Context: an optimization exercise on an open-source flow, tuned for small area. The choices shown serve that exercise and are no tape-out recipe.
At most, simulation tests tie the RTL to the original design; equivalence was not proved.
Some runs may be left out. An edit can pass the tests and still lose a function that they never use.
Function not checked in run 5: the RTL went through the layout flow alone.
No activity file was given, so power comes from the tool's default toggle rates.

### design.v
module MemoryChip
(
    input logic clk, rst,
    input logic WE_bar,
    input logic[2:0] Address,
    input logic[31:0] DataIn,
    output logic[31:0] DataOut
);
function automatic logic[31:0] default_val(input logic[2:0] a);
    case(a)
        3'd0: default_val = 32'h0_0000_F00;
        3'd1: default_val = 32'h1_0000_000;
        3'd2: default_val = 32'h3_0000_0F0;
        3'd3: default_val = 32'h2_0000_00F;
        3'd4: default_val = 32'h4_0000_F0F;
        3'd5: default_val = 32'h5_0000_F00;
        3'd6: default_val = 32'h6_3030_000;
        default: default_val = 32'h7_0000_000;
    endcase
endfunction
logic[7:0][31:0] mem;
always_ff @(posedge clk) begin
    for(int a = 0; a < 8; a++) begin
        if(rst)
            mem[a] <= default_val(a[2:0]);
        else if(!WE_bar && Address == a[2:0])
            mem[a] <= DataIn;
    end
end
assign DataOut = mem[Address];
endmodule
module Memory
(
    input logic clk, rst,
    input logic WE_bar,
    input logic[2:0] Address,
    input logic[18:0] DataIn,
    output logic[18:0] DataOut
);
function automatic logic[7:0] reset_byte(input logic[2:0] a);
    case(a)
        3'd2: reset_byte = 8'hF0;
        3'd3: reset_byte = 8'h0F;
        3'd4: reset_byte = 8'h0F;
        default: reset_byte = 8'h00;
    endcase
endfunction
logic[7:0][18:0] mem;
always_ff @(posedge clk) begin
    for(int a = 0; a < 8; a++) begin
        if(rst)
            mem[a] <= {3'b100, 8'h00, reset_byte(a[2:0])};
        else if(!WE_bar && Address == a[2:0])
            mem[a] <= DataIn;
    end
end
assign DataOut = mem[Address];
endmodule
module PosEdge
(
    input logic clk, rst,
    input logic signal,
    output logic pedge
);
logic[1:0] ff;
always_ff @(posedge clk) begin
    if(rst)
        ff <= 2'd0;
    else begin
        ff[0] <= signal;
        ff[1] <= ff[0];
    end
end
assign pedge = ~ff[1] & ff[0];
endmodule
module Pedge
(
    input logic clk, rst,
    input logic signal,
    output logic pedge
);
logic busy;
logic[13:0] ctr;
always_ff @(posedge clk) begin
    if(rst) begin
        pedge <= 1'b0;
        busy <= 1'b0;
        ctr <= 14'd0;
    end else if(pedge) begin
        pedge <= 1'b0;
        busy <= 1'b1;
    end else if(busy) begin
        if(ctr == 14'd9999) begin
            busy <= 1'b0;
            ctr <= 14'd0;
        end else
            ctr <= ctr + 1'b1;
    end else if(signal)
        pedge <= 1'b1;
end
endmodule
module PWM
(
    input logic clk, rst,
    output logic pulse
);
logic[15:0] ctr;
always_ff @(posedge clk) begin
    if(rst) begin
        pulse <= 1'b1;
        ctr <= 16'd0;
    end else if(pulse ? (ctr == 16'h0FFE) : (ctr == 16'hFFFE)) begin
        pulse <= ~pulse;
        ctr <= 16'd0;
    end else
        ctr <= ctr + 1'b1;
end
endmodule
module SPI
(
    input logic clk, rst,
    input logic start, stop,
    input logic write,
    input logic[7:0] data,
    output logic done,
    output logic sclk, mosi, cs
);
logic pStart, pStop, pWrite;
PosEdge peStart(.clk(clk), .rst(rst), .signal(start), .pedge(pStart));
PosEdge peStop(.clk(clk), .rst(rst), .signal(stop), .pedge(pStop));
PosEdge peWrite(.clk(clk), .rst(rst), .signal(write), .pedge(pWrite));
typedef enum logic[2:0] {IDLE, S0, S1, S2, DONE} state_t;
state_t state;
logic[1:0] sel_sclk;
logic pulse;
always_comb begin
    case(sel_sclk)
        2'd0: sclk = 1'b0;
        2'd2: sclk = pulse;
        default: sclk = 1'b1;
    endcase
end
logic[2:0] ctr;
logic wait_st;
assign wait_st = (state == S0) || (state == DONE);
always_ff @(posedge clk) begin : wav_gen
    if(rst) begin
        ctr <= 3'b0;
        pulse <= 1'b0;
    end else if(sel_sclk == 2'd2) begin
        if(ctr == 3'd7)
            pulse <= ~pulse;
        ctr <= ctr + 1'b1;
    end else begin
        pulse <= 1'b0;
        ctr <= wait_st ? ctr + 1'b1 : 3'd0;
    end
end
logic[3:0] i;
always_ff @(posedge clk) begin
    if(rst) begin
        i <= 0;
    end else if(sel_sclk == 2'd2) begin
        if(sclk == 1'b1 && ctr == 3'd0)
            if(i < 8) i <= i + 1;
            else i <= 0;
    end else
        i <= 1'b0;
end
logic passed;
assign passed = (ctr == 3'd7);
always_ff @(posedge clk) begin
    if(rst) begin
        sel_sclk <= 2'd1;
        cs <= 1'b1;
        mosi <= 1'b0;
        done <= 1'b0;
        state <= IDLE;
    end else begin
        case(state)
            IDLE: begin
                if(pStart) begin
                    cs <= 1'b0;
                    state <= S0;
                end
            end
            S0: begin
                if(passed) begin
                    sel_sclk <= 2'd0;
                    done <= 1'b1;
                    state <= S1;
                end
            end
            S1: begin
                if(pWrite) begin
                    sel_sclk <= 2'd2;
                    done <= 1'b0;
                    state <= S2;
                end
                else if(pStop) begin
                    sel_sclk <= 2'd1;
                    done <= 1'b0;
                    state <= DONE;
                end
            end
            S2: begin
                if(i < 8 && ctr == 3'd2) begin
                    mosi <= data[7 - i];
                end else if(i == 8 && ctr == 3'd7 && !sclk) begin
                    sel_sclk <= 2'd0;
                    mosi <= 1'b0;
                    done <= 1'b1;
                    state <= S1;
                end
            end
            DONE: begin
                if(passed) begin
                    cs <= 1'b1;
                    state <= IDLE;
                end
            end
            default: state <= IDLE;
        endcase
    end
end
endmodule
module I2C
(
    input logic clk, rst,
    input logic S, P,
    input logic write, read,
    input logic[7:0] wData,
    input logic sda_in,
    output logic sda_out, sda_oe,
    output logic sclk,
    output logic[7:0] rData,
    output logic rdy,
    output logic ack
);
localparam T_LOW = 200, T_HIGH = 100, T_SAMPLE = 80;
typedef enum logic[2:0] {S_IDLE, S_WAIT, WRITE0, WRITE1, READ0, READ1, P_WAIT, BUS_FREE} state_t;
state_t state;
logic[1:0] sel_sclk;
logic pulse;
always_comb begin
    case(sel_sclk)
        2'd1: sclk = pulse;
        2'd2: sclk = 1'b0;
        default: sclk = 1'b1;
    endcase
end
logic[7:0] ctr;
logic passed;
always_comb begin
    case(state)
        S_WAIT, P_WAIT: passed = (ctr == 8'd79);
        BUS_FREE: passed = (ctr == 8'd130);
        default: passed = 1'b0;
    endcase
end
logic t_low_sample, t_high_sample;
assign t_low_sample = !pulse && ctr == T_SAMPLE;
assign t_high_sample = pulse && ctr == 8'd80;
always_ff @(posedge clk) begin : gen_wav
    if(rst) begin
        pulse <= 1'b0;
        ctr <= 0;
    end else if(sel_sclk == 2'd1) begin
        if(pulse ? (ctr == T_HIGH - 1) : (ctr == T_LOW - 1)) begin
            ctr <= 0;
            pulse <= ~pulse;
        end else
            ctr <= ctr + 1'b1;
    end else if((state == S_WAIT || state == P_WAIT || state == BUS_FREE) && !passed)
        ctr <= ctr + 1'b1;
    else
        ctr <= 0;
end
logic pWrite;
PosEdge posedge_write(.clk(clk), .rst(rst), .signal(write), .pedge(pWrite));
logic pRead;
PosEdge posedge_read(.clk(clk), .rst(rst), .signal(read), .pedge(pRead));
logic is_out;
logic sda;
assign sda_oe = is_out;
assign sda = is_out ? sda_out : sda_in;
logic hello;
PosEdge pHello(.clk(clk), .rst(rst), .signal(S), .pedge(hello));
logic goodbye;
PosEdge pGoodbye(.clk(clk), .rst(rst), .signal(P), .pedge(goodbye));
logic rw;
logic[3:0] nPulse;
always_ff @(posedge clk) begin
    if(rst) begin
        sda_out <= 1'b1;
        sel_sclk <= 2'd0;
        is_out <= 1'b1;
        nPulse <= 1'b0;
        rdy <= 1'b0;
        rw <= 1'b0;
        ack <= 1'b0;
        rData <= 8'h00;
        state <= S_IDLE;
    end else begin
        case(state)
            S_IDLE: begin
                if(hello) begin
                    sda_out <= 1'b0;
                    rdy <= 1'b0;
                    state <= S_WAIT;
                end
            end
            S_WAIT: begin
                if(passed) begin
                    sel_sclk <= 2'd2;
                    rdy <= 1'b1;
                    state <= WRITE0;
                end
            end
            WRITE0: begin
                if(pWrite) begin
                    sel_sclk <= 2'd1;
                    rdy <= 1'b0;
                    ack <= 1'b0;
                    state <= WRITE1;
                end else if(goodbye) begin
                    rw <= 1'b0;
                    sel_sclk <= 2'd0;
                    rdy <= 1'b0;
                    state <= P_WAIT;
                end
            end
            WRITE1: begin
                if(nPulse < 10) begin
                    if(t_low_sample) begin
                        if(nPulse < 8)
                            sda_out <= wData[7 - nPulse];
                        if(nPulse == 8)
                            is_out <= 1'b0;
                        nPulse <= nPulse + 1'b1;
                    end
                    if(nPulse == 9 && t_high_sample)
                        ack <= ~sda;
                end else begin
                    sda_out <= 1'b0;
                    sel_sclk <= 2'd2;
                    is_out <= 1'b1;
                    nPulse <= 0;
                    rdy <= 1'b1;
                    if(!rw) begin
                        rw <= 1'b1;
                        if(wData[0])
                            state <= READ0;
                        else
                            state <= WRITE0;
                    end else
                        state <= WRITE0;
                end
            end
            READ0: begin
                if(pRead) begin
                    sel_sclk <= 2'd1;
                    is_out <= 1'b0;
                    rdy <= 1'b0;
                    state <= READ1;
                end else if(goodbye) begin
                    rw <= 1'b0;
                    sel_sclk <= 2'd0;
                    rdy <= 1'b0;
                    state <= P_WAIT;
                end
            end
            READ1: begin
                if(nPulse < 10) begin
                    if(t_low_sample) begin
                        if(nPulse < 8)
                            rData[7 - nPulse] <= sda;
                        if(nPulse == 8) begin
                            sda_out <= 1'b0;
                            is_out <= 1'b1;
                        end
                        nPulse <= nPulse + 1'b1;
                    end
                end else begin
                    sel_sclk <= 2'd2;
                    is_out <= 1'b1;
                    nPulse <= 0;
                    rdy <= 1'b1;
                    state <= READ0;
                end
            end
            P_WAIT: begin
                if(passed) begin
                    sda_out <= 1'b1;
                    state <= BUS_FREE;
                end
            end
            BUS_FREE: begin
                if(passed) begin
                    rdy <= 1'b1;
                    state <= S_IDLE;
                end
            end
            default: state <= S_IDLE;
        endcase
    end
end
endmodule
module IColor
(
    input logic clk, rst,
    input logic detect,
    input logic led_in,
    input logic sda_in,
    output logic sda_out, sda_oe,
    output logic sclk, led_en,
    output logic R, G, B,
    output logic[2:0] rgb
);
typedef enum logic[4:0] {IDLE, START0, START1, START2, START3, S0, S1, S2, S3, S4, S5, S6, S7, S8, S9, S10, G0, G1, G2, G3, G4, G5, G6, G7, G8, G9, G10, G11, STOP0, STOP1, STOP2, STOP3} state_t;
state_t state;
assign led_en = led_in;
function automatic logic[7:0] send_data(input logic[2:0] idx);
    case(idx)
        3'd0: send_data = 8'h52;
        3'd1: send_data = 8'hA0;
        3'd2: send_data = 8'h03;
        3'd3: send_data = 8'h52;
        3'd4: send_data = 8'hB4;
        3'd5: send_data = 8'h53;
        default: send_data = 8'h00;
    endcase
endfunction
logic[7:0] rData;
logic rdy, rcvd_ack;
logic S, P, write, read;
logic[2:0] widx;  
I2C prtcl(.clk(clk), .rst(rst), .S(S), .write(write), .read(read), .wData(send_data(widx)), .rData(rData), .P(P), .sclk(sclk), .sda_in(sda_in), .sda_out(sda_out), .sda_oe(sda_oe), .rdy(rdy), .ack(rcvd_ack));
logic[9:0] tctr;
logic passed_10ms;
assign passed_10ms = (tctr == 10'd1000);
always_ff @(posedge clk) begin
    if(rst)
        tctr <= 10'd0;
    else if((state == S3 || state == S7) && !passed_10ms)
        tctr <= tctr + 1'b1;
    else
        tctr <= 10'd0;
end
logic pDetect;
Pedge peDetect(.clk(clk), .rst(rst), .signal(detect), .pedge(pDetect));
logic[7:2][7:0] buffer;
logic[15:0] red, green, blue;
assign red = {buffer[3], buffer[2]};
assign green = {buffer[5], buffer[4]};
assign blue = {buffer[7], buffer[6]};
assign rgb[2] = red > blue && red > green;
assign rgb[1] = green > blue && green > red;
assign rgb[0] = blue > red && blue > green;
logic pulse;
PWM wav_gen(.clk(clk), .rst(rst), .pulse(pulse));
assign R = rgb[2] & pulse;
assign G = rgb[1] & pulse;
assign B = rgb[0] & pulse;
logic err;
logic[1:0] flag;
logic[3:0] j;
logic[2:0] i;
always_ff @(posedge clk) begin
    if(rst) begin
        i <= 3'd0;
        j <= 4'd0;
        err <= 1'b0;
        flag <= 2'b0;
        {S, P, write, read} <= 4'b0;
        widx <= 3'd7;
        buffer <= 48'h0;
        state <= IDLE;
    end else begin
        case(state)
            IDLE: begin
                if(pDetect) state <= START0;
            end
            START0: begin
                S <= 1'b1;
                state <= START1;
            end
            START1: state <= START2;
            START2: state <= START3;
            START3: begin
                if(rdy) begin
                    S <= 1'b0;
                    case(flag)
                        2'd1: state <= S4;
                        2'd2: state <= S8;
                        default: state <= S0;
                    endcase
                end
            end
            S0: begin
                if(i < 3) begin
                    widx <= i;
                    write <= 1'b1;
                    state <= G0;
                end else begin
                    write <= 1'b0;
                    state <= S2;
                end
            end
            G0: state <= G1;
            G1: state <= G2;
            G2: begin
                if(rdy) begin
                    write <= 1'b0;
                    state <= S1;
                end
            end
            S1: begin
                if(rcvd_ack) begin
                    i <= i + 1;
                    state <= S0;
                end else begin
                    err <= 1'b1;
                    i <= 1'b0;
                    flag <= 2'd0;
                    state <= STOP0;
                end
            end
            S2: state <= S3;
            S3: begin
                if(passed_10ms) begin
                    flag <= 2'd1;
                    state <= STOP0;
                end
            end
            S4: begin
                if(i < 5) begin
                    widx <= i;
                    write <= 1'b1;
                    state <= G3;
                end else begin
                    write <= 1'b0;
                    state <= S6;
                end
            end
            G3: state <= G4;
            G4: state <= G5;
            G5: begin
                if(rdy) begin
                    write <= 1'b0;
                    state <= S5;
                end
            end
            S5: begin
                if(rcvd_ack) begin
                    i <= i + 1;
                    state <= S4;
                end else begin
                    err <= 1'b1;
                    i <= 3'd0;
                    flag <= 2'd0;
                    state <= STOP0;
                end
            end
            S6: state <= S7;
            S7: begin
                if(passed_10ms) begin
                    flag <= 2'd2;
                    state <= STOP0;
                end
            end
            S8: begin
                flag <= 2'd0;
                widx <= i;
                write <= 1'b1;
                state <= G6;
            end
            G6: state <= G7;
            G7: state <= G8;
            G8: begin
                if(rdy) begin
                    write <= 1'b0;
                    state <= S9;
                end
            end
            S9: begin
                if(rcvd_ack) begin
                    i <= 3'b0;
                    state <= S10;
                end else begin
                    err <= 1'b1;
                    i <= 3'd0;
                    flag <= 2'd0;
                    state <= STOP0;
                end
            end
            S10: begin
                if(j < 8) begin
                    read <= 1'b1;
                    state <= G9;
                end else begin
                    j <= 1'b0;
                    state <= STOP0;
                end
            end
            G9: state <= G10;
            G10: state <= G11;
            G11: begin
                if(rdy) begin
                    case(j)
                        4'd2: buffer[2] <= rData;
                        4'd3: buffer[3] <= rData;
                        4'd4: buffer[4] <= rData;
                        4'd5: buffer[5] <= rData;
                        4'd6: buffer[6] <= rData;
                        4'd7: buffer[7] <= rData;
                        default: ;
                    endcase
                    read <= 1'b0;
                    j <= j + 1;
                    state <= S10;
                end
            end
            STOP0: begin
                P <= 1'b1;
                state <= STOP1;
            end
            STOP1: state <= STOP2;
            STOP2: state <= STOP3;
            STOP3: begin
                if(rdy) begin
                    P <= 1'b0;
                    if(err || |flag) begin
                        err <= 1'b0;
                        state <= START0;
                    end else
                        state <= IDLE;
                end
            end
            default: state <= IDLE;
        endcase
    end
end
endmodule
module IDisplay
(
    input logic clk, rst,
    input logic on_off, exec,
    input logic[18:0] IR,  
    input logic osel,      
    output logic rdy,
    output logic sclk, mosi, cs,
    output logic vcc_en, pmod_en, dc, res
);
typedef enum logic[4:0] {IDLE, ON0, ON1, ON2, ON3, ON4, ON5, ON6, ON7, ON8, ON9, GFX0, GFX1, GFX2, DELAY0, DELAY1, DELAY2, DELAY3, DELAY4, DELAY5, OFF0, OFF1, OFF2} state_t;
state_t state;
logic[5:0] i;
function automatic logic[7:0] data_to_send(input logic[5:0] idx);
    case(idx)
        6'd0: data_to_send = 8'hFD;
        6'd1: data_to_send = 8'h12;
        6'd2: data_to_send = 8'hAE;
        6'd3: data_to_send = 8'hA0;
        6'd4: data_to_send = 8'h72;
        6'd5: data_to_send = 8'hA1;
        6'd6: data_to_send = 8'h00;
        6'd7: data_to_send = 8'hA2;
        6'd8: data_to_send = 8'h00;
        6'd9: data_to_send = 8'hA4;
        6'd10: data_to_send = 8'hA8;
        6'd11: data_to_send = 8'h3F;
        6'd12: data_to_send = 8'hAD;
        6'd13: data_to_send = 8'h8E;
        6'd14: data_to_send = 8'hB0;
        6'd15: data_to_send = 8'h0B;
        6'd16: data_to_send = 8'hB1;
        6'd17: data_to_send = 8'h31;
        6'd18: data_to_send = 8'hB3;
        6'd19: data_to_send = 8'hF0;
        6'd20: data_to_send = 8'h8A;
        6'd21: data_to_send = 8'h64;
        6'd22: data_to_send = 8'h8B;
        6'd23: data_to_send = 8'h78;
        6'd24: data_to_send = 8'h8C;
        6'd25: data_to_send = 8'h64;
        6'd26: data_to_send = 8'hBB;
        6'd27: data_to_send = 8'h3A;
        6'd28: data_to_send = 8'hBE;
        6'd29: data_to_send = 8'h3E;
        6'd30: data_to_send = 8'h87;
        6'd31: data_to_send = 8'h06;
        6'd32: data_to_send = 8'h81;
        6'd33: data_to_send = 8'h91;
        6'd34: data_to_send = 8'h82;
        6'd35: data_to_send = 8'h50;
        6'd36: data_to_send = 8'h83;
        6'd37: data_to_send = 8'h7D;
        6'd38: data_to_send = 8'h2E;
        6'd39: data_to_send = 8'h25;
        6'd40: data_to_send = 8'h0;
        6'd41: data_to_send = 8'h0;
        6'd42: data_to_send = 8'h3F;
        6'd43: data_to_send = 8'h1F;
        6'd44: data_to_send = 8'hAF;
        default: data_to_send = 8'h00;
    endcase
endfunction
logic[2:0] cls;
logic[15:0] d;
assign cls = IR[18:16];
assign d = IR[15:0];
logic[3:0] nBytes;
always_comb begin
    case(cls)
        3'b000: nBytes = 4'd8;
        3'b001: nBytes = 4'd7;
        3'b101: nBytes = 4'd5;
        3'b100: nBytes = 4'd2;
        default: nBytes = 4'd11;
    endcase
end
logic[3:0] j;  
logic[7:0] cmd_byte;
always_comb begin
    if(!osel) begin
        if(j == 0) cmd_byte = 8'h26;
        else if(j == 1) cmd_byte = {7'b0, cls == 3'b011 || (cls == 3'b100 && d[4])};
        else cmd_byte = 8'h00;
    end else if(cls == 3'b100) begin
        cmd_byte = d[7:0];
    end else begin
        case(j)
            4'd0: case(cls)
                      3'b000: cmd_byte = 8'h21;
                      3'b001: cmd_byte = 8'h23;
                      3'b101: cmd_byte = 8'h25;
                      default: cmd_byte = 8'h22;
                  endcase
            4'd1, 4'd2: cmd_byte = (cls == 3'b101) ? 8'h00 : 8'h10;
            4'd3: cmd_byte = (cls == 3'b101) ? 8'h5F : 8'h40;
            4'd4: cmd_byte = (cls == 3'b101) ? 8'h3F : 8'h20;
            4'd5: cmd_byte = (cls == 3'b001) ? d[15:8] : {2{d[11:8]}};
            4'd6: cmd_byte = (cls == 3'b001) ? d[7:0] : {2{d[7:4]}};
            4'd7, 4'd10: cmd_byte = {2{d[3:0]}};
            4'd8: cmd_byte = {2{d[11:8]}};
            default: cmd_byte = {2{d[7:4]}};
        endcase
    end
end
logic start, stop, write, done;
logic[7:0] data;
SPI protocol(.clk(clk), .rst(rst), .sclk(sclk), .mosi(mosi), .cs(cs), .start(start), .stop(stop), .write(write), .data(data), .done(done));
logic[15:0] tctr;
logic passed;
always_comb begin
    case(state)
        ON1, ON7: passed = (tctr == 16'd2499);
        ON2: passed = (tctr == 16'd399);
        ON9: passed = (tctr == 16'd9999);
        OFF2: passed = (tctr == 16'd39999);
        default: passed = 1'b0;
    endcase
end
always_ff @(posedge clk) begin
    if(rst)
        tctr <= 16'd0;
    else if((state == ON1 || state == ON2 || state == ON7 || state == ON9 || state == OFF2) && !passed)
        tctr <= tctr + 1'b1;
    else
        tctr <= 16'd0;
end
assign dc = 1'b0;
always_ff @(posedge clk) begin
    if(rst) begin
        {i, j} <= 2'b0;
        rdy <= 1'b0;
        {res, vcc_en, pmod_en} <= 3'b0;
        {start, stop, write} <= 3'b0;
        data <= 8'h00;
        state <= IDLE;
    end else begin
        case(state)
            IDLE: begin
                if(on_off) begin
                    state <= ON0;
                end
            end
            ON0: begin
                {res, vcc_en, pmod_en} <= 3'b101;
                state <= ON1;
            end
            ON1: begin
                if(passed) begin
                    res <= 1'b0;
                    state <= ON2;
                end
            end
            ON2: begin
                if(passed) begin
                    start <= 1'b1;
                    res <= 1'b1;
                    state <= ON3;
                end
            end
            ON3: begin
                if(done) begin
                    start <= 1'b0;
                    state <= ON4;
                end
            end
            ON4: begin
                if(i < 44) begin
                    write <= 1'b1;
                    data <= data_to_send(i);
                    state <= DELAY0;
                end else
                    state <= ON6;
            end
            DELAY0: state <= DELAY1;
            DELAY1: state <= ON5;
            ON5: begin
                write <= 1'b0;
                if(done) begin
                    i <= i + 1;
                    state <= ON4;
                end
            end
            ON6: begin
                vcc_en <= 1'b1;
                write <= 1'b0;
                state <= ON7;
            end
            ON7: begin
                if(passed) begin
                    write <= 1'b1;
                    data <= data_to_send(i);
                    state <= DELAY2;
                end
            end
            DELAY2: state <= DELAY3;
            DELAY3: state <= ON8;
            ON8: begin
                if(done) begin
                    i <= 1'b0;
                    write <= 1'b0;
                    state <= ON9;
                end
            end
            ON9: begin
                if(passed) state <= GFX0;
            end
            GFX0: begin
                rdy <= 1'b1;
                if(!on_off) begin
                    rdy <= 1'b0;
                    state <= OFF0;
                end
                if(exec) begin
                    rdy <= 1'b0;
                    state <= GFX1;
                end
            end
            GFX1: begin
                if(j < nBytes) begin
                    write <= 1'b1;
                    data <= cmd_byte;
                    state <= DELAY4;
                end else begin
                    j <= 0;
                    state <= GFX0;
                end
            end
            DELAY4: state <= DELAY5;
            DELAY5: state <= GFX2;
            GFX2: begin
                write <= 1'b0;
                if(done) begin
                    j <= j + 1;
                    state <= GFX1;
                end
            end
            OFF0: begin
                write <= 1'b1;
                data <= 8'hAE;
                if(done) begin
                    stop <= 1'b1;
                    state <= OFF1;
                end
            end
            OFF1: begin
                {vcc_en, stop} <= 2'b0;
                state <= OFF2;
            end
            OFF2: begin
                if(passed) begin
                    pmod_en <= 1'b0;
                    state <= IDLE;
                end
            end
            default: state <= IDLE;
        endcase
    end
end
endmodule
module IKeyboard
(
    input logic clk, rst,
    input logic[3:0] row,
    output logic[3:0] col, key,
    output logic key_was_pressed
);
logic[3:0] grp;
logic[1:0] ff;
assign key_was_pressed = ~ff[1] & ff[0];
logic[8:0] ctr;
logic[1:0] r;
logic hit;
always_comb begin
    hit = 1'b1;
    r = 2'd0;
    case(row)
        4'b0111: r = 2'd0;
        4'b1011: r = 2'd1;
        4'b1101: r = 2'd2;
        4'b1110: r = 2'd3;
        default: hit = 1'b0;
    endcase
end
function automatic logic[3:0] keymap(input logic[1:0] c, input logic[1:0] r);
    case({c, r})
        4'h0: keymap = 4'h1;
        4'h1: keymap = 4'h4;
        4'h2: keymap = 4'h7;
        4'h3: keymap = 4'h0;
        4'h4: keymap = 4'h2;
        4'h5: keymap = 4'h5;
        4'h6: keymap = 4'h8;
        4'h7: keymap = 4'hF;
        4'h8: keymap = 4'h3;
        4'h9: keymap = 4'h6;
        4'hA: keymap = 4'h9;
        4'hB: keymap = 4'hE;
        4'hC: keymap = 4'hA;
        4'hD: keymap = 4'hB;
        4'hE: keymap = 4'hC;
        default: keymap = 4'hD;
    endcase
endfunction
logic scan;
logic[1:0] c;
always_comb begin
    scan = 1'b1;
    c = 2'd0;
    case(ctr)
        9'd108: c = 2'd0;
        9'd208: c = 2'd1;
        9'd308: c = 2'd2;
        9'd408: c = 2'd3;
        default: scan = 1'b0;
    endcase
end
always_ff @(posedge clk) begin
    if(rst) begin
        ctr <= 9'd0;
        grp <= 4'b0;
        col <= 4'b0;
        key <= 4'b0;
        ff <= 2'b0;
    end else begin
        ff[0] <= |grp;
        ff[1] <= ff[0];
        ctr <= (ctr == 9'd408) ? 9'd0 : ctr + 1'b1;
        case(ctr)
            9'd100: col <= 4'b0111;
            9'd200: col <= 4'b1011;
            9'd300: col <= 4'b1101;
            9'd400: col <= 4'b1110;
            default: ;
        endcase
        if(scan) begin
            grp[c] <= hit;
            if(hit) key <= keymap(c, r);
        end
    end
end
endmodule
module IEncoder
(
    input logic clk, rst,
    input logic A, B,
    output logic add, sub
);
typedef enum logic[3:0] {IDLE, A0, A1, A2, B0, B1, B2, SUB, ADD, IDLE_ADD, IDLE_SUB} state_t;
state_t state;
assign add = (state == IDLE_ADD);
assign sub = (state == IDLE_SUB);
always_ff @(posedge clk) begin
    if(rst)
        state <= IDLE;
    else
        case(state)
            IDLE, IDLE_ADD, IDLE_SUB: begin
                if(~A)
                    state <= A0;
                else if(~B)
                    state <= B0;
                else
                    state <= IDLE;
            end
            A0: begin
                if(A)
                    state <= IDLE;
                else if(~B)
                    state <= A1;
            end
            A1: begin
                if(B)
                    state <= A0;
                else if(A)
                    state <= A2;
            end
            A2: begin
                if(~A)
                    state <= A1;
                else if(B)
                    state <= SUB;
            end
            SUB: state <= IDLE_SUB;
            B0: begin
                if(B)
                    state <= IDLE;
                else if(~A)
                    state <= B1;
            end
            B1: begin
                if(A)
                    state <= B0;
                else if(B)
                    state <= B2;
            end
            B2: begin
                if(~B)
                    state <= B1;
                else if(A)
                    state <= ADD;
            end
            ADD: state <= IDLE_ADD;
            default:
                state <= IDLE;
        endcase
end
endmodule
module SegmentRefresh
(
    input logic clk, rst,
    output logic[2:0] idx
);
logic[6:0] ctr;
always_ff @(posedge clk) begin
    if(rst) begin
        ctr <= 7'd0;
        idx <= 3'd0;
    end else if(ctr == 7'd100) begin
        idx <= idx + 1'b1;
        ctr <= 7'd0;
    end else
        ctr <= ctr + 1'b1;
end
endmodule
module ISegmentDisplay
(
    input logic[3:0] val,
    output logic[7:0] C
);
always_comb begin
    case(val)
        4'd0: C = 8'b00000011;
        4'd1: C = 8'b10011111;
        4'd2: C = 8'b00100101;
        4'd3: C = 8'b00001101;
        4'd4: C = 8'b10011001;
        4'd5: C = 8'b01001001;
        4'd6: C = 8'b01000001;
        4'd7: C = 8'b00011111;
        4'd8: C = 8'b00000001;
        4'd9: C = 8'b00001001;
        4'hA: C = 8'b00010001;
        4'hB: C = 8'b11000001;
        4'hC: C = 8'b01100011;
        4'hD: C = 8'b10000101;
        4'hE: C = 8'b01100001;
        default: C = 8'b01110001;
    endcase
end
endmodule
module Programmer
(
    input logic clk, rst,
    input logic mode,  
    input logic[1:0] stage,
    input logic[3:0] row,
    output logic[3:0] col,
    input logic A, B,
    input logic btn, swt,
    output logic[7:0] AN, C,
    output logic[2:0] Addr,
    input logic[7:0][3:0] RF_Data,
    output logic WE_bar,
    output logic[31:0] entrdCommand
);
logic kwp;
logic[3:0] key;
IKeyboard PmodKYPD(.clk(clk), .rst(rst), .row(row), .col(col), .key(key), .key_was_pressed(kwp));
logic add, sub;
IEncoder PmodENC(.clk(clk), .rst(rst), .A(A), .B(B), .add(add), .sub(sub));
logic[2:0] i;
logic[7:0][3:0] kypd_buffer;
assign entrdCommand = kypd_buffer;
always_ff @(posedge clk) begin : writer_kypd_buffer
    if(rst) begin
        kypd_buffer <= 0;
        i <= 0;
    end else if(kwp & !mode & !swt) begin
        kypd_buffer[i] <= key;
        i <= i + 1;
    end else if(add & !mode & swt) i <= i + 1;
    else if(sub & !mode & swt) i <= i - 1;
end
logic[2:0] k;
SegmentRefresh arbiter(.clk(clk), .rst(rst), .idx(k));
assign AN = ~(8'b1 << k);
logic pBTN;
Pedge pedge_btn(.clk(clk), .rst(rst), .signal(btn), .pedge(pBTN));
always_ff @(posedge clk) begin
    if(rst) begin
        WE_bar <= 1'b1;
        Addr <= 0;
    end else if(WE_bar) begin
        if(add & mode & (stage == 0)) Addr <= Addr + 1;
        else if(sub & mode & (stage == 0)) Addr <= Addr - 1;
        if(pBTN & (stage == 0)) WE_bar <= 1'b0;
    end else begin
        WE_bar <= 1'b1;
        Addr <= Addr + 1'b1;
    end
end
logic[3:0] val;
assign val = mode ? RF_Data[k] : kypd_buffer[k];
logic[7:0] c;
ISegmentDisplay display(.val(val), .C(c));
assign C = {c[7:1], c[0] & ~(!mode && k == i)};
endmodule
module Compiler
(
    input logic clk, rst,
    input logic compile,
    input logic[31:0] DataIn,
    input logic[2:0] color,  
    output logic WE_bar, done,
    output logic[2:0] Addr,
    output logic[18:0] DataOut
);
logic pCompile;
Pedge peCompile(.clk(clk), .rst(rst), .signal(compile), .pedge(pCompile));
logic[2:0] cls_in;
always_comb begin
    case(DataIn[31:28])
        4'd0: cls_in = 3'b000;
        4'd1: cls_in = 3'b100;
        4'd2: cls_in = 3'b010;
        4'd3: cls_in = 3'b011;
        4'd4: cls_in = 3'b110;
        4'd5: cls_in = 3'b111;
        4'd6: cls_in = 3'b001;
        default: cls_in = 3'b101;
    endcase
end
typedef enum logic[2:0] {IDLE, S0, S1, S2, S3, S4} state_t;
state_t state;
logic[3:0] i;
always_ff @(posedge clk) begin
    if(rst)
        DataOut <= {3'b100, 16'h0};
    else if(state == S1)
        DataOut <= {cls_in, DataIn[27:24], (cls_in == 3'b001) ? DataIn[23:12] : DataIn[11:0]};
    else if(state == S4 && DataOut[18] && (DataOut[17] || !DataOut[16]))
        DataOut <= {1'b0, DataOut[17:12], {4{color[2]}}, {4{color[1]}}, {4{color[0]}}};
end
always_ff @(posedge clk) begin
    if(rst) begin
        Addr <= 0;
        WE_bar <= 1'b1;
        done <= 1'b0;
        i <= 0;
        state <= IDLE;
    end else begin
        case(state)
            IDLE: begin
                done <= 1'b1;
                if(pCompile) begin
                    done <= 1'b0;
                    state <= S0;
                end
            end
            S0: begin
                WE_bar <= 1'b1;
                if(i < 8) begin
                    i <= i + 1;
                    state <= S1;
                end else begin
                    i <= 0;
                    state <= IDLE;
                end
            end
            S1: state <= S2;
            S2: begin
                Addr <= Addr + 1;
                state <= S3;
            end
            S3: state <= S4;
            S4: begin
                WE_bar <= 1'b0;
                state <= S0;
            end
            default: state <= IDLE;
        endcase
    end
end
endmodule
module ExecModule
(
    input logic clk, rst,
    input logic rdy_oled, rdy_compiler, run,
    input logic[18:0] DataIn,
    output logic draw,
    output logic[2:0] Addr,
    output logic[18:0] IR,
    output logic osel
);
logic pRun;
Pedge peRun(.clk(clk), .rst(rst), .signal(run), .pedge(pRun));
typedef enum logic[2:0] {IDLE, S0, S1, S2, S3, S4} state_t;
state_t state;
logic sel_oIR;
always_ff @(posedge clk) begin
    if(rst) begin
        IR <= {3'b100, 16'h0};
        Addr <= 0;
        sel_oIR <= 1'b0;
        osel <= 1'b0;
        draw <= 1'b0;
        state <= IDLE;
    end else begin
        osel <= sel_oIR;
        if(state == S1) begin
            IR <= DataIn;
            Addr <= Addr + 1;
        end
        case(state)
            IDLE: begin
                if(rdy_compiler & rdy_oled & pRun) state <= S0;
            end
            S0: begin
                sel_oIR <= 1'b0;
                state <= S1;
            end
            S1: begin
                draw <= 1'b1;
                state <= S2;
            end
            S2: begin
                draw <= 1'b0;
                state <= S3;
            end
            S3: begin
                if(rdy_oled) begin
                    sel_oIR <= 1'b1;
                    draw <= 1'b1;
                    state <= S4;
                end
            end
            S4: begin
                sel_oIR <= 1'b1;
                draw <= 1'b0;
                state <= IDLE;
            end
            default: state <= IDLE;
        endcase
    end
end
endmodule
module System
(
    input logic clk, rst,
    input logic mode,  
    input logic[1:0] stage,  
    input logic on_off,  
    input logic detect,  
    input logic compile,  
    input logic run,  
    input logic[3:0] row,
    output logic[3:0] col,
    input logic A_ENC, B_ENC,
    input logic btn, swt,
    input logic led_in,
    input logic sda_in,  
    output logic sda_out, sda_oe,  
    output logic sclk_c, led_en,
    output logic sclk_o, mosi, cs,
    output logic vcc_en, pmod_en, dc, res,
    output logic R, G, B,
    output logic[7:0] AN, C,
    output logic[2:0] mem_addr
);
logic WE_bar_0;
logic[2:0] RF_Addr;
logic[31:0] entrdCommand;
logic[31:0] DataOut;
logic[2:0] Addr_RF;
logic[2:0] rgb;
logic WE_bar_1, cmpl_done, compl;
logic[2:0] IS_RF_Addr;
logic[18:0] cmpldCommand;
logic[18:0] exeCommand;
logic[2:0] Addr_IS;
logic oled_draw, oled_rdy, oled_sel;
logic[18:0] oled_IR;
logic exe;
logic[2:0] IS_Addr;
assign mem_addr = (stage == 0 || stage == 1) ? Addr_RF : Addr_IS;
assign Addr_RF = (stage == 0) ? RF_Addr : (stage == 1) ? IS_RF_Addr : 3'd0;
assign Addr_IS = (stage == 1) ? IS_RF_Addr : (stage == 2) ? IS_Addr : 3'd0;
assign compl = (stage == 1) ? compile : 1'b0;
assign exe = (stage == 2) ? run : 1'b0;
IColor PmodCOLOR(.clk(clk), .rst(~rst), .detect(detect), .led_in(led_in), .sda_in(sda_in), .sda_out(sda_out), .sda_oe(sda_oe), .sclk(sclk_c), .led_en(led_en), .R(R), .G(G), .B(B),
                 .rgb(rgb));
Programmer code_writer(.clk(clk), .rst(~rst), .mode(mode), .stage(stage), .row(row), .col(col), .A(A_ENC), .B(B_ENC), .btn(btn), .swt(swt),
                       .AN(AN), .C(C), .WE_bar(WE_bar_0), .Addr(RF_Addr), .entrdCommand(entrdCommand), .RF_Data(DataOut));
MemoryChip reg_file(.clk(clk), .rst(~rst), .WE_bar(WE_bar_0), .Address(Addr_RF), .DataIn(entrdCommand), .DataOut(DataOut));
Compiler to_executable(.clk(clk), .rst(~rst), .compile(compl), .DataIn(DataOut), .color(rgb), .WE_bar(WE_bar_1), .done(cmpl_done),
                       .Addr(IS_RF_Addr), .DataOut(cmpldCommand));
Memory dot_exe(.clk(clk), .rst(~rst), .WE_bar(WE_bar_1), .Address(Addr_IS), .DataIn(cmpldCommand), .DataOut(exeCommand));
ExecModule driver(.clk(clk), .rst(~rst), .rdy_oled(oled_rdy), .rdy_compiler(cmpl_done), .run(exe), .DataIn(exeCommand), .Addr(IS_Addr),
                  .draw(oled_draw), .IR(oled_IR), .osel(oled_sel));
IDisplay PmodOLED(.clk(clk), .rst(~rst), .on_off(on_off), .exec(oled_draw), .IR(oled_IR), .osel(oled_sel), .rdy(oled_rdy),
                  .sclk(sclk_o), .mosi(mosi), .vcc_en(vcc_en), .pmod_en(pmod_en), .cs(cs), .dc(dc), .res(res));
endmodule
### run.sh
#!/bin/bash
# synth_recipe.tcl (not shown) runs the flow's synth.tcl, then flattens the netlist and writes it again
# the make line also repeats each setting of config.mk as NAME=value (left out here)
make -C /OpenROAD-flow-scripts/flow DESIGN_CONFIG=/design/flow/config.mk WORK_HOME=/design/flow/orfs CLKGATE_MAP_FILE= SYNTH_SCRIPT=/design/flow/synth_recipe.tcl finish
### config.mk
export PLATFORM = sky130hd
export DESIGN_NAME = System
export DESIGN_NICKNAME = System
export VERILOG_FILES = /design/flow/design.v
export SDC_FILE = /design/flow/constraint.sdc
export NUM_CORES = 4
export LEC_CHECK = 0
export CAP_MARGIN = 20
export CORE_MARGIN = 2
export CORE_UTILIZATION = 40
export SLEW_MARGIN = 20
### constraint.sdc
create_clock -name core_clock -period 20.0 [get_ports {clk}]
set_input_delay 4.0000 -clock core_clock [delete_from_list [all_inputs] [get_ports {clk}]]
set_output_delay 4.0000 -clock core_clock [all_outputs]
set_load 0.01 [all_outputs]
Run 1, sequential cells grouped by signal name:
(2 px per um)
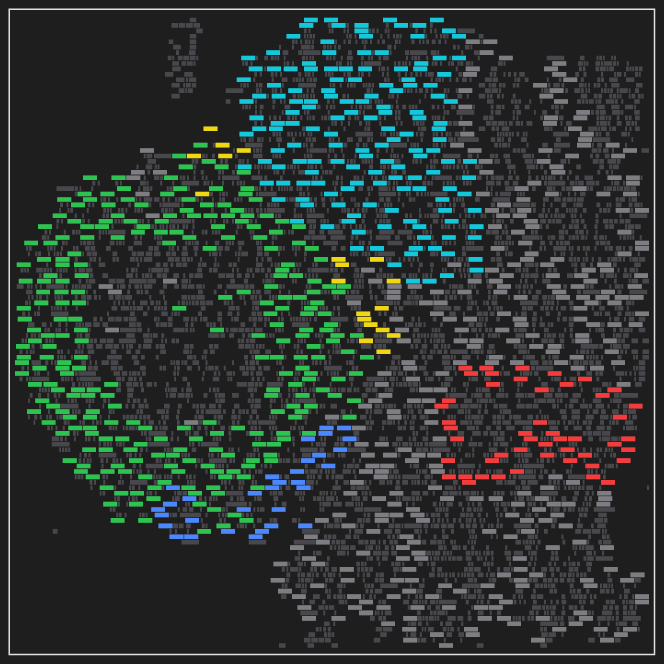
- code_writer.kypd_buffer: blue (placed flops 32; where bottom center)
- dot_exe.mem: cyan (placed flops 152; where top center)
- reg_file.mem: green (placed flops 256)
- PmodCOLOR.buffer: red (placed flops 48)
- to_executable.DataOut: yellow (placed flops 19; where center)

Run 1, routed metal, one color a layer:
(2 px per um)
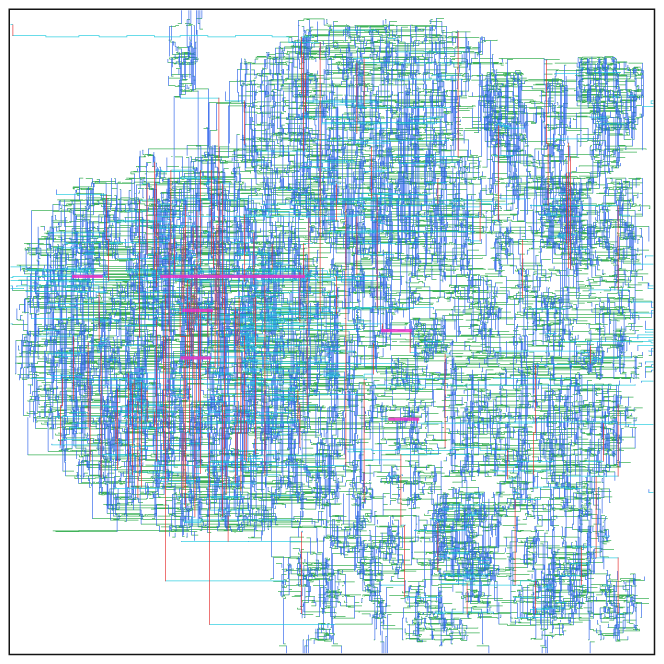
- met3: cyan (wire length 9,000 um)
- met5: magenta (wire length 140 um)
- met1: green (wire length 55.9 mm)
- met4: red (wire length 5,000 um)
- met2: blue (wire length 55.2 mm)

Run 1, signal wires on met2:
(1.5 px per um)
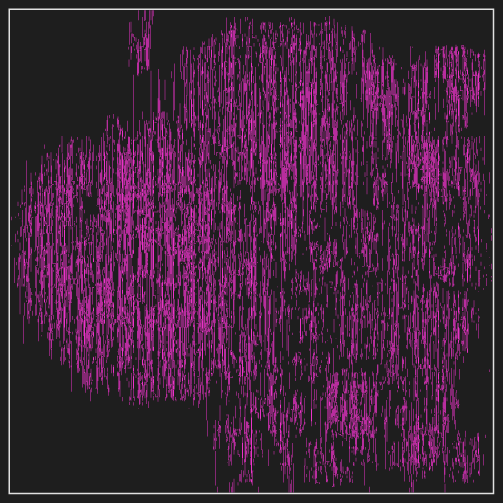
- share of all routed wire: 44%
- nets with wire on the layer: 3,967
- longest straight run: 92.1 um
- wire length on this layer: 55.2 mm

run 1: path summary, 6_finish.rpt:
path,start,to,cells after the start
worst max-delay path,stage[0],C[1],14
worst min-delay path,PmodCOLOR.prtcl.pHello.ff[0]$_SDFF_PN0_,PmodCOLOR.prtcl.pHello.ff[1]$_SDFF_PN0_,2
worst max register to register,to_executable.Addr[0]$_SDFFE_PN0P_,to_executable.DataOut[3]$_SDFFE_PN0P_,10
worst min register to register,PmodCOLOR.prtcl.pHello.ff[0]$_SDFF_PN0_,PmodCOLOR.prtcl.pHello.ff[1]$_SDFF_PN0_,2
run 1: critical path, delay by kind of cell:
| kind | cells | cell delay [ns] |
|---|---|---|
| compound gates | 6 | 1.52 |
| simple gates | 2 | 1.74 |
| buf+inv | 4 | 1.88 |
| fa+ha+maj | 1 | 0.22 |
| mux | 1 | 0.26 |
run 1: flip-flops by register name, indices dropped and copies added (netlist names), 16 cells and up, named ones only:
signal	cells
reg_file.mem	256
PmodOLED.tctr	16
dot_exe.mem	152
code_writer.kypd_buffer	32
PmodCOLOR.buffer	48
PmodCOLOR.wav_gen.ctr	16
driver.IR	19
to_executable.DataOut	19
run 1: logic make-up (layout without fill, tap and decap cells):
family                     after synthesis  in the layout  synth area share
AOI/OAI and AO/OA                     1266           1266             0.192
muxes                                   77             77            0.0208
DFF                                    819            819             0.406
adders and majority gates              134            134            0.0414
other                                    1              1         0.0000928
and+or+nand+nor                       2367           2367             0.257
buffers and inverters                  526            433            0.0524
xor gates and xnor gates               139            139            0.0301
run 1: placed cells by master (no fill, tap or decap), types with 17 or more instances in the layout:
master,n
nand4_1,49
nand3b_1,19
mux2i_1,61
a311oi_1,27
nand2b_1,30
xor2_1,85
dfxtp_1,819
a21o_1,28
o2111ai_1,23
nor3b_1,17
and2_1,32
a21oi_1,585
o211ai_1,35
xnor2_1,54
nor3_1,66
nand2_1,1291
nand3_1,208
o22ai_1,24
or3_1,20
a211oi_1,48
nor2b_1,23
clkbuf_16,90
clkdlybuf4s50_1,51
clkbuf_1,21
o21ai_0,202
inv_1,138
ha_1,132
buf_4,72
nor2_1,449
and3_1,54
a31oi_1,46
a22oi_1,79
run 1: layer usage:
layer,part of all wire,global-route usage,routed length (um)
met3,0.072,0.0463,9000
met2,0.44,0.368,55200
met4,0.040,0.0928,5000
met1,0.45,0.322,55900
met5,0.0011,0,139
==> results.cfg, run 1 <==
[outcome]
status = timing/DRC/antenna clean

[timing]
period_needed_ns = 13.67
max_slew_margin = 0.196
rsz0062_at_grt = false
report.final.slew_viol_count = 0
hold_violations = 0
fmaxAchievable_ghz = 0.0732

[route]
drtAntennaViolNets = 0
via_per_inst = 5.69
dr.pass1.iters = 8
finalWirelength_um = 125000
wire_per_inst_um = 19.2

[place]
place.detailed.hpwl_um = 82600
dp.cells = 6369
dp_slack_ns = 6.40
portBuffers = 52

[clock_tree]
cts-root-buf = clkbuf_16
cts_hold_buffers = 0
clkTransAtPathRegs_ns = 0.06
cts_made_buffers = 89
post-cts-setup-buffer-count = 0
cts.sinks = 819
ctsLongestPathBuffers = 3
htree_num_levels = 3

[yosys]
ys_seq_area_frac = 0.406
synth_ff_type = dfxtp_1
synthTopCellsByCount = nand2_1, dfxtp_1, a21oi_1
netlist_area_um2 = 40400
synth.distinct_cells = 108
synth_largest_area_cell = dfxtp_1
netlist_instances = 5329
ys_seq_elements = 819
syn_avg_cell_area_um2 = 7.58
synth_edf_count = 0

[pwr]
p_clk_frac = 0.450
comb_power_uw = 329
power_leader = registers
seq-power_mw = 1.72
finalPower_mw = 3.72
pwr-share-seq = 0.461
p_leak_nw = 15.6
pwr_density_cell_nw_per_um2 = 83.3
powerClk_mw = 1.68
p_int_mw = 2.75
ir_drop_uv = 67.0

[global_route]
grt_use_total = 0.237
antenna_found_initial = 4
overflow = 0
grt_pass1_vias = 34298
grt_pass1_wl_um = 197000

[floorplan]
num_io_pins = 56
die_h_um = 322
start_util = 0.404
taps = 1298
die_w_um = 322

[cells_and_area]
multi_input_area_share = 0.494
nClkBuffers = 125
n_all_buffers = 125
inverters = 144
finalNetCount = 5314
n_fill_cell = 10048
sh_seq_area = 0.367

[setup_path]
required_ns = 16.00
worst-setup-path-type = in -> out
worstPathArrival_ns = 9.67
cp-end-kind = output port
crit_fanout = 27

[flow_run]
maxCapViolCount = 0
==> inputs of run 2 (changes only) <==
--- a/design.v
+++ b/design.v
@@ -34,8 +34,8 @@
     input logic clk, rst,
     input logic WE_bar,
     input logic[2:0] Address,
-    input logic[18:0] DataIn,
-    output logic[18:0] DataOut
+    input logic[16:0] DataIn,
+    output logic[16:0] DataOut
 );
 function automatic logic[7:0] reset_byte(input logic[2:0] a);
     case(a)
@@ -45,11 +45,11 @@
         default: reset_byte = 8'h00;
     endcase
 endfunction
-logic[7:0][18:0] mem;
+logic[7:0][16:0] mem;
 always_ff @(posedge clk) begin
     for(int a = 0; a < 8; a++) begin
         if(rst)
-            mem[a] <= {3'b100, 8'h00, reset_byte(a[2:0])};
+            mem[a] <= {2'b00, 3'b100, 4'h0, reset_byte(a[2:0])};
         else if(!WE_bar && Address == a[2:0])
             mem[a] <= DataIn;
     end
@@ -79,22 +79,25 @@
     input logic signal,
     output logic pedge
 );
-logic busy;
+logic busy, term;
 logic[13:0] ctr;
+assign term = (ctr == 14'h1E4A);
+always_ff @(posedge clk) begin
+    if(rst || !busy || term)
+        ctr <= 14'h3FFF;
+    else
+        ctr <= {ctr[12:0], ^(ctr & 14'h3802)};
+end
 always_ff @(posedge clk) begin
     if(rst) begin
         pedge <= 1'b0;
         busy <= 1'b0;
-        ctr <= 14'd0;
     end else if(pedge) begin
         pedge <= 1'b0;
         busy <= 1'b1;
     end else if(busy) begin
-        if(ctr == 14'd9999) begin
+        if(term)
             busy <= 1'b0;
-            ctr <= 14'd0;
-        end else
-            ctr <= ctr + 1'b1;
     end else if(signal)
         pedge <= 1'b1;
 end
@@ -105,15 +108,17 @@
     output logic pulse
 );
 logic[15:0] ctr;
+logic end_high;
+assign end_high = pulse && ctr == 16'hC261;
 always_ff @(posedge clk) begin
     if(rst) begin
         pulse <= 1'b1;
-        ctr <= 16'd0;
-    end else if(pulse ? (ctr == 16'h0FFE) : (ctr == 16'hFFFE)) begin
-        pulse <= ~pulse;
-        ctr <= 16'd0;
-    end else
-        ctr <= ctr + 1'b1;
+        ctr <= 16'hFFFF;
+    end else begin
+        if(end_high || (!pulse && ctr == 16'h7FFF))
+            pulse <= ~pulse;
+        ctr <= end_high ? 16'hFFFF : {ctr[14:0], ^(ctr & 16'hD008)};
+    end
 end
 endmodule
 module SPI
@@ -237,7 +242,6 @@
     output logic rdy,
     output logic ack
 );
-localparam T_LOW = 200, T_HIGH = 100, T_SAMPLE = 80;
 typedef enum logic[2:0] {S_IDLE, S_WAIT, WRITE0, WRITE1, READ0, READ1, P_WAIT, BUS_FREE} state_t;
 state_t state;
 logic[1:0] sel_sclk;
@@ -253,28 +257,26 @@
 logic passed;
 always_comb begin
     case(state)
-        S_WAIT, P_WAIT: passed = (ctr == 8'd79);
-        BUS_FREE: passed = (ctr == 8'd130);
+        S_WAIT, P_WAIT: passed = (ctr == 8'h56);
+        BUS_FREE: passed = (ctr == 8'h1B);
         default: passed = 1'b0;
     endcase
 end
-logic t_low_sample, t_high_sample;
-assign t_low_sample = !pulse && ctr == T_SAMPLE;
-assign t_high_sample = pulse && ctr == 8'd80;
+logic t_low_sample, t_high_sample, half_end;
+assign t_low_sample = !pulse && ctr == 8'hAD;
+assign t_high_sample = pulse && ctr == 8'hAD;
+assign half_end = pulse ? (ctr == 8'h87) : (ctr == 8'hFA);
 always_ff @(posedge clk) begin : gen_wav
-    if(rst) begin
+    if(rst)
         pulse <= 1'b0;
-        ctr <= 0;
-    end else if(sel_sclk == 2'd1) begin
-        if(pulse ? (ctr == T_HIGH - 1) : (ctr == T_LOW - 1)) begin
-            ctr <= 0;
-            pulse <= ~pulse;
-        end else
-            ctr <= ctr + 1'b1;
-    end else if((state == S_WAIT || state == P_WAIT || state == BUS_FREE) && !passed)
-        ctr <= ctr + 1'b1;
+    else if(sel_sclk == 2'd1 && half_end)
+        pulse <= ~pulse;
+end
+always_ff @(posedge clk) begin
+    if(rst || (sel_sclk == 2'd1 ? half_end : !((state == S_WAIT || state == P_WAIT || state == BUS_FREE) && !passed)))
+        ctr <= 8'hFF;
     else
-        ctr <= 0;
+        ctr <= {ctr[6:0], ^(ctr & 8'hB8)};
 end
 logic pWrite;
 PosEdge posedge_write(.clk(clk), .rst(rst), .signal(write), .pedge(pWrite));
@@ -438,14 +440,12 @@
 I2C prtcl(.clk(clk), .rst(rst), .S(S), .write(write), .read(read), .wData(send_data(widx)), .rData(rData), .P(P), .sclk(sclk), .sda_in(sda_in), .sda_out(sda_out), .sda_oe(sda_oe), .rdy(rdy), .ack(rcvd_ack));
 logic[9:0] tctr;
 logic passed_10ms;
-assign passed_10ms = (tctr == 10'd1000);
+assign passed_10ms = (tctr == 10'h29B);
 always_ff @(posedge clk) begin
-    if(rst)
-        tctr <= 10'd0;
-    else if((state == S3 || state == S7) && !passed_10ms)
-        tctr <= tctr + 1'b1;
+    if(!rst && (state == S3 || state == S7) && !passed_10ms)
+        tctr <= {tctr[8:0], ^(tctr & 10'h240)};
     else
-        tctr <= 10'd0;
+        tctr <= 10'h3FF;
 end
 logic pDetect;
 Pedge peDetect(.clk(clk), .rst(rst), .signal(detect), .pedge(pDetect));
@@ -454,9 +454,16 @@
 assign red = {buffer[3], buffer[2]};
 assign green = {buffer[5], buffer[4]};
 assign blue = {buffer[7], buffer[6]};
-assign rgb[2] = red > blue && red > green;
-assign rgb[1] = green > blue && green > red;
-assign rgb[0] = blue > red && blue > green;
+logic rg, rb, gb, erg, erb, egb;
+assign rg = red > green;
+assign rb = red > blue;
+assign gb = green > blue;
+assign erg = red == green;
+assign erb = red == blue;
+assign egb = green == blue;
+assign rgb[2] = rb && rg;
+assign rgb[1] = gb && !rg && !erg;
+assign rgb[0] = !rb && !erb && !gb && !egb;
 logic pulse;
 PWM wav_gen(.clk(clk), .rst(rst), .pulse(pulse));
 assign R = rgb[2] & pulse;
@@ -646,7 +653,7 @@
 (
     input logic clk, rst,
     input logic on_off, exec,
-    input logic[18:0] IR,  
+    input logic[16:0] IR,  
     input logic osel,      
     output logic rdy,
     output logic sclk, mosi, cs,
@@ -707,7 +714,7 @@
 endfunction
 logic[2:0] cls;
 logic[15:0] d;
-assign cls = IR[18:16];
+assign cls = IR[16] ? 3'b001 : IR[14:12];
 assign d = IR[15:0];
 logic[3:0] nBytes;
 always_comb begin
@@ -754,20 +761,18 @@
 logic passed;
 always_comb begin
     case(state)
-        ON1, ON7: passed = (tctr == 16'd2499);
-        ON2: passed = (tctr == 16'd399);
-        ON9: passed = (tctr == 16'd9999);
-        OFF2: passed = (tctr == 16'd39999);
+        ON1, ON7: passed = (tctr == 16'hD578);  
+        ON2: passed = (tctr == 16'h8F64);       
+        ON9: passed = (tctr == 16'h87B1);       
+        OFF2: passed = (tctr == 16'h5448);      
         default: passed = 1'b0;
     endcase
 end
 always_ff @(posedge clk) begin
-    if(rst)
-        tctr <= 16'd0;
-    else if((state == ON1 || state == ON2 || state == ON7 || state == ON9 || state == OFF2) && !passed)
-        tctr <= tctr + 1'b1;
+    if(!rst && (state == ON1 || state == ON2 || state == ON7 || state == ON9 || state == OFF2) && !passed)
+        tctr <= {tctr[14:0], ^(tctr & 16'hD008)};
     else
-        tctr <= 16'd0;
+        tctr <= 16'hFFFF;
 end
 assign dc = 1'b0;
 always_ff @(posedge clk) begin
@@ -952,16 +957,16 @@
     scan = 1'b1;
     c = 2'd0;
     case(ctr)
-        9'd108: c = 2'd0;
-        9'd208: c = 2'd1;
-        9'd308: c = 2'd2;
-        9'd408: c = 2'd3;
+        9'h0B8: c = 2'd0;  
+        9'h14F: c = 2'd1;  
+        9'h0EB: c = 2'd2;  
+        9'h12E: c = 2'd3;  
         default: scan = 1'b0;
     endcase
 end
 always_ff @(posedge clk) begin
     if(rst) begin
-        ctr <= 9'd0;
+        ctr <= 9'h1FF;
         grp <= 4'b0;
         col <= 4'b0;
         key <= 4'b0;
@@ -969,12 +974,12 @@
     end else begin
         ff[0] <= |grp;
         ff[1] <= ff[0];
-        ctr <= (ctr == 9'd408) ? 9'd0 : ctr + 1'b1;
+        ctr <= (ctr == 9'h12E) ? 9'h1FF : {ctr[7:0], ^(ctr & 9'h110)};
         case(ctr)
-            9'd100: col <= 4'b0111;
-            9'd200: col <= 4'b1011;
-            9'd300: col <= 4'b1101;
-            9'd400: col <= 4'b1110;
+            9'h0DA: col <= 4'b0111;  
+            9'h02B: col <= 4'b1011;  
+            9'h058: col <= 4'b1101;  
+            9'h0AF: col <= 4'b1110;  
             default: ;
         endcase
         if(scan) begin
@@ -1058,13 +1063,13 @@
 logic[6:0] ctr;
 always_ff @(posedge clk) begin
     if(rst) begin
-        ctr <= 7'd0;
+        ctr <= 7'h7F;
         idx <= 3'd0;
-    end else if(ctr == 7'd100) begin
+    end else if(ctr == 7'h69) begin
         idx <= idx + 1'b1;
-        ctr <= 7'd0;
+        ctr <= 7'h7F;
     end else
-        ctr <= ctr + 1'b1;
+        ctr <= {ctr[5:0], ^(ctr & 7'h60)};
 end
 endmodule
 module ISegmentDisplay
@@ -1158,7 +1163,7 @@
     input logic[2:0] color,  
     output logic WE_bar, done,
     output logic[2:0] Addr,
-    output logic[18:0] DataOut
+    output logic[16:0] DataOut
 );
 logic pCompile;
 Pedge peCompile(.clk(clk), .rst(rst), .signal(compile), .pedge(pCompile));
@@ -1171,7 +1176,7 @@
         4'd3: cls_in = 3'b011;
         4'd4: cls_in = 3'b110;
         4'd5: cls_in = 3'b111;
-        4'd6: cls_in = 3'b001;
+        4'd6: cls_in = 3'b001;  
         default: cls_in = 3'b101;
     endcase
 end
@@ -1180,11 +1185,14 @@
 logic[3:0] i;
 always_ff @(posedge clk) begin
     if(rst)
-        DataOut <= {3'b100, 16'h0};
-    else if(state == S1)
-        DataOut <= {cls_in, DataIn[27:24], (cls_in == 3'b001) ? DataIn[23:12] : DataIn[11:0]};
-    else if(state == S4 && DataOut[18] && (DataOut[17] || !DataOut[16]))
-        DataOut <= {1'b0, DataOut[17:12], {4{color[2]}}, {4{color[1]}}, {4{color[0]}}};
+        DataOut <= {1'b0, 1'b0, 3'b100, 12'h0};
+    else if(state == S1) begin
+        if(DataIn[31:28] == 4'd6)
+            DataOut <= {1'b1, DataIn[27:12]};
+        else
+            DataOut <= {1'b0, DataIn[27], cls_in, DataIn[11:0]};
+    end else if(state == S4 && !DataOut[16] && DataOut[14] && (DataOut[13] || !DataOut[12]))
+        DataOut <= {DataOut[16:15], 1'b0, DataOut[13:12], {4{color[2]}}, {4{color[1]}}, {4{color[0]}}};
 end
 always_ff @(posedge clk) begin
     if(rst) begin
@@ -1231,10 +1239,10 @@
 (
     input logic clk, rst,
     input logic rdy_oled, rdy_compiler, run,
-    input logic[18:0] DataIn,
+    input logic[16:0] DataIn,
     output logic draw,
     output logic[2:0] Addr,
-    output logic[18:0] IR,
+    output logic[16:0] IR,
     output logic osel
 );
 logic pRun;
@@ -1244,7 +1252,7 @@
 logic sel_oIR;
 always_ff @(posedge clk) begin
     if(rst) begin
-        IR <= {3'b100, 16'h0};
+        IR <= {2'b00, 3'b100, 12'h0};
         Addr <= 0;
         sel_oIR <= 1'b0;
         osel <= 1'b0;
@@ -1320,11 +1328,11 @@
 logic[2:0] rgb;
 logic WE_bar_1, cmpl_done, compl;
 logic[2:0] IS_RF_Addr;
-logic[18:0] cmpldCommand;
-logic[18:0] exeCommand;
+logic[16:0] cmpldCommand;
+logic[16:0] exeCommand;
 logic[2:0] Addr_IS;
 logic oled_draw, oled_rdy, oled_sel;
-logic[18:0] oled_IR;
+logic[16:0] oled_IR;
 logic exe;
 logic[2:0] IS_Addr;
 assign mem_addr = (stage == 0 || stage == 1) ? Addr_RF : Addr_IS;
Run 2, the metal 3 layer:
(1.5 px per um)
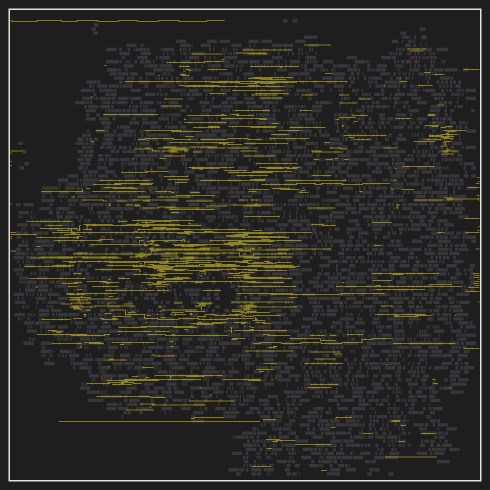
- main direction: horizontal
- nets with wire on the layer: 383
- share of all routed wire: 7.5%
- wire length on this layer: 9,030 um
- longest straight run: 173 um

Run 2, CTS result over the die:
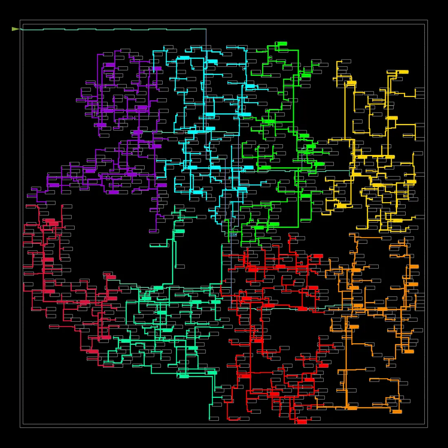
H-Tree Depth: 3
clock sink count: 799
num sequential: 799
CTS buffer count: 88

Run 2, sequential cells grouped by signal name:
(2 px per um)
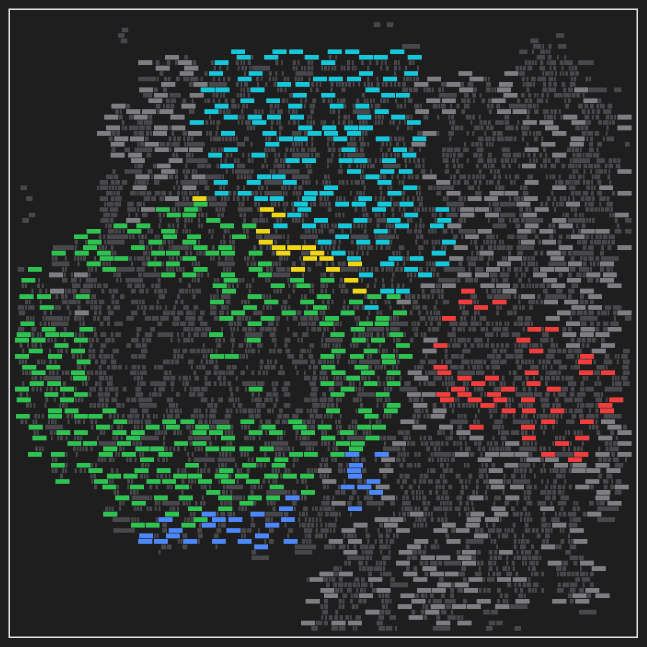
- PmodCOLOR.buffer: red (placed flops 48; where middle right)
- to_executable.DataOut: yellow (placed flops 17; where center)
- reg_file.mem: green (placed flops 256)
- dot_exe.mem: cyan (placed flops 136; where top center)
- code_writer.kypd_buffer: blue (placed flops 32)
- not colored: 310

Run 2, routed metal, one color a layer:
(2 px per um)
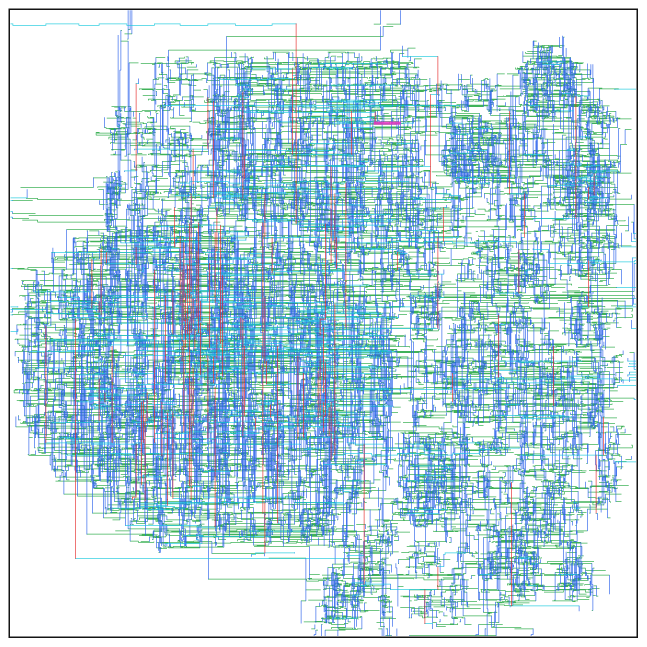
- met4: red (wire length 3,750 um)
- met5: magenta (wire length 12.0 um)
- met3: cyan (wire length 9,030 um)
- met1: green (wire length 54.7 mm)
- met2: blue (wire length 52.4 mm)

==> run 2 against run 1 <==
  * Largest cell class unchanged
  * Still clean
  * Global-route usage barely moved
  * Non-clock buffer count fell by 8
  * Clock power is 5% higher
  * Largest power group is now the clock network
==> results.cfg, run 2 <==
[cells_and_area]
multi_input_area_um2 = 20500
antenna_cells = 0
drive_above_1_share = 0.0721
finalNetCount = 4958
top_register = reg_file.mem
final_cell_mix = nand2_1, dfxtp_1, a21oi_1
largest_register_ffs = 256
final_common_cell = nand2_1
reg_top3 = reg_file.mem (256), dot_exe.mem (136), PmodCOLOR.buffer (48)
syn_to_final_growth_pct = 11.8
seqCellArea_um2 = 16000
n_fill_cell = 9386

[yosys]
synthTopCellsByArea = dfxtp_1, nand2_1, a21oi_1
synth_largest_area_cell = dfxtp_1
synth_edf_count = 0
synth_ff_type = dfxtp_1
ys_async_sr_fraction = 0
synth_simple_gate_area_frac = 0.258
ys_warn_count = 16
synth.area.mux_share = 0.0291
syn_avg_cell_area_um2 = 7.69
yosysMostFrequentCell = nand2_1
synth_compound_area_frac = 0.190
netlist_area_um2 = 38300
synthTopCellsByCount = nand2_1, dfxtp_1, a21oi_1
synth_top_area_frac = 0.418
ys_seq_area_frac = 0.418
synth-xor-area-share = 0.0114
synth.distinct_cells = 92
synth_top_family_by_area = simple AND/OR/NAND/NOR gates
netlist_instances = 4978
ys_seq_elements = 799
synth_fa_ha_area_frac = 0.0414
syn_nets = 5122

[setup_path]
required_ns = 16.00
start_kind = primary input
crit_fanout = 39
worstPathArrival_ns = 9.45
worstReg2RegStart = to_executable.Addr[1]$_SDFFE_PN0P_
worst-setup-path-type = in -> out
cp-end-kind = output port
critical_path.startpoint = stage[1]

[timing]
hold_violations = 0
tightestPinTransition_ns = 1.14
skew_ns = 0.0226
fmaxAchievable_ghz = 0.0744
max_slew_margin = 0.240
setup_viol = 0
period_needed_ns = 13.45
rsz0062_at_grt = false
finalWorstSetupSlack_ns = 6.55
report.final.slew_viol_count = 0
tns_ns = 0
period_share = 0.672

[place]
place.detailed.hpwl_um = 79300
place_congestion = 0.956
dp_slack_ns = 6.61
portBuffers = 52

[route]
drt-initial-drc-count = 3601
drtAntennaViolNets = 0
via_per_inst = 5.68
finalWirelength_um = 120000
wire_per_inst_um = 19.5
via_count = 34946
drcViolationCount = 0
dr.pass1.iters = 7

[global_route]
grt_use_total = 0.237
grt_max_degree = 202
antenna_found_initial = 1
grt_pass1_wl_um = 188000
grt_pass1_vias = 32131
overflow = 0

[clock_tree]
ctsLongestPathBuffers = 3
clock_latency_ns = 0.67
cts_tree = done
cts_hold_buffers = 0
post-cts-setup-buffer-count = 0
clkTransAtPathRegs_ns = 0.06
cts_resized = 0
cts-root-buf = clkbuf_16

[flow_run]
maxCapViolCount = 0

[floorplan]
die_h_um = 313
start_util = 0.403
placementRows = 113
die_w_um = 313
core_um2 = 94900
num_io_pins = 56
die_area_um2 = 98200

[pwr]
pwr_density_cell_nw_per_um2 = 87.7
ir_drop_uv = 63.8
p_leak_nw = 15.2

[outcome]
status = timing/DRC/antenna clean

[worst_hold_path]
worstHoldStart = PmodCOLOR.peDetect.busy$_SDFF_PN0_
hold_class = reg -> reg
run 2: changes by cell type after synthesis, moves of 12 or more:
cell,change
a21oi_1,-61
dfxtp_1,-20
o2111ai_1,-12
and3_1,-12
nand2b_1,+48
buf_2,-23
nor2_1,-146
mux2i_1,+14
xor2_1,-72
or2_2,+48
xnor2_1,-17
nand2_1,-88
o21ai_0,-13
run 2: path summary, 6_finish.rpt:
check	endpoint	depth (start not counted)	slack (ns)
setup / recovery	C[7]	14	6.55
setup reg to reg	to_executable.DataOut[4]$_SDFFE_PN0P_	10	15.70
hold / removal	PmodCOLOR.peDetect.pedge$_SDFF_PP0_	1	0.42
hold reg to reg	PmodCOLOR.peDetect.pedge$_SDFF_PP0_	1	0.42
run 2: metrics by stage:
| step | area (um^2) | hold slack (ns) | utilization | power, mW | cells |
|---|---|---|---|---|---|
| after global routing | 42800 | 0.438 | 0.451 | 3.89 | 6149 |
| after floorplan | 38300 | 0.398 | - | 1.94 | 4978 |
| final | 42800 | 0.417 | 0.451 | 3.75 | 6149 |
| after global placement | 39600 | 0.405 | 0.417 | 2.02 | 5989 |
| after detailed placement | 39600 | 0.414 | 0.417 | 2.02 | 5989 |
| after CTS | 42700 | 0.422 | 0.451 | 3.77 | 6149 |
run 2: power breakdown:
group          switching, mW  total (mW)  internal [mW]
clock network          0.697        1.76           1.06
logic                  0.205       0.321          0.116
registers             0.0503        1.67           1.62
total                  0.952        3.75           2.80
run 2: per-layer routing:
layer  global-route usage  vias to the layer above  wire (um)
li1                     -                    16899          -
met1                0.338                    16536      54700
met2                0.363                     1262      52400
met3               0.0420                      247       9030
met4               0.0742                        2       3750
met5                    0                        -         11
run 2: critical path, stage by stage:
cell	delay, ns
clkdlybuf4s50_1	0.94
or2_1	0.59
o22a_2	0.79
a22oi_1	0.20
nand3_1	0.14
nand2_1	0.09
mux4_2	0.45
and2_1	0.18
o31ai_1	0.40
buf_4	0.26
ha_1	0.23
nor3b_1	0.07
a211oi_1	0.41
clkdlybuf4s50_1	0.62
run 2: cell type report:
cell class	instances	share of cell area
Timing Repair Buffer	117	0.0239
Clock buffer	119	0.0592
Tap cell	1265	0.0370
Multi-Input combinational cell	3664	0.479
Clock inverter	41	0.0143
Sequential cell	799	0.374
Inverter	144	0.0128
==> inputs of run 3 (changes only) <==
--- a/design.v
+++ b/design.v
@@ -19,13 +19,17 @@
     endcase
 endfunction
 logic[7:0][31:0] mem;
-always_ff @(posedge clk) begin
-    for(int a = 0; a < 8; a++) begin
-        if(rst)
-            mem[a] <= default_val(a[2:0]);
-        else if(!WE_bar && Address == a[2:0])
-            mem[a] <= DataIn;
-    end
+logic[31:0] din0, din1;
+assign din0 = DataIn & {32{~rst}};
+assign din1 = DataIn | {32{rst}};
+logic[7:0][31:0] nxt;
+always_comb
+    for(int a = 0; a < 8; a++)
+        nxt[a] = (din1 & default_val(a[2:0])) | (din0 & ~default_val(a[2:0]));
+always_ff @(posedge clk) begin
+    for(int a = 0; a < 8; a++)
+        if(rst || (!WE_bar && Address == a[2:0]))
+            mem[a] <= nxt[a];
 end
 assign DataOut = mem[Address];
 endmodule
@@ -46,13 +50,19 @@
     endcase
 endfunction
 logic[7:0][16:0] mem;
-always_ff @(posedge clk) begin
+logic[16:0] din0, din1;
+assign din0 = DataIn & {17{~rst}};
+assign din1 = DataIn | {17{rst}};
+logic[7:0][16:0] rv, nxt;
+always_comb
     for(int a = 0; a < 8; a++) begin
-        if(rst)
-            mem[a] <= {2'b00, 3'b100, 4'h0, reset_byte(a[2:0])};
-        else if(!WE_bar && Address == a[2:0])
-            mem[a] <= DataIn;
+        rv[a] = {2'b00, 3'b100, 4'h0, reset_byte(a[2:0])};
+        nxt[a] = (din1 & rv[a]) | (din0 & ~rv[a]);
     end
+always_ff @(posedge clk) begin
+    for(int a = 0; a < 8; a++)
+        if(rst || (!WE_bar && Address == a[2:0]))
+            mem[a] <= nxt[a];
 end
 assign DataOut = mem[Address];
 endmodule
@@ -471,12 +481,10 @@
 assign B = rgb[0] & pulse;
 logic err;
 logic[1:0] flag;
-logic[3:0] j;
-logic[2:0] i;
+logic[3:0] i;
 always_ff @(posedge clk) begin
     if(rst) begin
-        i <= 3'd0;
-        j <= 4'd0;
+        i <= 4'd0;
         err <= 1'b0;
         flag <= 2'b0;
         {S, P, write, read} <= 4'b0;
@@ -506,7 +514,7 @@
             end
             S0: begin
                 if(i < 3) begin
-                    widx <= i;
+                    widx <= i[2:0];
                     write <= 1'b1;
                     state <= G0;
                 end else begin
@@ -542,7 +550,7 @@
             end
             S4: begin
                 if(i < 5) begin
-                    widx <= i;
+                    widx <= i[2:0];
                     write <= 1'b1;
                     state <= G3;
                 end else begin
@@ -578,7 +586,7 @@
             end
             S8: begin
                 flag <= 2'd0;
-                widx <= i;
+                widx <= i[2:0];
                 write <= 1'b1;
                 state <= G6;
             end
@@ -602,11 +610,11 @@
                 end
             end
             S10: begin
-                if(j < 8) begin
+                if(i < 8) begin
                     read <= 1'b1;
                     state <= G9;
                 end else begin
-                    j <= 1'b0;
+                    i <= 4'd0;
                     state <= STOP0;
                 end
             end
@@ -614,7 +622,7 @@
             G10: state <= G11;
             G11: begin
                 if(rdy) begin
-                    case(j)
+                    case(i)
                         4'd2: buffer[2] <= rData;
                         4'd3: buffer[3] <= rData;
                         4'd4: buffer[4] <= rData;
@@ -624,7 +632,7 @@
                         default: ;
                     endcase
                     read <= 1'b0;
-                    j <= j + 1;
+                    i <= i + 1;
                     state <= S10;
                 end
             end
@@ -726,7 +734,8 @@
         default: nBytes = 4'd11;
     endcase
 end
-logic[3:0] j;  
+logic[3:0] j;
+assign j = i[3:0];
 logic[7:0] cmd_byte;
 always_comb begin
     if(!osel) begin
@@ -777,7 +786,7 @@
 assign dc = 1'b0;
 always_ff @(posedge clk) begin
     if(rst) begin
-        {i, j} <= 2'b0;
+        i <= 6'd0;
         rdy <= 1'b0;
         {res, vcc_en, pmod_en} <= 3'b0;
         {start, stop, write} <= 3'b0;
@@ -866,12 +875,12 @@
                 end
             end
             GFX1: begin
-                if(j < nBytes) begin
+                if(i < nBytes) begin
                     write <= 1'b1;
                     data <= cmd_byte;
                     state <= DELAY4;
                 end else begin
-                    j <= 0;
+                    i <= 0;
                     state <= GFX0;
                 end
             end
@@ -880,7 +889,7 @@
             GFX2: begin
                 write <= 1'b0;
                 if(done) begin
-                    j <= j + 1;
+                    i <= i + 1;
                     state <= GFX1;
                 end
             end
@@ -1180,7 +1189,7 @@
         default: cls_in = 3'b101;
     endcase
 end
-typedef enum logic[2:0] {IDLE, S0, S1, S2, S3, S4} state_t;
+typedef enum logic[2:0] {IDLE, S0, S1, S2, S3, S4, S0W} state_t;
 state_t state;
 logic[3:0] i;
 always_ff @(posedge clk) begin
@@ -1194,10 +1203,10 @@
     end else if(state == S4 && !DataOut[16] && DataOut[14] && (DataOut[13] || !DataOut[12]))
         DataOut <= {DataOut[16:15], 1'b0, DataOut[13:12], {4{color[2]}}, {4{color[1]}}, {4{color[0]}}};
 end
+assign WE_bar = (state != S0W);
 always_ff @(posedge clk) begin
     if(rst) begin
         Addr <= 0;
-        WE_bar <= 1'b1;
         done <= 1'b0;
         i <= 0;
         state <= IDLE;
@@ -1210,8 +1219,7 @@
                     state <= S0;
                 end
             end
-            S0: begin
-                WE_bar <= 1'b1;
+            S0, S0W: begin
                 if(i < 8) begin
                     i <= i + 1;
                     state <= S1;
@@ -1226,10 +1234,7 @@
                 state <= S3;
             end
             S3: state <= S4;
-            S4: begin
-                WE_bar <= 1'b0;
-                state <= S0;
-            end
+            S4: state <= S0W;
             default: state <= IDLE;
         endcase
     end
@@ -1250,13 +1255,13 @@
 typedef enum logic[2:0] {IDLE, S0, S1, S2, S3, S4} state_t;
 state_t state;
 logic sel_oIR;
+assign draw = (state == S2) || (state == S4);
 always_ff @(posedge clk) begin
     if(rst) begin
         IR <= {2'b00, 3'b100, 12'h0};
         Addr <= 0;
         sel_oIR <= 1'b0;
         osel <= 1'b0;
-        draw <= 1'b0;
         state <= IDLE;
     end else begin
         osel <= sel_oIR;
@@ -1272,24 +1277,16 @@
                 sel_oIR <= 1'b0;
                 state <= S1;
             end
-            S1: begin
-                draw <= 1'b1;
-                state <= S2;
-            end
-            S2: begin
-                draw <= 1'b0;
-                state <= S3;
-            end
+            S1: state <= S2;
+            S2: state <= S3;
             S3: begin
                 if(rdy_oled) begin
                     sel_oIR <= 1'b1;
-                    draw <= 1'b1;
                     state <= S4;
                 end
             end
             S4: begin
                 sel_oIR <= 1'b1;
-                draw <= 1'b0;
                 state <= IDLE;
             end
             default: state <= IDLE;
Run 3, CTS result over the die:
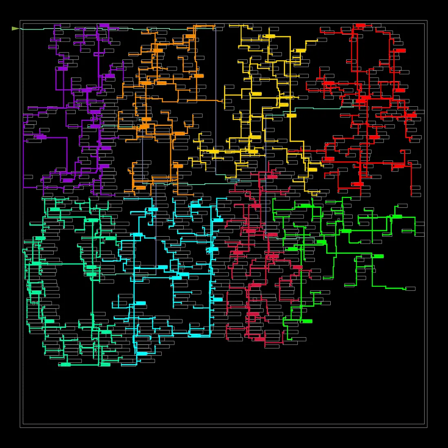
num sequential: 790
Clock Root Buffer: clkbuf_16
CTS buffer count: 82
clock sink count: 790

Run 3, routed metal, one color a layer:
(2 px per um)
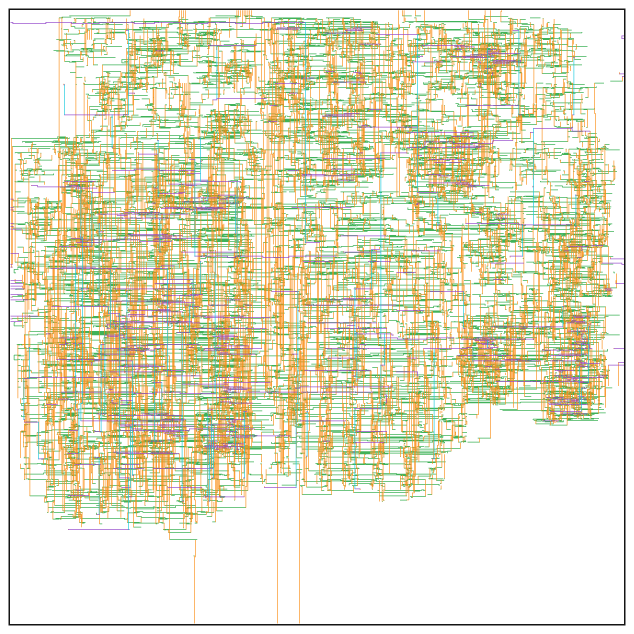
- met3: purple (wire length 5,230 um)
- met2: orange (wire length 45.2 mm)
- met1: green (wire length 44.4 mm)
- met4: cyan (wire length 2,390 um)

Run 3, sequential cells grouped by signal name:
(2 px per um)
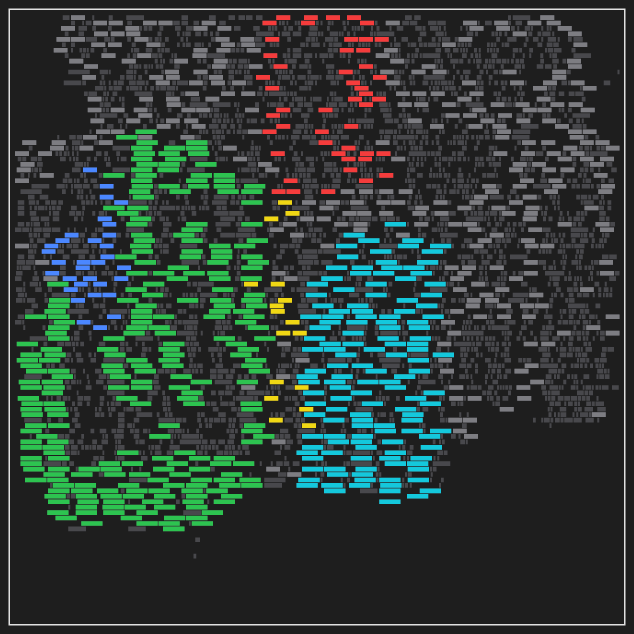
- PmodCOLOR.buffer: red (placed flops 48; where top center)
- to_executable.DataOut: yellow (placed flops 17; where center)
- dot_exe.mem: cyan (placed flops 136)
- code_writer.kypd_buffer: blue (placed flops 32; where middle left)
- reg_file.mem: green (placed flops 256)

Run 3, the metal 3 layer:
(1.5 px per um)
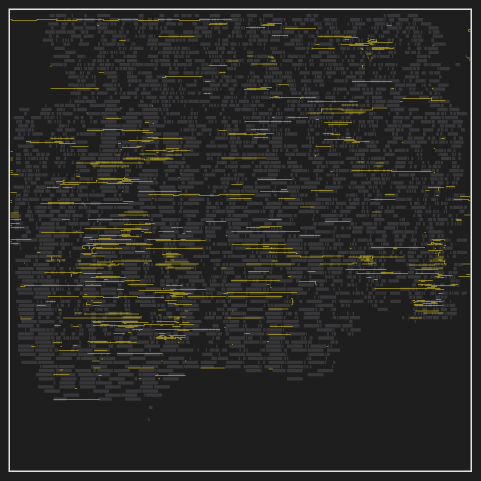
- longest straight run: 58.2 um
- wire length on this layer: 5,230 um
- main direction: horizontal
- nets with wire on the layer: 300
- share of all routed wire: 5.4%

==> run 3 against run 2 <==
  * Synthesized cell count fell by 27%
  * Largest power group is now registers
  * Worst hold slack gained 0.012 ns
  * Final cell count decreased by 21%
  * Critical path type unchanged
  * Highest routed layer is now met4
  * Synthesized area is 4.0% lower
  * Final area down 3.3%
==> results.cfg, run 3 <==
[outcome]
status = timing/DRC/antenna clean

[route]
finalWirelength_um = 97200
via_per_inst = 5.71
dr.pass1.iters = 10
wire_per_inst_um = 19.9
drt-initial-drc-count = 2631
drcViolationCount = 0

[timing]
tns_ns = 0
report.final.slew_viol_count = 0
holdWs_ns = 0.429
rsz0062_at_grt = false
hold_violations = 0
setup_viol = 0
finalWorstSetupSlack_ns = 6.35
period_share = 0.683
skew_ns = 0.0326
max_slew_margin = 0.305

[setup_path]
crit_chain = clkdlybuf4s50_1 -> or4b_1 -> nand2_2 -> a221o_1 -> o22ai_1 -> mux4_2 -> a2111oi_0 -> a41o_1 -> ha_1 -> nor3b_1 -> a211oi_1 -> clkdlybuf4s50_1
required_ns = 16.00
worst-setup-path-type = in -> out
slowest_delay_ns = 0.85
worstPathArrival_ns = 9.65
cp-end-kind = output port
start_kind = primary input
critPathMostFrequentCell = clkdlybuf4s50_1
critical_path_buf_inv_count = 2

[clock_tree]
cts_hold_buffers = 0
cts_tree = done
htree_num_levels = 3
post-cts-setup-buffer-count = 0

[place]
dp.cells = 4732
dp_slack_ns = 6.09
portBuffers = 52
place_area_um2 = 38500

[worst_hold_path]
hold_class = reg -> reg

[cells_and_area]
n_fill_cell = 8600
antenna_cells = 0
top_register = reg_file.mem
final_common_cell = nand2_1
finalNonFillerCells = 4887
stdcell_area_um2 = 41300
drive_above_1_share = 0.0840
syn_to_final_growth_pct = 12.5
fin_util = 0.452
final_cell_mix = nand2_1, dfxtp_1, edfxtp_1

[pwr]
finalPower_mw = 3.82
ir_drop_uv = 91.2
p_leak_nw = 14.7

[yosys]
ys_seq_elements = 790
netlist_instances = 3657
yosysMostFrequentCell = nand2_1
syn_nets = 3797
synth_ff_type = dfxtp_1
synth_top_area_frac = 0.320
ys_seq_area_frac = 0.537
netlist_area_um2 = 36700
synth_edf_count = 392
ys_warn_count = 16
syn_avg_cell_area_um2 = 10.0

[floorplan]
placementRows = 111
die_w_um = 307
start_util = 0.402
core_um2 = 91400
die_area_um2 = 94300

[global_route]
overflow = 0
grt_pass1_vias = 26225
antenna_found_initial = 0
grt_max_degree = 137
[run 3: cell types whose count changed after synthesis, moves of 38 or more]
cell	before	now
edfxtp_1	0	392
nand2_1	1204	405
clkbuf_1	331	153
a21oi_1	524	232
a22oi_1	83	38
dfxtp_1	799	398
and2_1	26	67
nand3_1	202	159
o22ai_1	32	70
nand2b_1	78	130
o21ai_0	189	151
[run 3: cells by family (layout without fill, tap and decap cells)]
| logic type | after synthesis | in the layout | share of synthesized area |
|---|---|---|---|
| DFF | 790 | 790 | 0.537 |
| adders and majority gates | 122 | 122 | 0.0415 |
| AOI/OAI and AO/OA | 889 | 889 | 0.162 |
| xor gates and xnor gates | 46 | 46 | 0.0110 |
| other | 1 | 1 | 0.000102 |
| and+or+nand+nor | 1402 | 1402 | 0.192 |
| buffers and inverters | 351 | 395 | 0.0390 |
| muxes | 56 | 56 | 0.0175 |
[run 3: path summary, 6_finish.rpt]
| check | start | end | depth (start not counted) |
|---|---|---|---|
| max reg2reg | driver.IR[12]$_SDFFE_PN0N_ | register | 13 |
| min | PmodCOLOR.prtcl.pHello.ff[0]$_SDFF_PN0_ | PmodCOLOR.prtcl.pHello.ff[1]$_SDFF_PN0_ | 2 |
| min reg2reg | PmodCOLOR.prtcl.pHello.ff[0]$_SDFF_PN0_ | PmodCOLOR.prtcl.pHello.ff[1]$_SDFF_PN0_ | 2 |
| max | stage[1] | C[7] | 12 |
[run 3: metal layers]
layer / wire length, um / share of wire / global-route usage / vias up
met5: 0 / 0 / 0 / -
met2: 45200 / 0.47 / 0.332 / 877
met4: 2390 / 0.025 / 0.0548 / 0
met3: 5230 / 0.054 / 0.0249 / 170
li1: - / - / - / 13384
met1: 44400 / 0.46 / 0.281 / 13474
[run 3: power by group]
group | total [mW] | switching (mW) | internal (mW)
combinational | 0.388 | 0.243 | 0.145
clock | 1.59 | 0.649 | 0.940
sequential | 1.84 | 0.0722 | 1.77
total | 3.82 | 0.964 | 2.85
[run 3: layout make-up]
cell class,instances,area (um^2),share of cell area
Inverter,138,523,0.0127
Clock inverter,43,527,0.0127
Clock buffer,110,2290,0.0554
Tap cell,1186,1480,0.0359
Timing Repair Buffer,104,933,0.0226
Sequential cell,790,19700,0.477
Multi-Input combinational cell,2516,15800,0.383
==> inputs of run 4 (changes only) <==
--- a/design.v
+++ b/design.v
@@ -429,7 +429,16 @@
     output logic R, G, B,
     output logic[2:0] rgb
 );
-typedef enum logic[4:0] {IDLE, START0, START1, START2, START3, S0, S1, S2, S3, S4, S5, S6, S7, S8, S9, S10, G0, G1, G2, G3, G4, G5, G6, G7, G8, G9, G10, G11, STOP0, STOP1, STOP2, STOP3} state_t;
+typedef enum logic[4:0] {
+    START0 = 5'b000_00, START1 = 5'b000_01, START2 = 5'b000_10, START3 = 5'b000_11,
+    S0     = 5'b001_00, G0     = 5'b001_01, G1     = 5'b001_10, G2     = 5'b001_11,
+    S4     = 5'b010_00, G3     = 5'b010_01, G4     = 5'b010_10, G5     = 5'b010_11,
+    S8     = 5'b011_00, G6     = 5'b011_01, G7     = 5'b011_10, G8     = 5'b011_11,
+    S10    = 5'b100_00, G9     = 5'b100_01, G10    = 5'b100_10, G11    = 5'b100_11,
+    STOP0  = 5'b101_00, STOP1  = 5'b101_01, STOP2  = 5'b101_10, STOP3  = 5'b101_11,
+    IDLE   = 5'b110_00, S1     = 5'b110_01, S2     = 5'b110_10, S3     = 5'b110_11,
+    S9     = 5'b111_00, S5     = 5'b111_01, S6     = 5'b111_10, S7     = 5'b111_11
+} state_t;
 state_t state;
 assign led_en = led_in;
 function automatic logic[7:0] send_data(input logic[2:0] idx);
@@ -474,6 +483,13 @@
 assign rgb[2] = rb && rg;
 assign rgb[1] = gb && !rg && !erg;
 assign rgb[0] = !rb && !erb && !gb && !egb;
+logic[7:0] rData_in;
+assign rData_in = rData & {8{~rst}};
+always_ff @(posedge clk) begin
+    for(int n = 2; n < 8; n++)
+        if(rst || (state == G11 && rdy && i == n))
+            buffer[n] <= rData_in;
+end
 logic pulse;
 PWM wav_gen(.clk(clk), .rst(rst), .pulse(pulse));
 assign R = rgb[2] & pulse;
@@ -489,7 +505,6 @@
         flag <= 2'b0;
         {S, P, write, read} <= 4'b0;
         widx <= 3'd7;
-        buffer <= 48'h0;
         state <= IDLE;
     end else begin
         case(state)
@@ -622,15 +637,6 @@
             G10: state <= G11;
             G11: begin
                 if(rdy) begin
-                    case(i)
-                        4'd2: buffer[2] <= rData;
-                        4'd3: buffer[3] <= rData;
-                        4'd4: buffer[4] <= rData;
-                        4'd5: buffer[5] <= rData;
-                        4'd6: buffer[6] <= rData;
-                        4'd7: buffer[7] <= rData;
-                        default: ;
-                    endcase
                     read <= 1'b0;
                     i <= i + 1;
                     state <= S10;
@@ -1004,63 +1010,42 @@
     input logic A, B,
     output logic add, sub
 );
-typedef enum logic[3:0] {IDLE, A0, A1, A2, B0, B1, B2, SUB, ADD, IDLE_ADD, IDLE_SUB} state_t;
-state_t state;
-assign add = (state == IDLE_ADD);
-assign sub = (state == IDLE_SUB);
+logic dir;
+logic[2:0] lvl;
+assign add = (lvl == 3'd5) & dir;
+assign sub = (lvl == 3'd5) & ~dir;
+logic P, Q;
+assign P = dir ? B : A;
+assign Q = dir ? A : B;
 always_ff @(posedge clk) begin
-    if(rst)
-        state <= IDLE;
-    else
-        case(state)
-            IDLE, IDLE_ADD, IDLE_SUB: begin
-                if(~A)
-                    state <= A0;
-                else if(~B)
-                    state <= B0;
-                else
-                    state <= IDLE;
-            end
-            A0: begin
-                if(A)
-                    state <= IDLE;
-                else if(~B)
-                    state <= A1;
-            end
-            A1: begin
-                if(B)
-                    state <= A0;
-                else if(A)
-                    state <= A2;
-            end
-            A2: begin
-                if(~A)
-                    state <= A1;
-                else if(B)
-                    state <= SUB;
-            end
-            SUB: state <= IDLE_SUB;
-            B0: begin
-                if(B)
-                    state <= IDLE;
-                else if(~A)
-                    state <= B1;
+    if(rst) begin
+        dir <= 1'b0;
+        lvl <= 3'd0;
+    end else
+        case(lvl)
+            3'd1: begin
+                if(P) lvl <= 3'd0;
+                else if(~Q) lvl <= 3'd2;
+            end
+            3'd2: begin
+                if(Q) lvl <= 3'd1;
+                else if(P) lvl <= 3'd3;
+            end
+            3'd3: begin
+                if(~P) lvl <= 3'd2;
+                else if(Q) lvl <= 3'd4;
+            end
+            3'd4: lvl <= 3'd5;
+            default: begin
+                if(~A) begin
+                    dir <= 1'b0;
+                    lvl <= 3'd1;
+                end else if(~B) begin
+                    dir <= 1'b1;
+                    lvl <= 3'd1;
+                end else
+                    lvl <= 3'd0;
             end
-            B1: begin
-                if(A)
-                    state <= B0;
-                else if(B)
-                    state <= B2;
-            end
-            B2: begin
-                if(~B)
-                    state <= B1;
-                else if(A)
-                    state <= ADD;
-            end
-            ADD: state <= IDLE_ADD;
-            default:
-                state <= IDLE;
         endcase
 end
 endmodule
@@ -1130,16 +1115,21 @@
 logic[2:0] i;
 logic[7:0][3:0] kypd_buffer;
 assign entrdCommand = kypd_buffer;
-always_ff @(posedge clk) begin : writer_kypd_buffer
-    if(rst) begin
-        kypd_buffer <= 0;
+always_ff @(posedge clk) begin : writer_i
+    if(rst)
         i <= 0;
-    end else if(kwp & !mode & !swt) begin
-        kypd_buffer[i] <= key;
+    else if(kwp & !mode & !swt)
         i <= i + 1;
-    end else if(add & !mode & swt) i <= i + 1;
+    else if(add & !mode & swt) i <= i + 1;
     else if(sub & !mode & swt) i <= i - 1;
 end
+logic[3:0] key_in;
+assign key_in = key & {4{~rst}};
+always_ff @(posedge clk) begin : writer_kypd_buffer
+    for(int n = 0; n < 8; n++)
+        if(rst || (kwp & !mode & !swt & i == n[2:0]))
+            kypd_buffer[n] <= key_in;
+end
 logic[2:0] k;
 SegmentRefresh arbiter(.clk(clk), .rst(rst), .idx(k));
 assign AN = ~(8'b1 << k);
==> flow/run.sh (new file) <==
#!/bin/bash
# The standard layout (standard.sh, standard synthesis unchanged) with
# two changes:
#  - before the placement's repair_design, flow/downsize.tcl gives the
#    combinational cells their smallest size and the port buffers buf_1;
#    repair_design then fixes slew and capacitance as usual;
#  - clock tree synthesis adds no dummy loads and builds the tree from
#    clkbuf_4 cells driving clusters of up to 8 flip-flops.
# Every tool's output goes to standard_flow.log here, and ORFS's own logs
# stay under orfs/logs.
set -euo pipefail
cd "$(dirname "$0")/.."
CTS="-sink_clustering_enable -repair_clock_nets -dont_use_dummy_load"
CTS="$CTS -buf_list sky130_fd_sc_hd__clkbuf_4 -sink_clustering_size 8 -sink_clustering_max_diameter 40"
bash standard.sh "CTS_ARGS=$CTS" "PRE_RESIZE_TCL=$PWD/flow/downsize.tcl" finish > standard_flow.log 2>&1
test -f out/final.def
==> flow/downsize.tcl (new file) <==
# Before the placement's repair_design: give every combinational cell the
# smallest drive strength of its kind, and make the port buffers buf_1.
# repair_design, which runs next, then fixes any slew, capacitance or fanout
# limit this breaks. Registers keep their cell type and size.
set dont_use {}
if { [info exists ::env(DONT_USE_CELLS)] } { set dont_use $::env(DONT_USE_CELLS) }
proc is_dont_use { name dont_use } {
  foreach pat $dont_use { if { [string match $pat $name] } { return 1 } }
  return 0
}
set n 0
set saved 0.0
foreach inst [get_cells *] {
  set master [get_property $inst ref_name]
  if { $master eq "sky130_fd_sc_hd__clkdlybuf4s50_1" } {
    set saved [expr { $saved + [get_property [get_lib_cells $master] area] - [get_property [get_lib_cells sky130_fd_sc_hd__buf_1] area] }]
    replace_cell $inst sky130_fd_sc_hd__buf_1
    incr n
    continue
  }
  if { ![regexp {^sky130_fd_sc_hd__([a-z0-9]+)_([0-9]+)$} $master -> base size] } { continue }
  if { [regexp {^(s?dfx|edf|dfr|dfs|dfb|sdf|dl|tap|fill|decap|conb|clk|lpflow|probe|diode)} $base] } { continue }
  set best $master
  set best_area [get_property [get_lib_cells $master] area]
  foreach lc [get_lib_cells sky130_fd_sc_hd__${base}_*] {
    set name [get_name $lc]
    if { ![regexp "^sky130_fd_sc_hd__${base}_\[0-9\]+\$" $name] } { continue }
    if { [is_dont_use $name $dont_use] } { continue }
    set a [get_property $lc area]
    if { $a < $best_area - 1e-6 } { set best $name; set best_area $a }
  }
  if { $best ne $master } {
    set saved [expr { $saved + [get_property [get_lib_cells $master] area] - $best_area }]
    replace_cell $inst $best
    incr n
  }
}
puts "downsize: $n cells resized, [format %.1f $saved] um2 less"
==> standard.sh (new file) <==
#!/bin/bash
# synth_recipe.tcl (not shown) runs the flow's synth.tcl, then flattens the netlist and writes it again
# the make line also repeats each setting of config.mk as NAME=value (left out here)
make -C /OpenROAD-flow-scripts/flow DESIGN_CONFIG=/design/flow/config.mk WORK_HOME=/design/flow/orfs CLKGATE_MAP_FILE= SYNTH_SCRIPT=/design/flow/synth_recipe.tcl "${@:-finish}"
removed: run.sh
Run 4, signal wires on met2:
(1.5 px per um)
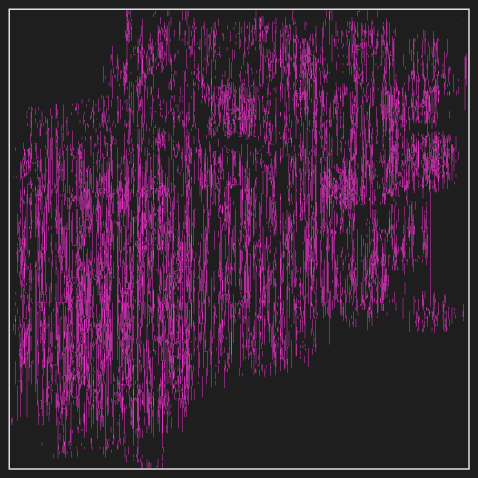
- wire length on this layer: 44.0 mm
- nets with wire on the layer: 2,902

Run 4, the metal 3 layer:
(1.5 px per um)
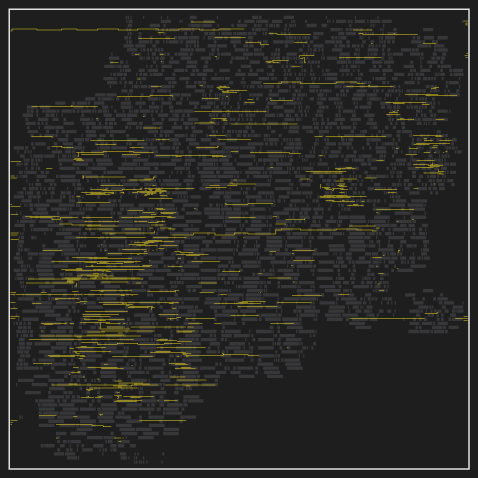
- nets with wire on the layer: 290
- longest straight run: 76.4 um
- wire length on this layer: 5,650 um

Run 4, sequential cells grouped by signal name:
(2 px per um)
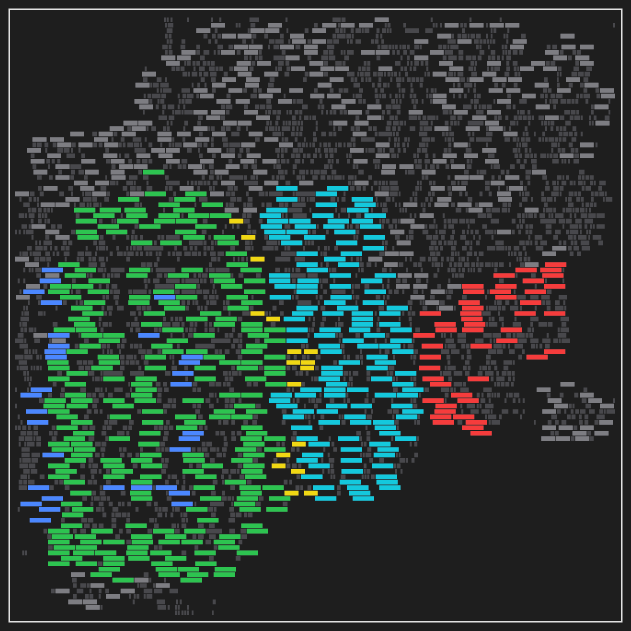
- PmodCOLOR.buffer: red (placed flops 48; where middle right)
- code_writer.kypd_buffer: blue (placed flops 32)
- to_executable.DataOut: yellow (placed flops 17)
- reg_file.mem: green (placed flops 256)
- dot_exe.mem: cyan (placed flops 136)

Run 4, routed metal, one color a layer:
(2 px per um)
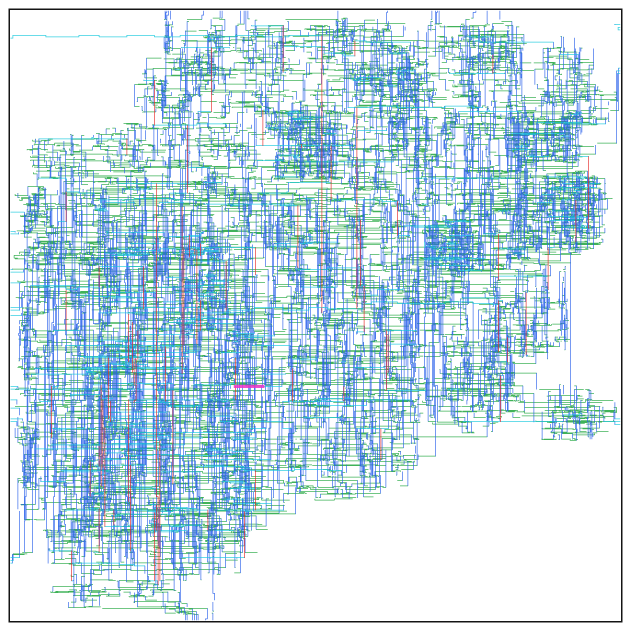
- met2: blue (wire length 44.0 mm)
- met1: green (wire length 41.5 mm)
- met4: red (wire length 2,060 um)
- met3: cyan (wire length 5,650 um)
- met5: magenta (wire length 13.8 um)

==> run 4 against run 3 <==
  * Critical path depth increased by 6
  * First-iteration DRC count decreased by 8.0%
  * Global-route usage decreased by 0.49 points
  * Non-clock buffer count increased by 27
  * Largest power group unchanged
==> results.cfg, run 4 <==
[outcome]
status = timing/DRC/antenna clean

[yosys]
synthTopCellsByArea = edfxtp_1, dfxtp_1, ha_1
ys_async_sr_fraction = 0
synth_top_family_by_area = simple AND/OR/NAND/NOR gates
synth_fa_ha_area_frac = 0.0425
synth_simple_gate_area_frac = 0.177
synth.area.mux_share = 0.0164
netlist_instances = 3423
synth_edf_count = 472
synthTopCellsByCount = edfxtp_1, nand2_1, dfxtp_1
synth_compound_area_frac = 0.147
ys_warn_count = 16
syn_nets = 3564
synth_largest_area_cell = edfxtp_1
synth.distinct_cells = 87
synth-xor-area-share = 0.0137
yosysMostFrequentCell = edfxtp_1
synth_top_area_frac = 0.390
syn_avg_cell_area_um2 = 10.6
synth_ff_type = edfxtp_1
netlist_area_um2 = 36300
ys_seq_elements = 790
ys_seq_area_frac = 0.565

[clock_tree]
cts.sinks = 790
cts_tree = done
cts_resized = 0
clkTransAtPathRegs_ns = 0.07
cts_hold_buffers = 0
cts_made_buffers = 140
htree_num_levels = 4
cts-root-buf = clkbuf_4
post-cts-setup-buffer-count = 0
clock_latency_ns = 1.02
ctsLongestPathBuffers = 3

[timing]
fmaxAchievable_ghz = 0.0782
period_needed_ns = 12.78
tns_ns = 0
skew_ns = 0.135
rsz0062_at_grt = false
report.final.slew_viol_count = 0
period_share = 0.639
hold_violations = 0
max_slew_margin = 0.293
tightestPinTransition_ns = 1.06
setup_viol = 0

[cells_and_area]
antenna_cells = 4
syn_to_final_growth_pct = 7.74
drive_above_1_share = 0.0896
stdcell_area_um2 = 39200
n_all_buffers = 131
seq_cells = 790
final_common_cell = edfxtp_1
sh_seq_area = 0.524
finalNetCount = 3624
clockNetworkAreaShare = 0.0268
reg_top3 = reg_file.mem (256), dot_exe.mem (136), PmodCOLOR.buffer (48)
largest_register_ffs = 256
inverters = 132
largest_cell_class = flip-flops and latches
top_register = reg_file.mem
seqCellArea_um2 = 20500
multi_input_area_share = 0.370
n_fill_cell = 8644
final_cell_mix = edfxtp_1, nand2_1, dfxtp_1
layout.nonclk_buf_frac = 0.0280
nClkBuffers = 140
multi_input_area_um2 = 14500
multi_input_cells = 2288

[floorplan]
num_io_pins = 56
taps = 1176
core_um2 = 90000
die_area_um2 = 93300
die_w_um = 305
die_h_um = 305
placementRows = 110
start_util = 0.404

[route]
wire_per_inst_um = 20.0
via_count = 26446
drtAntennaViolNets = 0
drt-initial-drc-count = 2421
finalWirelength_um = 93200
dr.pass1.iters = 7
via_per_inst = 5.67
drcViolationCount = 0

[place]
place_area_um2 = 38100
portBuffers = 52
place.detailed.hpwl_um = 62100
place_congestion = 0.878

[pwr]
pwr-share-seq = 0.610
ir_drop_uv = 49.9
power_switching_uw = 813
switching_share = 0.266
p_int_mw = 2.24
p_clk_frac = 0.279
p_leak_nw = 14.2
pwr_density_cell_nw_per_um2 = 78.0
pwr-share-comb = 0.111

[setup_path]
slowest_delay_ns = 0.72
worstPathArrival_ns = 8.78
start_kind = primary input
crit_chain = buf_1 -> nor4bb_1 -> buf_1 -> or2_1 -> buf_2 -> buf_16 -> a22oi_1 -> and3_1 -> a31oi_1 -> mux2_2 -> o21ai_0 -> o22ai_1 -> inv_1 -> ha_1 -> inv_1 -> mux2i_1 -> mux2i_1 -> buf_1
critPathMostFrequentCell = buf_1
slowest_stage = buf_1
worst-setup-path-type = in -> out
required_ns = 16.00
crit_fanout = 24
cp-end-kind = output port

[worst_hold_path]
hold_class = reg -> reg

[flow_run]
maxCapViolCount = 0

[global_route]
grt_pass1_vias = 25297
grt_max_degree = 47
grt_use_total = 0.197
overflow = 0
grt_pass1_wl_um = 145000
antenna_found_initial = 3
-- run 4: cell count changes in the layout (fill, tap and decap cells not counted), moves of 50 or more --
cell	previous run	this run
a21oi_1	232	171
dfxtp_1	398	318
buf_1	0	66
nand2_1	405	332
clkbuf_16	84	0
clkbuf_4	0	140
edfxtp_1	392	472
clkdlybuf4s50_1	50	0
nor2_1	276	200
-- run 4: per-stage QoR --
stage	hold slack, ns	utilization	power, mW	cells	setup WS [ns]
after global routing	0.426	0.435	3.21	4660	6.81
after global placement	0.405	0.423	2.24	4483	6.84
after detailed placement	0.406	0.423	2.24	4517	7.22
after CTS	0.392	0.435	3.09	4657	7.22
after floorplan	0.397	-	2.14	3423	8.91
final	0.400	0.435	3.06	4661	7.22
-- run 4: critical path: cells and delay by family --
kind	cells	cell delay (ns)
buf+inv	7	2.27
compound gates	4	1.04
simple gates	3	0.69
mux	3	0.44
fa+ha+maj	1	0.31
-- run 4: worst paths after layout --
check | start | endpoint | slack (ns) | depth (start not counted)
min | PmodCOLOR.tctr[5]$_SDFF_PN1_ | PmodCOLOR.tctr[6]$_SDFF_PN1_ | 0.40 | 1
max reg2reg | driver.IR[12]$_SDFFE_PN0P_ | register | 14.80 | 13
max | stage[0] | C[4] | 7.22 | 18
min reg2reg | PmodCOLOR.tctr[5]$_SDFF_PN1_ | PmodCOLOR.tctr[6]$_SDFF_PN1_ | 0.40 | 1
-- run 4: power groups by stage --
stage / sequential (mW) / clock, mW / combinational, mW
6_report: 1.86 / 0.852 / 0.341
5_1_grt: 1.87 / 0.955 / 0.379
3_5_place_dp: 1.90 / 0 / 0.337
2_1_floorplan: 1.86 / 0 / 0.278
4_1_cts: 1.86 / 0.893 / 0.339
3_3_place_gp: 1.90 / 0 / 0.341
-- run 4: cells by family after synthesis --
logic type | Yosys count
AO/OA/AOI/OAI | 818
XOR/XNOR | 57
adder cells (fa/ha/maj) | 124
buffers and inverters | 345
flip-flops | 790
multiplexers | 53
other | 1
AND/OR/NAND/NOR | 1235
-- run 4: routing by layer --
layer | vias to the layer above | part of all wire | global-route usage
met5 | - | 0.00014 | 0
met3 | 165 | 0.061 | 0.0331
li1 | 12674 | - | -
met2 | 919 | 0.47 | 0.321
met1 | 12686 | 0.45 | 0.265
met4 | 2 | 0.022 | 0.0694
## Run 5: large edit since run 4, in outline
design.v: 1342 -> 1801 lines; modules unchanged: 1
  Decoder: new, 14 lines
  Cell: new, 20 lines
  MemoryCore: new, 24 lines
  MemoryChip: edited, 35 -> 20 lines
  Memory: edited, 33 -> 15 lines
  Timer: new, 37 lines
  Pedge: edited, 29 -> 36 lines
  PWM: edited, 19 -> 28 lines
  Usample: new, 11 lines
  UsampleChip: new, 12 lines
  SPI: edited, 108 -> 118 lines
  I2C: edited, 179 -> 199 lines
  IColor: edited, 245 -> 276 lines
  IDisplay: edited, 259 -> 229 lines
  IKeyboard: edited, 82 -> 165 lines
  IEncoder: edited, 45 -> 71 lines
  SegmentRefresh: edited, 17 -> 34 lines
  ISegmentDisplay: edited, 26 -> 47 lines
  Programmer: edited, 62 -> 82 lines
  Compiler: edited, 76 -> 201 lines
  ExecModule: edited, 54 -> 86 lines
  System: edited, 56 -> 59 lines
==> module UsampleChip as of run 5 <==
module UsampleChip
(
    input logic[2:0][3:0] In,
    output logic[2:0][7:0] Out
);
generate;
    genvar i;
    for(i = 0; i < 3; i++) begin : genUpSampling
        Usample mdl_(.In(In[i]), .Out(Out[i]));
    end
endgenerate
endmodule
==> module ExecModule as of run 5 <==
module ExecModule
(
    input logic clk, rst,
    input logic rdy_oled, rdy_compiler, run,
    input logic[95:0] DataIn,
    output logic draw,
    output logic[2:0] Addr,
    output logic[3:0] cmd,
    output logic[87:0] oled_IR
);
assign cmd = IR[91:88];
logic pRun;
Pedge peRun(.clk(clk), .rst(rst), .signal(run), .pedge(pRun));
logic sel_IR;
logic[95:0] IR;
always_ff @(posedge clk) begin
    if(rst) begin
        IR <= 0;
    end else if(sel_IR)
        IR <= DataIn;
end
logic sel_Addr;
always_ff @(posedge clk) begin
    if(rst)
        Addr <= 0;
    else if(sel_Addr)
        Addr <= Addr + 1; 
end
logic sel_oIR;
always_ff @(posedge clk) begin
    if(rst)
        oled_IR <= 0;
    else if(sel_oIR)
        oled_IR <= IR[87:0];
    else 
        oled_IR <= cl_command;
end
logic[87:0] cl_command;
always_comb begin : next_oled_instr
    if(IR[92])
        cl_command = 88'h26_01_00_00_00_00_00_00_00_00_00;
    else 
        cl_command = 88'h26_00_00_00_00_00_00_00_00_00_00;
end
enum logic[2:0] {IDLE, S0, S1, S2, S3, S4} state;
always_ff @(posedge clk) begin
    if(rst) begin
        {sel_IR, sel_Addr, sel_oIR} <= 0;
        draw <= 0;
        state <= IDLE;
    end else begin
        case(state)
            IDLE: begin
                if(rdy_compiler & rdy_oled & pRun) state <= S0;    
            end
            S0: begin
                {sel_IR, sel_Addr, sel_oIR} <= 3'b110;
                state <= S1;
            end
            S1: begin
                {sel_IR, sel_Addr, sel_oIR} <= 3'b000;
                draw <= 1'b1;
                state <= S2;
            end
            S2: begin
                {sel_IR, sel_Addr, sel_oIR} <= 3'b000;
                draw <= 1'b0;
                state <= S3;
            end
            S3: begin
                if(rdy_oled) begin
                    {sel_IR, sel_Addr, sel_oIR} <= 3'b001;
                    draw <= 1'b1;
                    state <= S4;
                end
            end
            S4: begin
                {sel_IR, sel_Addr, sel_oIR} <= 3'b001;
                draw <= 1'b0;
                state <= IDLE;
            end
            default: state <= IDLE;
        endcase
    end
end
endmodule
==> module IEncoder as of run 5 <==
module IEncoder
(
    input logic clk, rst,
    input logic A, B,
    output logic add, sub 
);
enum logic[3:0] {IDLE, A0, A1, A2, B0, B1, B2, SUB, ADD} state;
always_ff @(posedge clk) begin
    if(rst) begin
        add <= 1'b0;
        sub <= 1'b0;
        state <= IDLE;
    end else
        case(state)
            IDLE: begin
                add <= 1'b0;
                sub <= 1'b0;
                if(~A)
                    state <= A0;
                else if(~B)
                    state <= B0;    
            end
            A0: begin
                if(A)
                    state <= IDLE;
                else if(~B)
                    state <= A1;
            end
            A1: begin
                if(B)
                    state <= A0;
                else if(A)
                    state <= A2;
            end
            A2: begin
                if(~A)
                    state <= A1;
                else if(B)
                    state <= SUB;
            end
            SUB: begin
                sub <= 1'b1;
                state <= IDLE;
            end 
            B0: begin
                if(B)
                    state <= IDLE;
                else if(~A)
                    state <= B1;
            end
            B1: begin
                if(A)
                    state <= B0;
                else if(B)
                    state <= B2;
            end
            B2: begin
                if(~B)
                    state <= B1;
                else if(A)
                    state <= ADD;
            end
            ADD: begin
                add <= 1'b1;
                state <= IDLE;
            end
            default:
                state <= IDLE;
        endcase
end
endmodule
==> module Programmer as of run 5 <==
module Programmer
(
    input logic clk, rst,
    input logic mode,  
    input logic[1:0] stage,
    input logic[3:0] row,
    output logic[3:0] col,
    input logic A, B,
    input logic btn, swt,
    output logic[7:0] AN, C,
    output logic[2:0] Addr,
    input logic[7:0][3:0] RF_Data,
    output logic WE_bar,
    output logic[31:0] entrdCommand
);
logic kwp;
logic[3:0] key;
IKeyboard PmodKYPD(.clk(clk), .rst(rst), .row(row), .col(col), .key(key), .key_was_pressed(kwp));
logic[2:0] i;
logic[7:0][3:0] kypd_buffer;
assign entrdCommand = kypd_buffer;
always_ff @(posedge clk) begin : writer_kypd_buffer
    if(rst) begin
        kypd_buffer <= 0;
        i <= 0;
    end else if(kwp & !mode & !swt) begin
        kypd_buffer[i] <= key;
        i <= i + 1; 
    end else if(add & !mode & swt) i <= i + 1;
    else if(sub & !mode & swt) i <= i - 1;
end
logic add, sub;
IEncoder PmodENC(.clk(clk), .rst(rst), .A(A), .B(B), .add(add), .sub(sub));
logic[7:0] an;
assign AN = an;
SegmentRefresh arbiter(.clk(clk), .rst(rst), .AN(an));
logic[2:0] k;
always_comb begin : InvEncoder
    k[0] = ~(an[1] & an[3] & an[5] & an[7]);
    k[1] = ~(an[2] & an[3] & an[6] & an[7]);
    k[2] = ~(an[4] & an[5] & an[6] & an[7]);
end
logic pBTN;
Pedge pedge_btn(.clk(clk), .rst(rst), .signal(btn), .pedge(pBTN));
enum logic {IDLE, WRITE_AND_INC} state;
always_ff @(posedge clk) begin
    if(rst) begin
        WE_bar <= 1'b1;
        Addr <= 0;
        state <= IDLE;
    end else begin
        case(state)
            IDLE: begin
                if(add & mode & (stage == 0)) Addr <= Addr + 1;
                else if(sub & mode & (stage == 0)) Addr <= Addr - 1;
                if(pBTN & (stage == 0)) begin
                    WE_bar <= 1'b0;
                    state <= WRITE_AND_INC;
                end
            end
            WRITE_AND_INC: begin
                WE_bar <= 1'b1;
                Addr <= Addr + 1'b1;
                state <= IDLE;
            end
            default: state <= IDLE;
        endcase
    end
end
logic[3:0] val;
assign val = mode ? RF_Data[k] : kypd_buffer[k];
logic[7:0] c;
ISegmentDisplay display(.val(val), .C(c));
always_comb begin : Light_up_dot
    if(!mode) begin
        if(k == i) C = {c[7:1], 1'b0};
        else C = c;
    end else begin
        C = c;
    end
end
endmodule
==> module ISegmentDisplay as of run 5 <==
module ISegmentDisplay
#(
    parameter nSeg = 8
)
(
    input logic[3:0] val,
    output logic[7:0] C
);
always_comb begin
    case(val)
        4'd0:
            C = 8'b00000011;
        4'd1:
            C = 8'b10011111;
        4'd2:
            C = 8'b00100101;
        4'd3:
            C = 8'b00001101;
        4'd4:
            C = 8'b10011001;
        4'd5:
            C = 8'b01001001;
        4'd6:
            C = 8'b01000001;
        4'd7:
            C = 8'b00011111;
        4'd8:
            C = 8'b00000001;
        4'd9:
            C = 8'b00001001;
        4'hA:
            C = 8'b00010001;
        4'hB:
            C = 8'b11000001;
        4'hC:
            C = 8'b01100011;
        4'hD:
            C = 8'b10000101;
        4'hE:
            C = 8'b01100001;
        4'hF:
            C = 8'b01110001;
        default:
            C = 8'b11111111;
    endcase
end
endmodule
==> module Usample as of run 5 <==
module Usample
(
    input logic[3:0] In,
    output logic[7:0] Out
);
localparam int base4 = 4'hF;
localparam int base8 = 8'hFF;
always_comb begin
    Out = base8 * In / base4;
end
endmodule
==> module Memory as of run 5 <==
module Memory
(
    input logic clk, rst,
    input logic WE_bar, CS_bar,
    input logic[2:0] Address,
    input logic[11:0][7:0] DataIn, 
    output logic[11:0][7:0] DataOut
);
generate;
    genvar i;
    for(i = 0; i < 12; i++) begin : genMemChips
        MemoryChip mem_chp(.clk(clk), .rst(rst), .WE_bar(WE_bar), .CS_bar(CS_bar), .Address(Address), .DataIn(DataIn[i]), .DataOut(DataOut[i]));
    end
endgenerate
endmodule
==> module Decoder as of run 5 <==
module Decoder
#(
    parameter nOuts = 12'h200  
)
(
    input logic[$clog2(nOuts) - 1:0] In,
    output logic[nOuts - 1:0] Out
);
always_comb begin
    for(int i = 0; i < nOuts; i++) begin
        Out[i] = In == i; 
    end
end
endmodule
==> run.sh (new file) <==
#!/bin/bash
# synth_recipe.tcl (not shown) runs the flow's synth.tcl, then flattens the netlist and writes it again
# the make line also repeats each setting of config.mk as NAME=value (left out here)
make -C /OpenROAD-flow-scripts/flow DESIGN_CONFIG=/design/flow/config.mk WORK_HOME=/design/flow/orfs CLKGATE_MAP_FILE= SYNTH_SCRIPT=/design/flow/synth_recipe.tcl finish
removed: flow/run.sh
removed: flow/downsize.tcl
removed: standard.sh
Run 5, placed cells, one color a class:
(1.5 px per um) Fill, decap, tap and diode cells in gray.
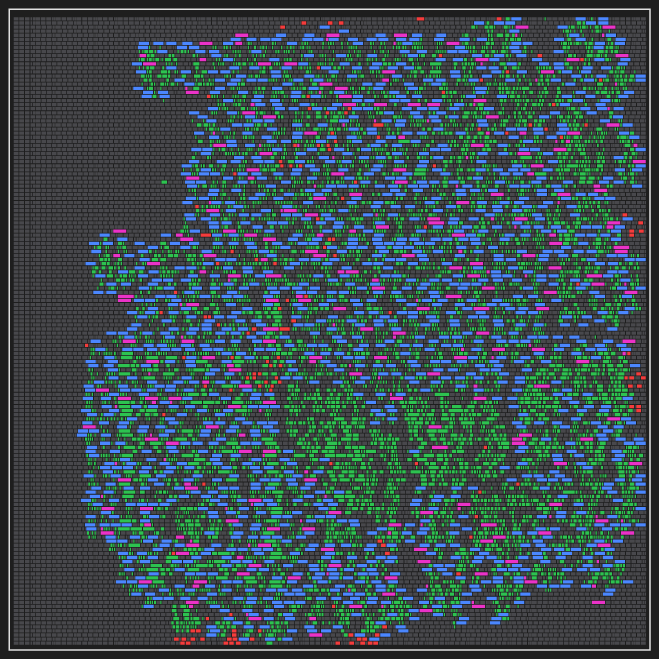
- other buffers and delay cells: red (cells 147)
- flip-flops: blue (cells 1,529)
- clock drivers and dummy loads: magenta (cells 299)
- all other logic: green (cells 6,728)

Run 5, routed metal, one color a layer:
(1.5 px per um)
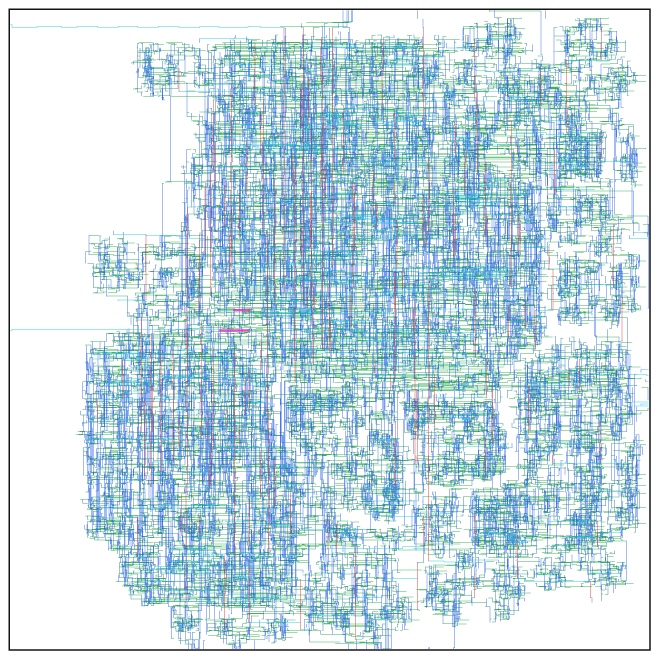
- met4: red (wire length 6,200 um)
- met3: cyan (wire length 11,800 um)
- met1: green (wire length 90.4 mm)
- met2: blue (wire length 93.1 mm)
- met5: magenta (wire length 28.5 um)

Run 5, signal wires on met2:
(1 px per um)
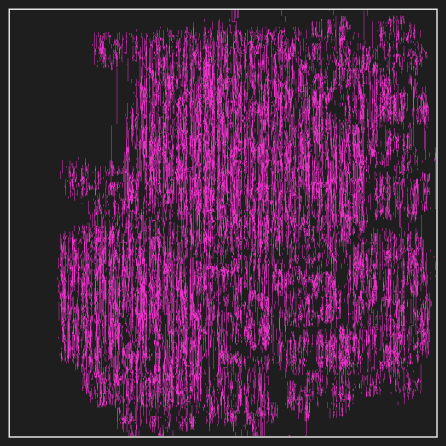
- share of all routed wire: 46%
- main direction: vertical
- longest straight run: 86.7 um
- nets with wire on the layer: 6,710
- wire length on this layer: 93.1 mm

Run 5, the metal 3 layer:
(1 px per um)
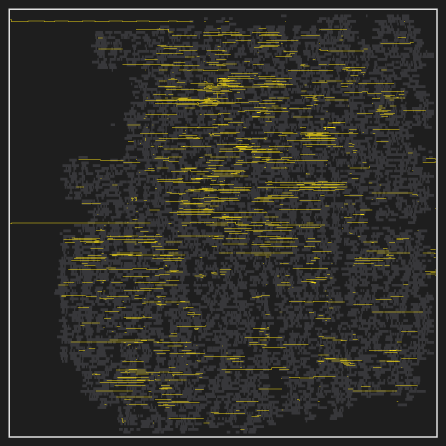
- wire length on this layer: 11,800 um
- share of all routed wire: 5.9%

==> run 5 against run 4 <==
  * Sequential power grew 69%
  * Synthesized cell count increased to 2.6 times the previous value
  * Flip-flop and latch count up 739
  * Critical endpoint unchanged
==> results.cfg, run 5 <==
[outcome]
status = timing/DRC/antenna clean

[global_route]
grt_pass1_wl_um = 321000
antenna_found_initial = 4
grt_use_total = 0.217
grt_pass1_vias = 57823
grt_max_degree = 202
overflow = 0

[cells_and_area]
final_common_cell = nand2_1
final_cell_mix = nand2_1, dfxtp_1, a21oi_1
finalNetCount = 8820
drive_above_1_share = 0.0660
stdcell_area_um2 = 78700
top_register = driver.IR
reg_top3 = driver.IR (55), dot_exe.genMemChips.mem_chp.mem_core.c4.ff (54), dot_exe.genMemChips.mem_chp.mem_core.c3.ff (54)
largest_register_ffs = 55
n_fill_cell = 17367
syn_to_final_growth_pct = 10.4

[worst_hold_path]
hold_class = reg -> reg

[yosys]
syn_avg_cell_area_um2 = 8.00
synth_compound_area_frac = 0.155
netlist_area_um2 = 71300
synth_top_area_frac = 0.429
synth_simple_gate_area_frac = 0.241
ys_seq_elements = 1529
synthTopCellsByArea = dfxtp_1, nand2_1, a21oi_1
synth_top_family_by_area = simple AND/OR/NAND/NOR gates
synth.area.mux_share = 0.0567
yosysMostFrequentCell = nand2_1
syn_nets = 9161
ys_seq_area_frac = 0.429
synth_edf_count = 0
ys_warn_count = 40
synth-xor-area-share = 0.0278
netlist_instances = 8912
synth_ff_type = dfxtp_1
synthTopCellsByCount = nand2_1, dfxtp_1, a21oi_1
synth_fa_ha_area_frac = 0.0427
synth.distinct_cells = 106
synth_largest_area_cell = dfxtp_1
ys_async_sr_fraction = 0

[pwr]
switching_share = 0.238
p_leak_nw = 28.7
power_switching_mw = 1.57
finalPower_mw = 6.58
pwr-share-comb = 0.054
p_int_mw = 5.01
p_clk_frac = 0.470
pwr_density_cell_nw_per_um2 = 83.6
ir_drop_uv = 94.6
pwr-share-seq = 0.477

[route]
drt-initial-drc-count = 5332
wire_per_inst_um = 18.2
dr.pass1.iters = 8
finalWirelength_um = 202000
via_per_inst = 5.51
via_count = 60896
drcViolationCount = 0
drtAntennaViolNets = 0

[setup_path]
crit_fanout = 41
critical_path_buf_inv_count = 3
critPathMostFrequentCell = mux2i_1
worst-setup-path-type = in -> out
slowest_delay_ns = 0.75
required_ns = 16.00
crit_family = multiplexers
crit_chain = clkdlybuf4s50_1 -> mux2i_1 -> or2_4 -> buf_4 -> mux4_2 -> mux2i_1 -> mux2i_1 -> mux4_2 -> mux2i_1 -> ha_1 -> and2_1 -> o31ai_1 -> clkdlybuf4s50_1
worstPathArrival_ns = 9.53
start_kind = primary input
cp-end-kind = output port
slowest_stage = buf_4

[timing]
report.final.slew_viol_count = 0
skew_ns = 0.0349
tightestPinTransition_ns = 1.30
tns_ns = 0
period_needed_ns = 13.53
fmaxAchievable_ghz = 0.0739
setup_viol = 0
hold_violations = 0
rsz0062_at_grt = false
max_slew_margin = 0.136
period_share = 0.677

[clock_tree]
cts_tree = done
cts-root-buf = clkbuf_16
htree_num_levels = 4
clock_latency_ns = 0.83
post-cts-setup-buffer-count = 0
cts_made_buffers = 165
cts.sinks = 1529
cts_hold_buffers = 0
ctsLongestPathBuffers = 3
clkTransAtPathRegs_ns = 0.06
cts_resized = 0

[floorplan]
core_um2 = 177000
placementRows = 154
num_io_pins = 56
die_area_um2 = 182000
die_h_um = 426
die_w_um = 426
start_util = 0.404

[place]
portBuffers = 52
place_area_um2 = 73200
place.detailed.hpwl_um = 123000
place_congestion = 0.857

[flow_run]
maxCapViolCount = 0
==> run 5: cell types whose count changed after synthesis, sizes merged, moves of 91 or more <==
cell | previous run | this run
a21oi | 171 | 911
xor2 | 17 | 131
inv | 129 | 220
nor2 | 200 | 772
edfxtp | 472 | 0
dfxtp | 318 | 1529
nand3 | 114 | 341
mux2i | 37 | 177
nand2 | 332 | 2090
clkbuf | 162 | 615
==> run 5: layer usage <==
metal | up-vias | track usage | wire length (um)
met5 | - | 0 | 28
met4 | 4 | 0.0780 | 6200
met3 | 358 | 0.0305 | 11800
met2 | 1735 | 0.358 | 93100
met1 | 29034 | 0.289 | 90400
li1 | 29765 | - | -
==> run 5: power by group through the flow <==
stage / clock network (mW) / registers [mW] / logic (mW)
floorplan: 0 / 3.17 / 0.284
global placement: 0 / 3.20 / 0.343
CTS: 3.16 / 3.14 / 0.350
global route: 3.29 / 3.14 / 0.396
detailed placement: 0 / 3.21 / 0.348
finish: 3.09 / 3.14 / 0.354
==> run 5: final cells by class <==
| cell class | instances | area (um^2) | area share |
|---|---|---|---|
| antenna | 1 | 2.50 | 0.0000318 |
| clock buffer | 241 | 4870 | 0.0619 |
| clock inverter | 58 | 622 | 0.00790 |
| inverter | 222 | 846 | 0.0107 |
| multi-input combinational | 6506 | 37600 | 0.477 |
| sequential | 1529 | 30600 | 0.389 |
| tap | 2340 | 2930 | 0.0372 |
| timing repair buffer | 147 | 1280 | 0.0162 |
==> run 5: through the flow <==
step	hold WS (ns)	util	instances	setup slack, ns
after detailed placement	0.421	0.414	10744	6.38
final	0.429	0.446	11044	6.47
after global placement	0.417	0.414	10743	6.44
after floorplan	0.405	-	8912	7.14
after global routing	0.460	0.446	11043	6.04
after CTS	0.429	0.445	11043	6.36
==> run 5: final timing paths <==
| check | startpoint | depth (start not counted) | slack, ns | end |
|---|---|---|---|---|
| worst max-delay path | stage[0] | 13 | 6.47 | C[4] |
| worst min-delay path | PmodCOLOR.prtcl.pHello.ff[0]$_SDFF_PN0_ | 2 | 0.43 | PmodCOLOR.prtcl.pHello.ff[1]$_SDFF_PN0_ |
| worst max register to register | to_executable.InColor[2]$_SDFFE_PN0P_ | 29 | 11.30 | to_executable.OutColor[0]$_SDFFE_PN0N_ |
| worst min register to register | PmodCOLOR.prtcl.pHello.ff[0]$_SDFF_PN0_ | 2 | 0.43 | PmodCOLOR.prtcl.pHello.ff[1]$_SDFF_PN0_ |

==> separate check: timing with driven ports <==
The results above use ideal ports. As a check the final layouts listed here were re-extracted and re-timed, cells and wires unchanged. Step 1, drivers: a clkbuf_16 drives clk and a buf_2 each remaining input, both assumed. Step 2 moves the port delays by t, midway between the first and last clock arrival at a register: inputs arrive t later, outputs are due t later. That takes back most of the time a late clock gives input paths. Three values: no drivers, after step 1, after step 2; two values: the first two.
run	t, ns	setup WS [ns]	worst data-port slew with drivers (ns)	pins driven straight from the clock port
run 1	0.730	6.332 / 6.272 / 6.272	0.14	1
run 2	0.728	6.553 / 6.513 / 6.513	0.13	1
run 3	0.700	6.346 / 6.296 / 6.296	0.13	1
run 4	1.026	7.219 / 7.192 / 7.192	0.06	1
run 5	0.901	6.468 / 6.256 / 6.256	0.21	1
After both steps every run listed still meets setup and hold. For run 5, which loses most, drivers alone change the setup slack by -0.212 ns; drivers and shift together by -0.212 ns.
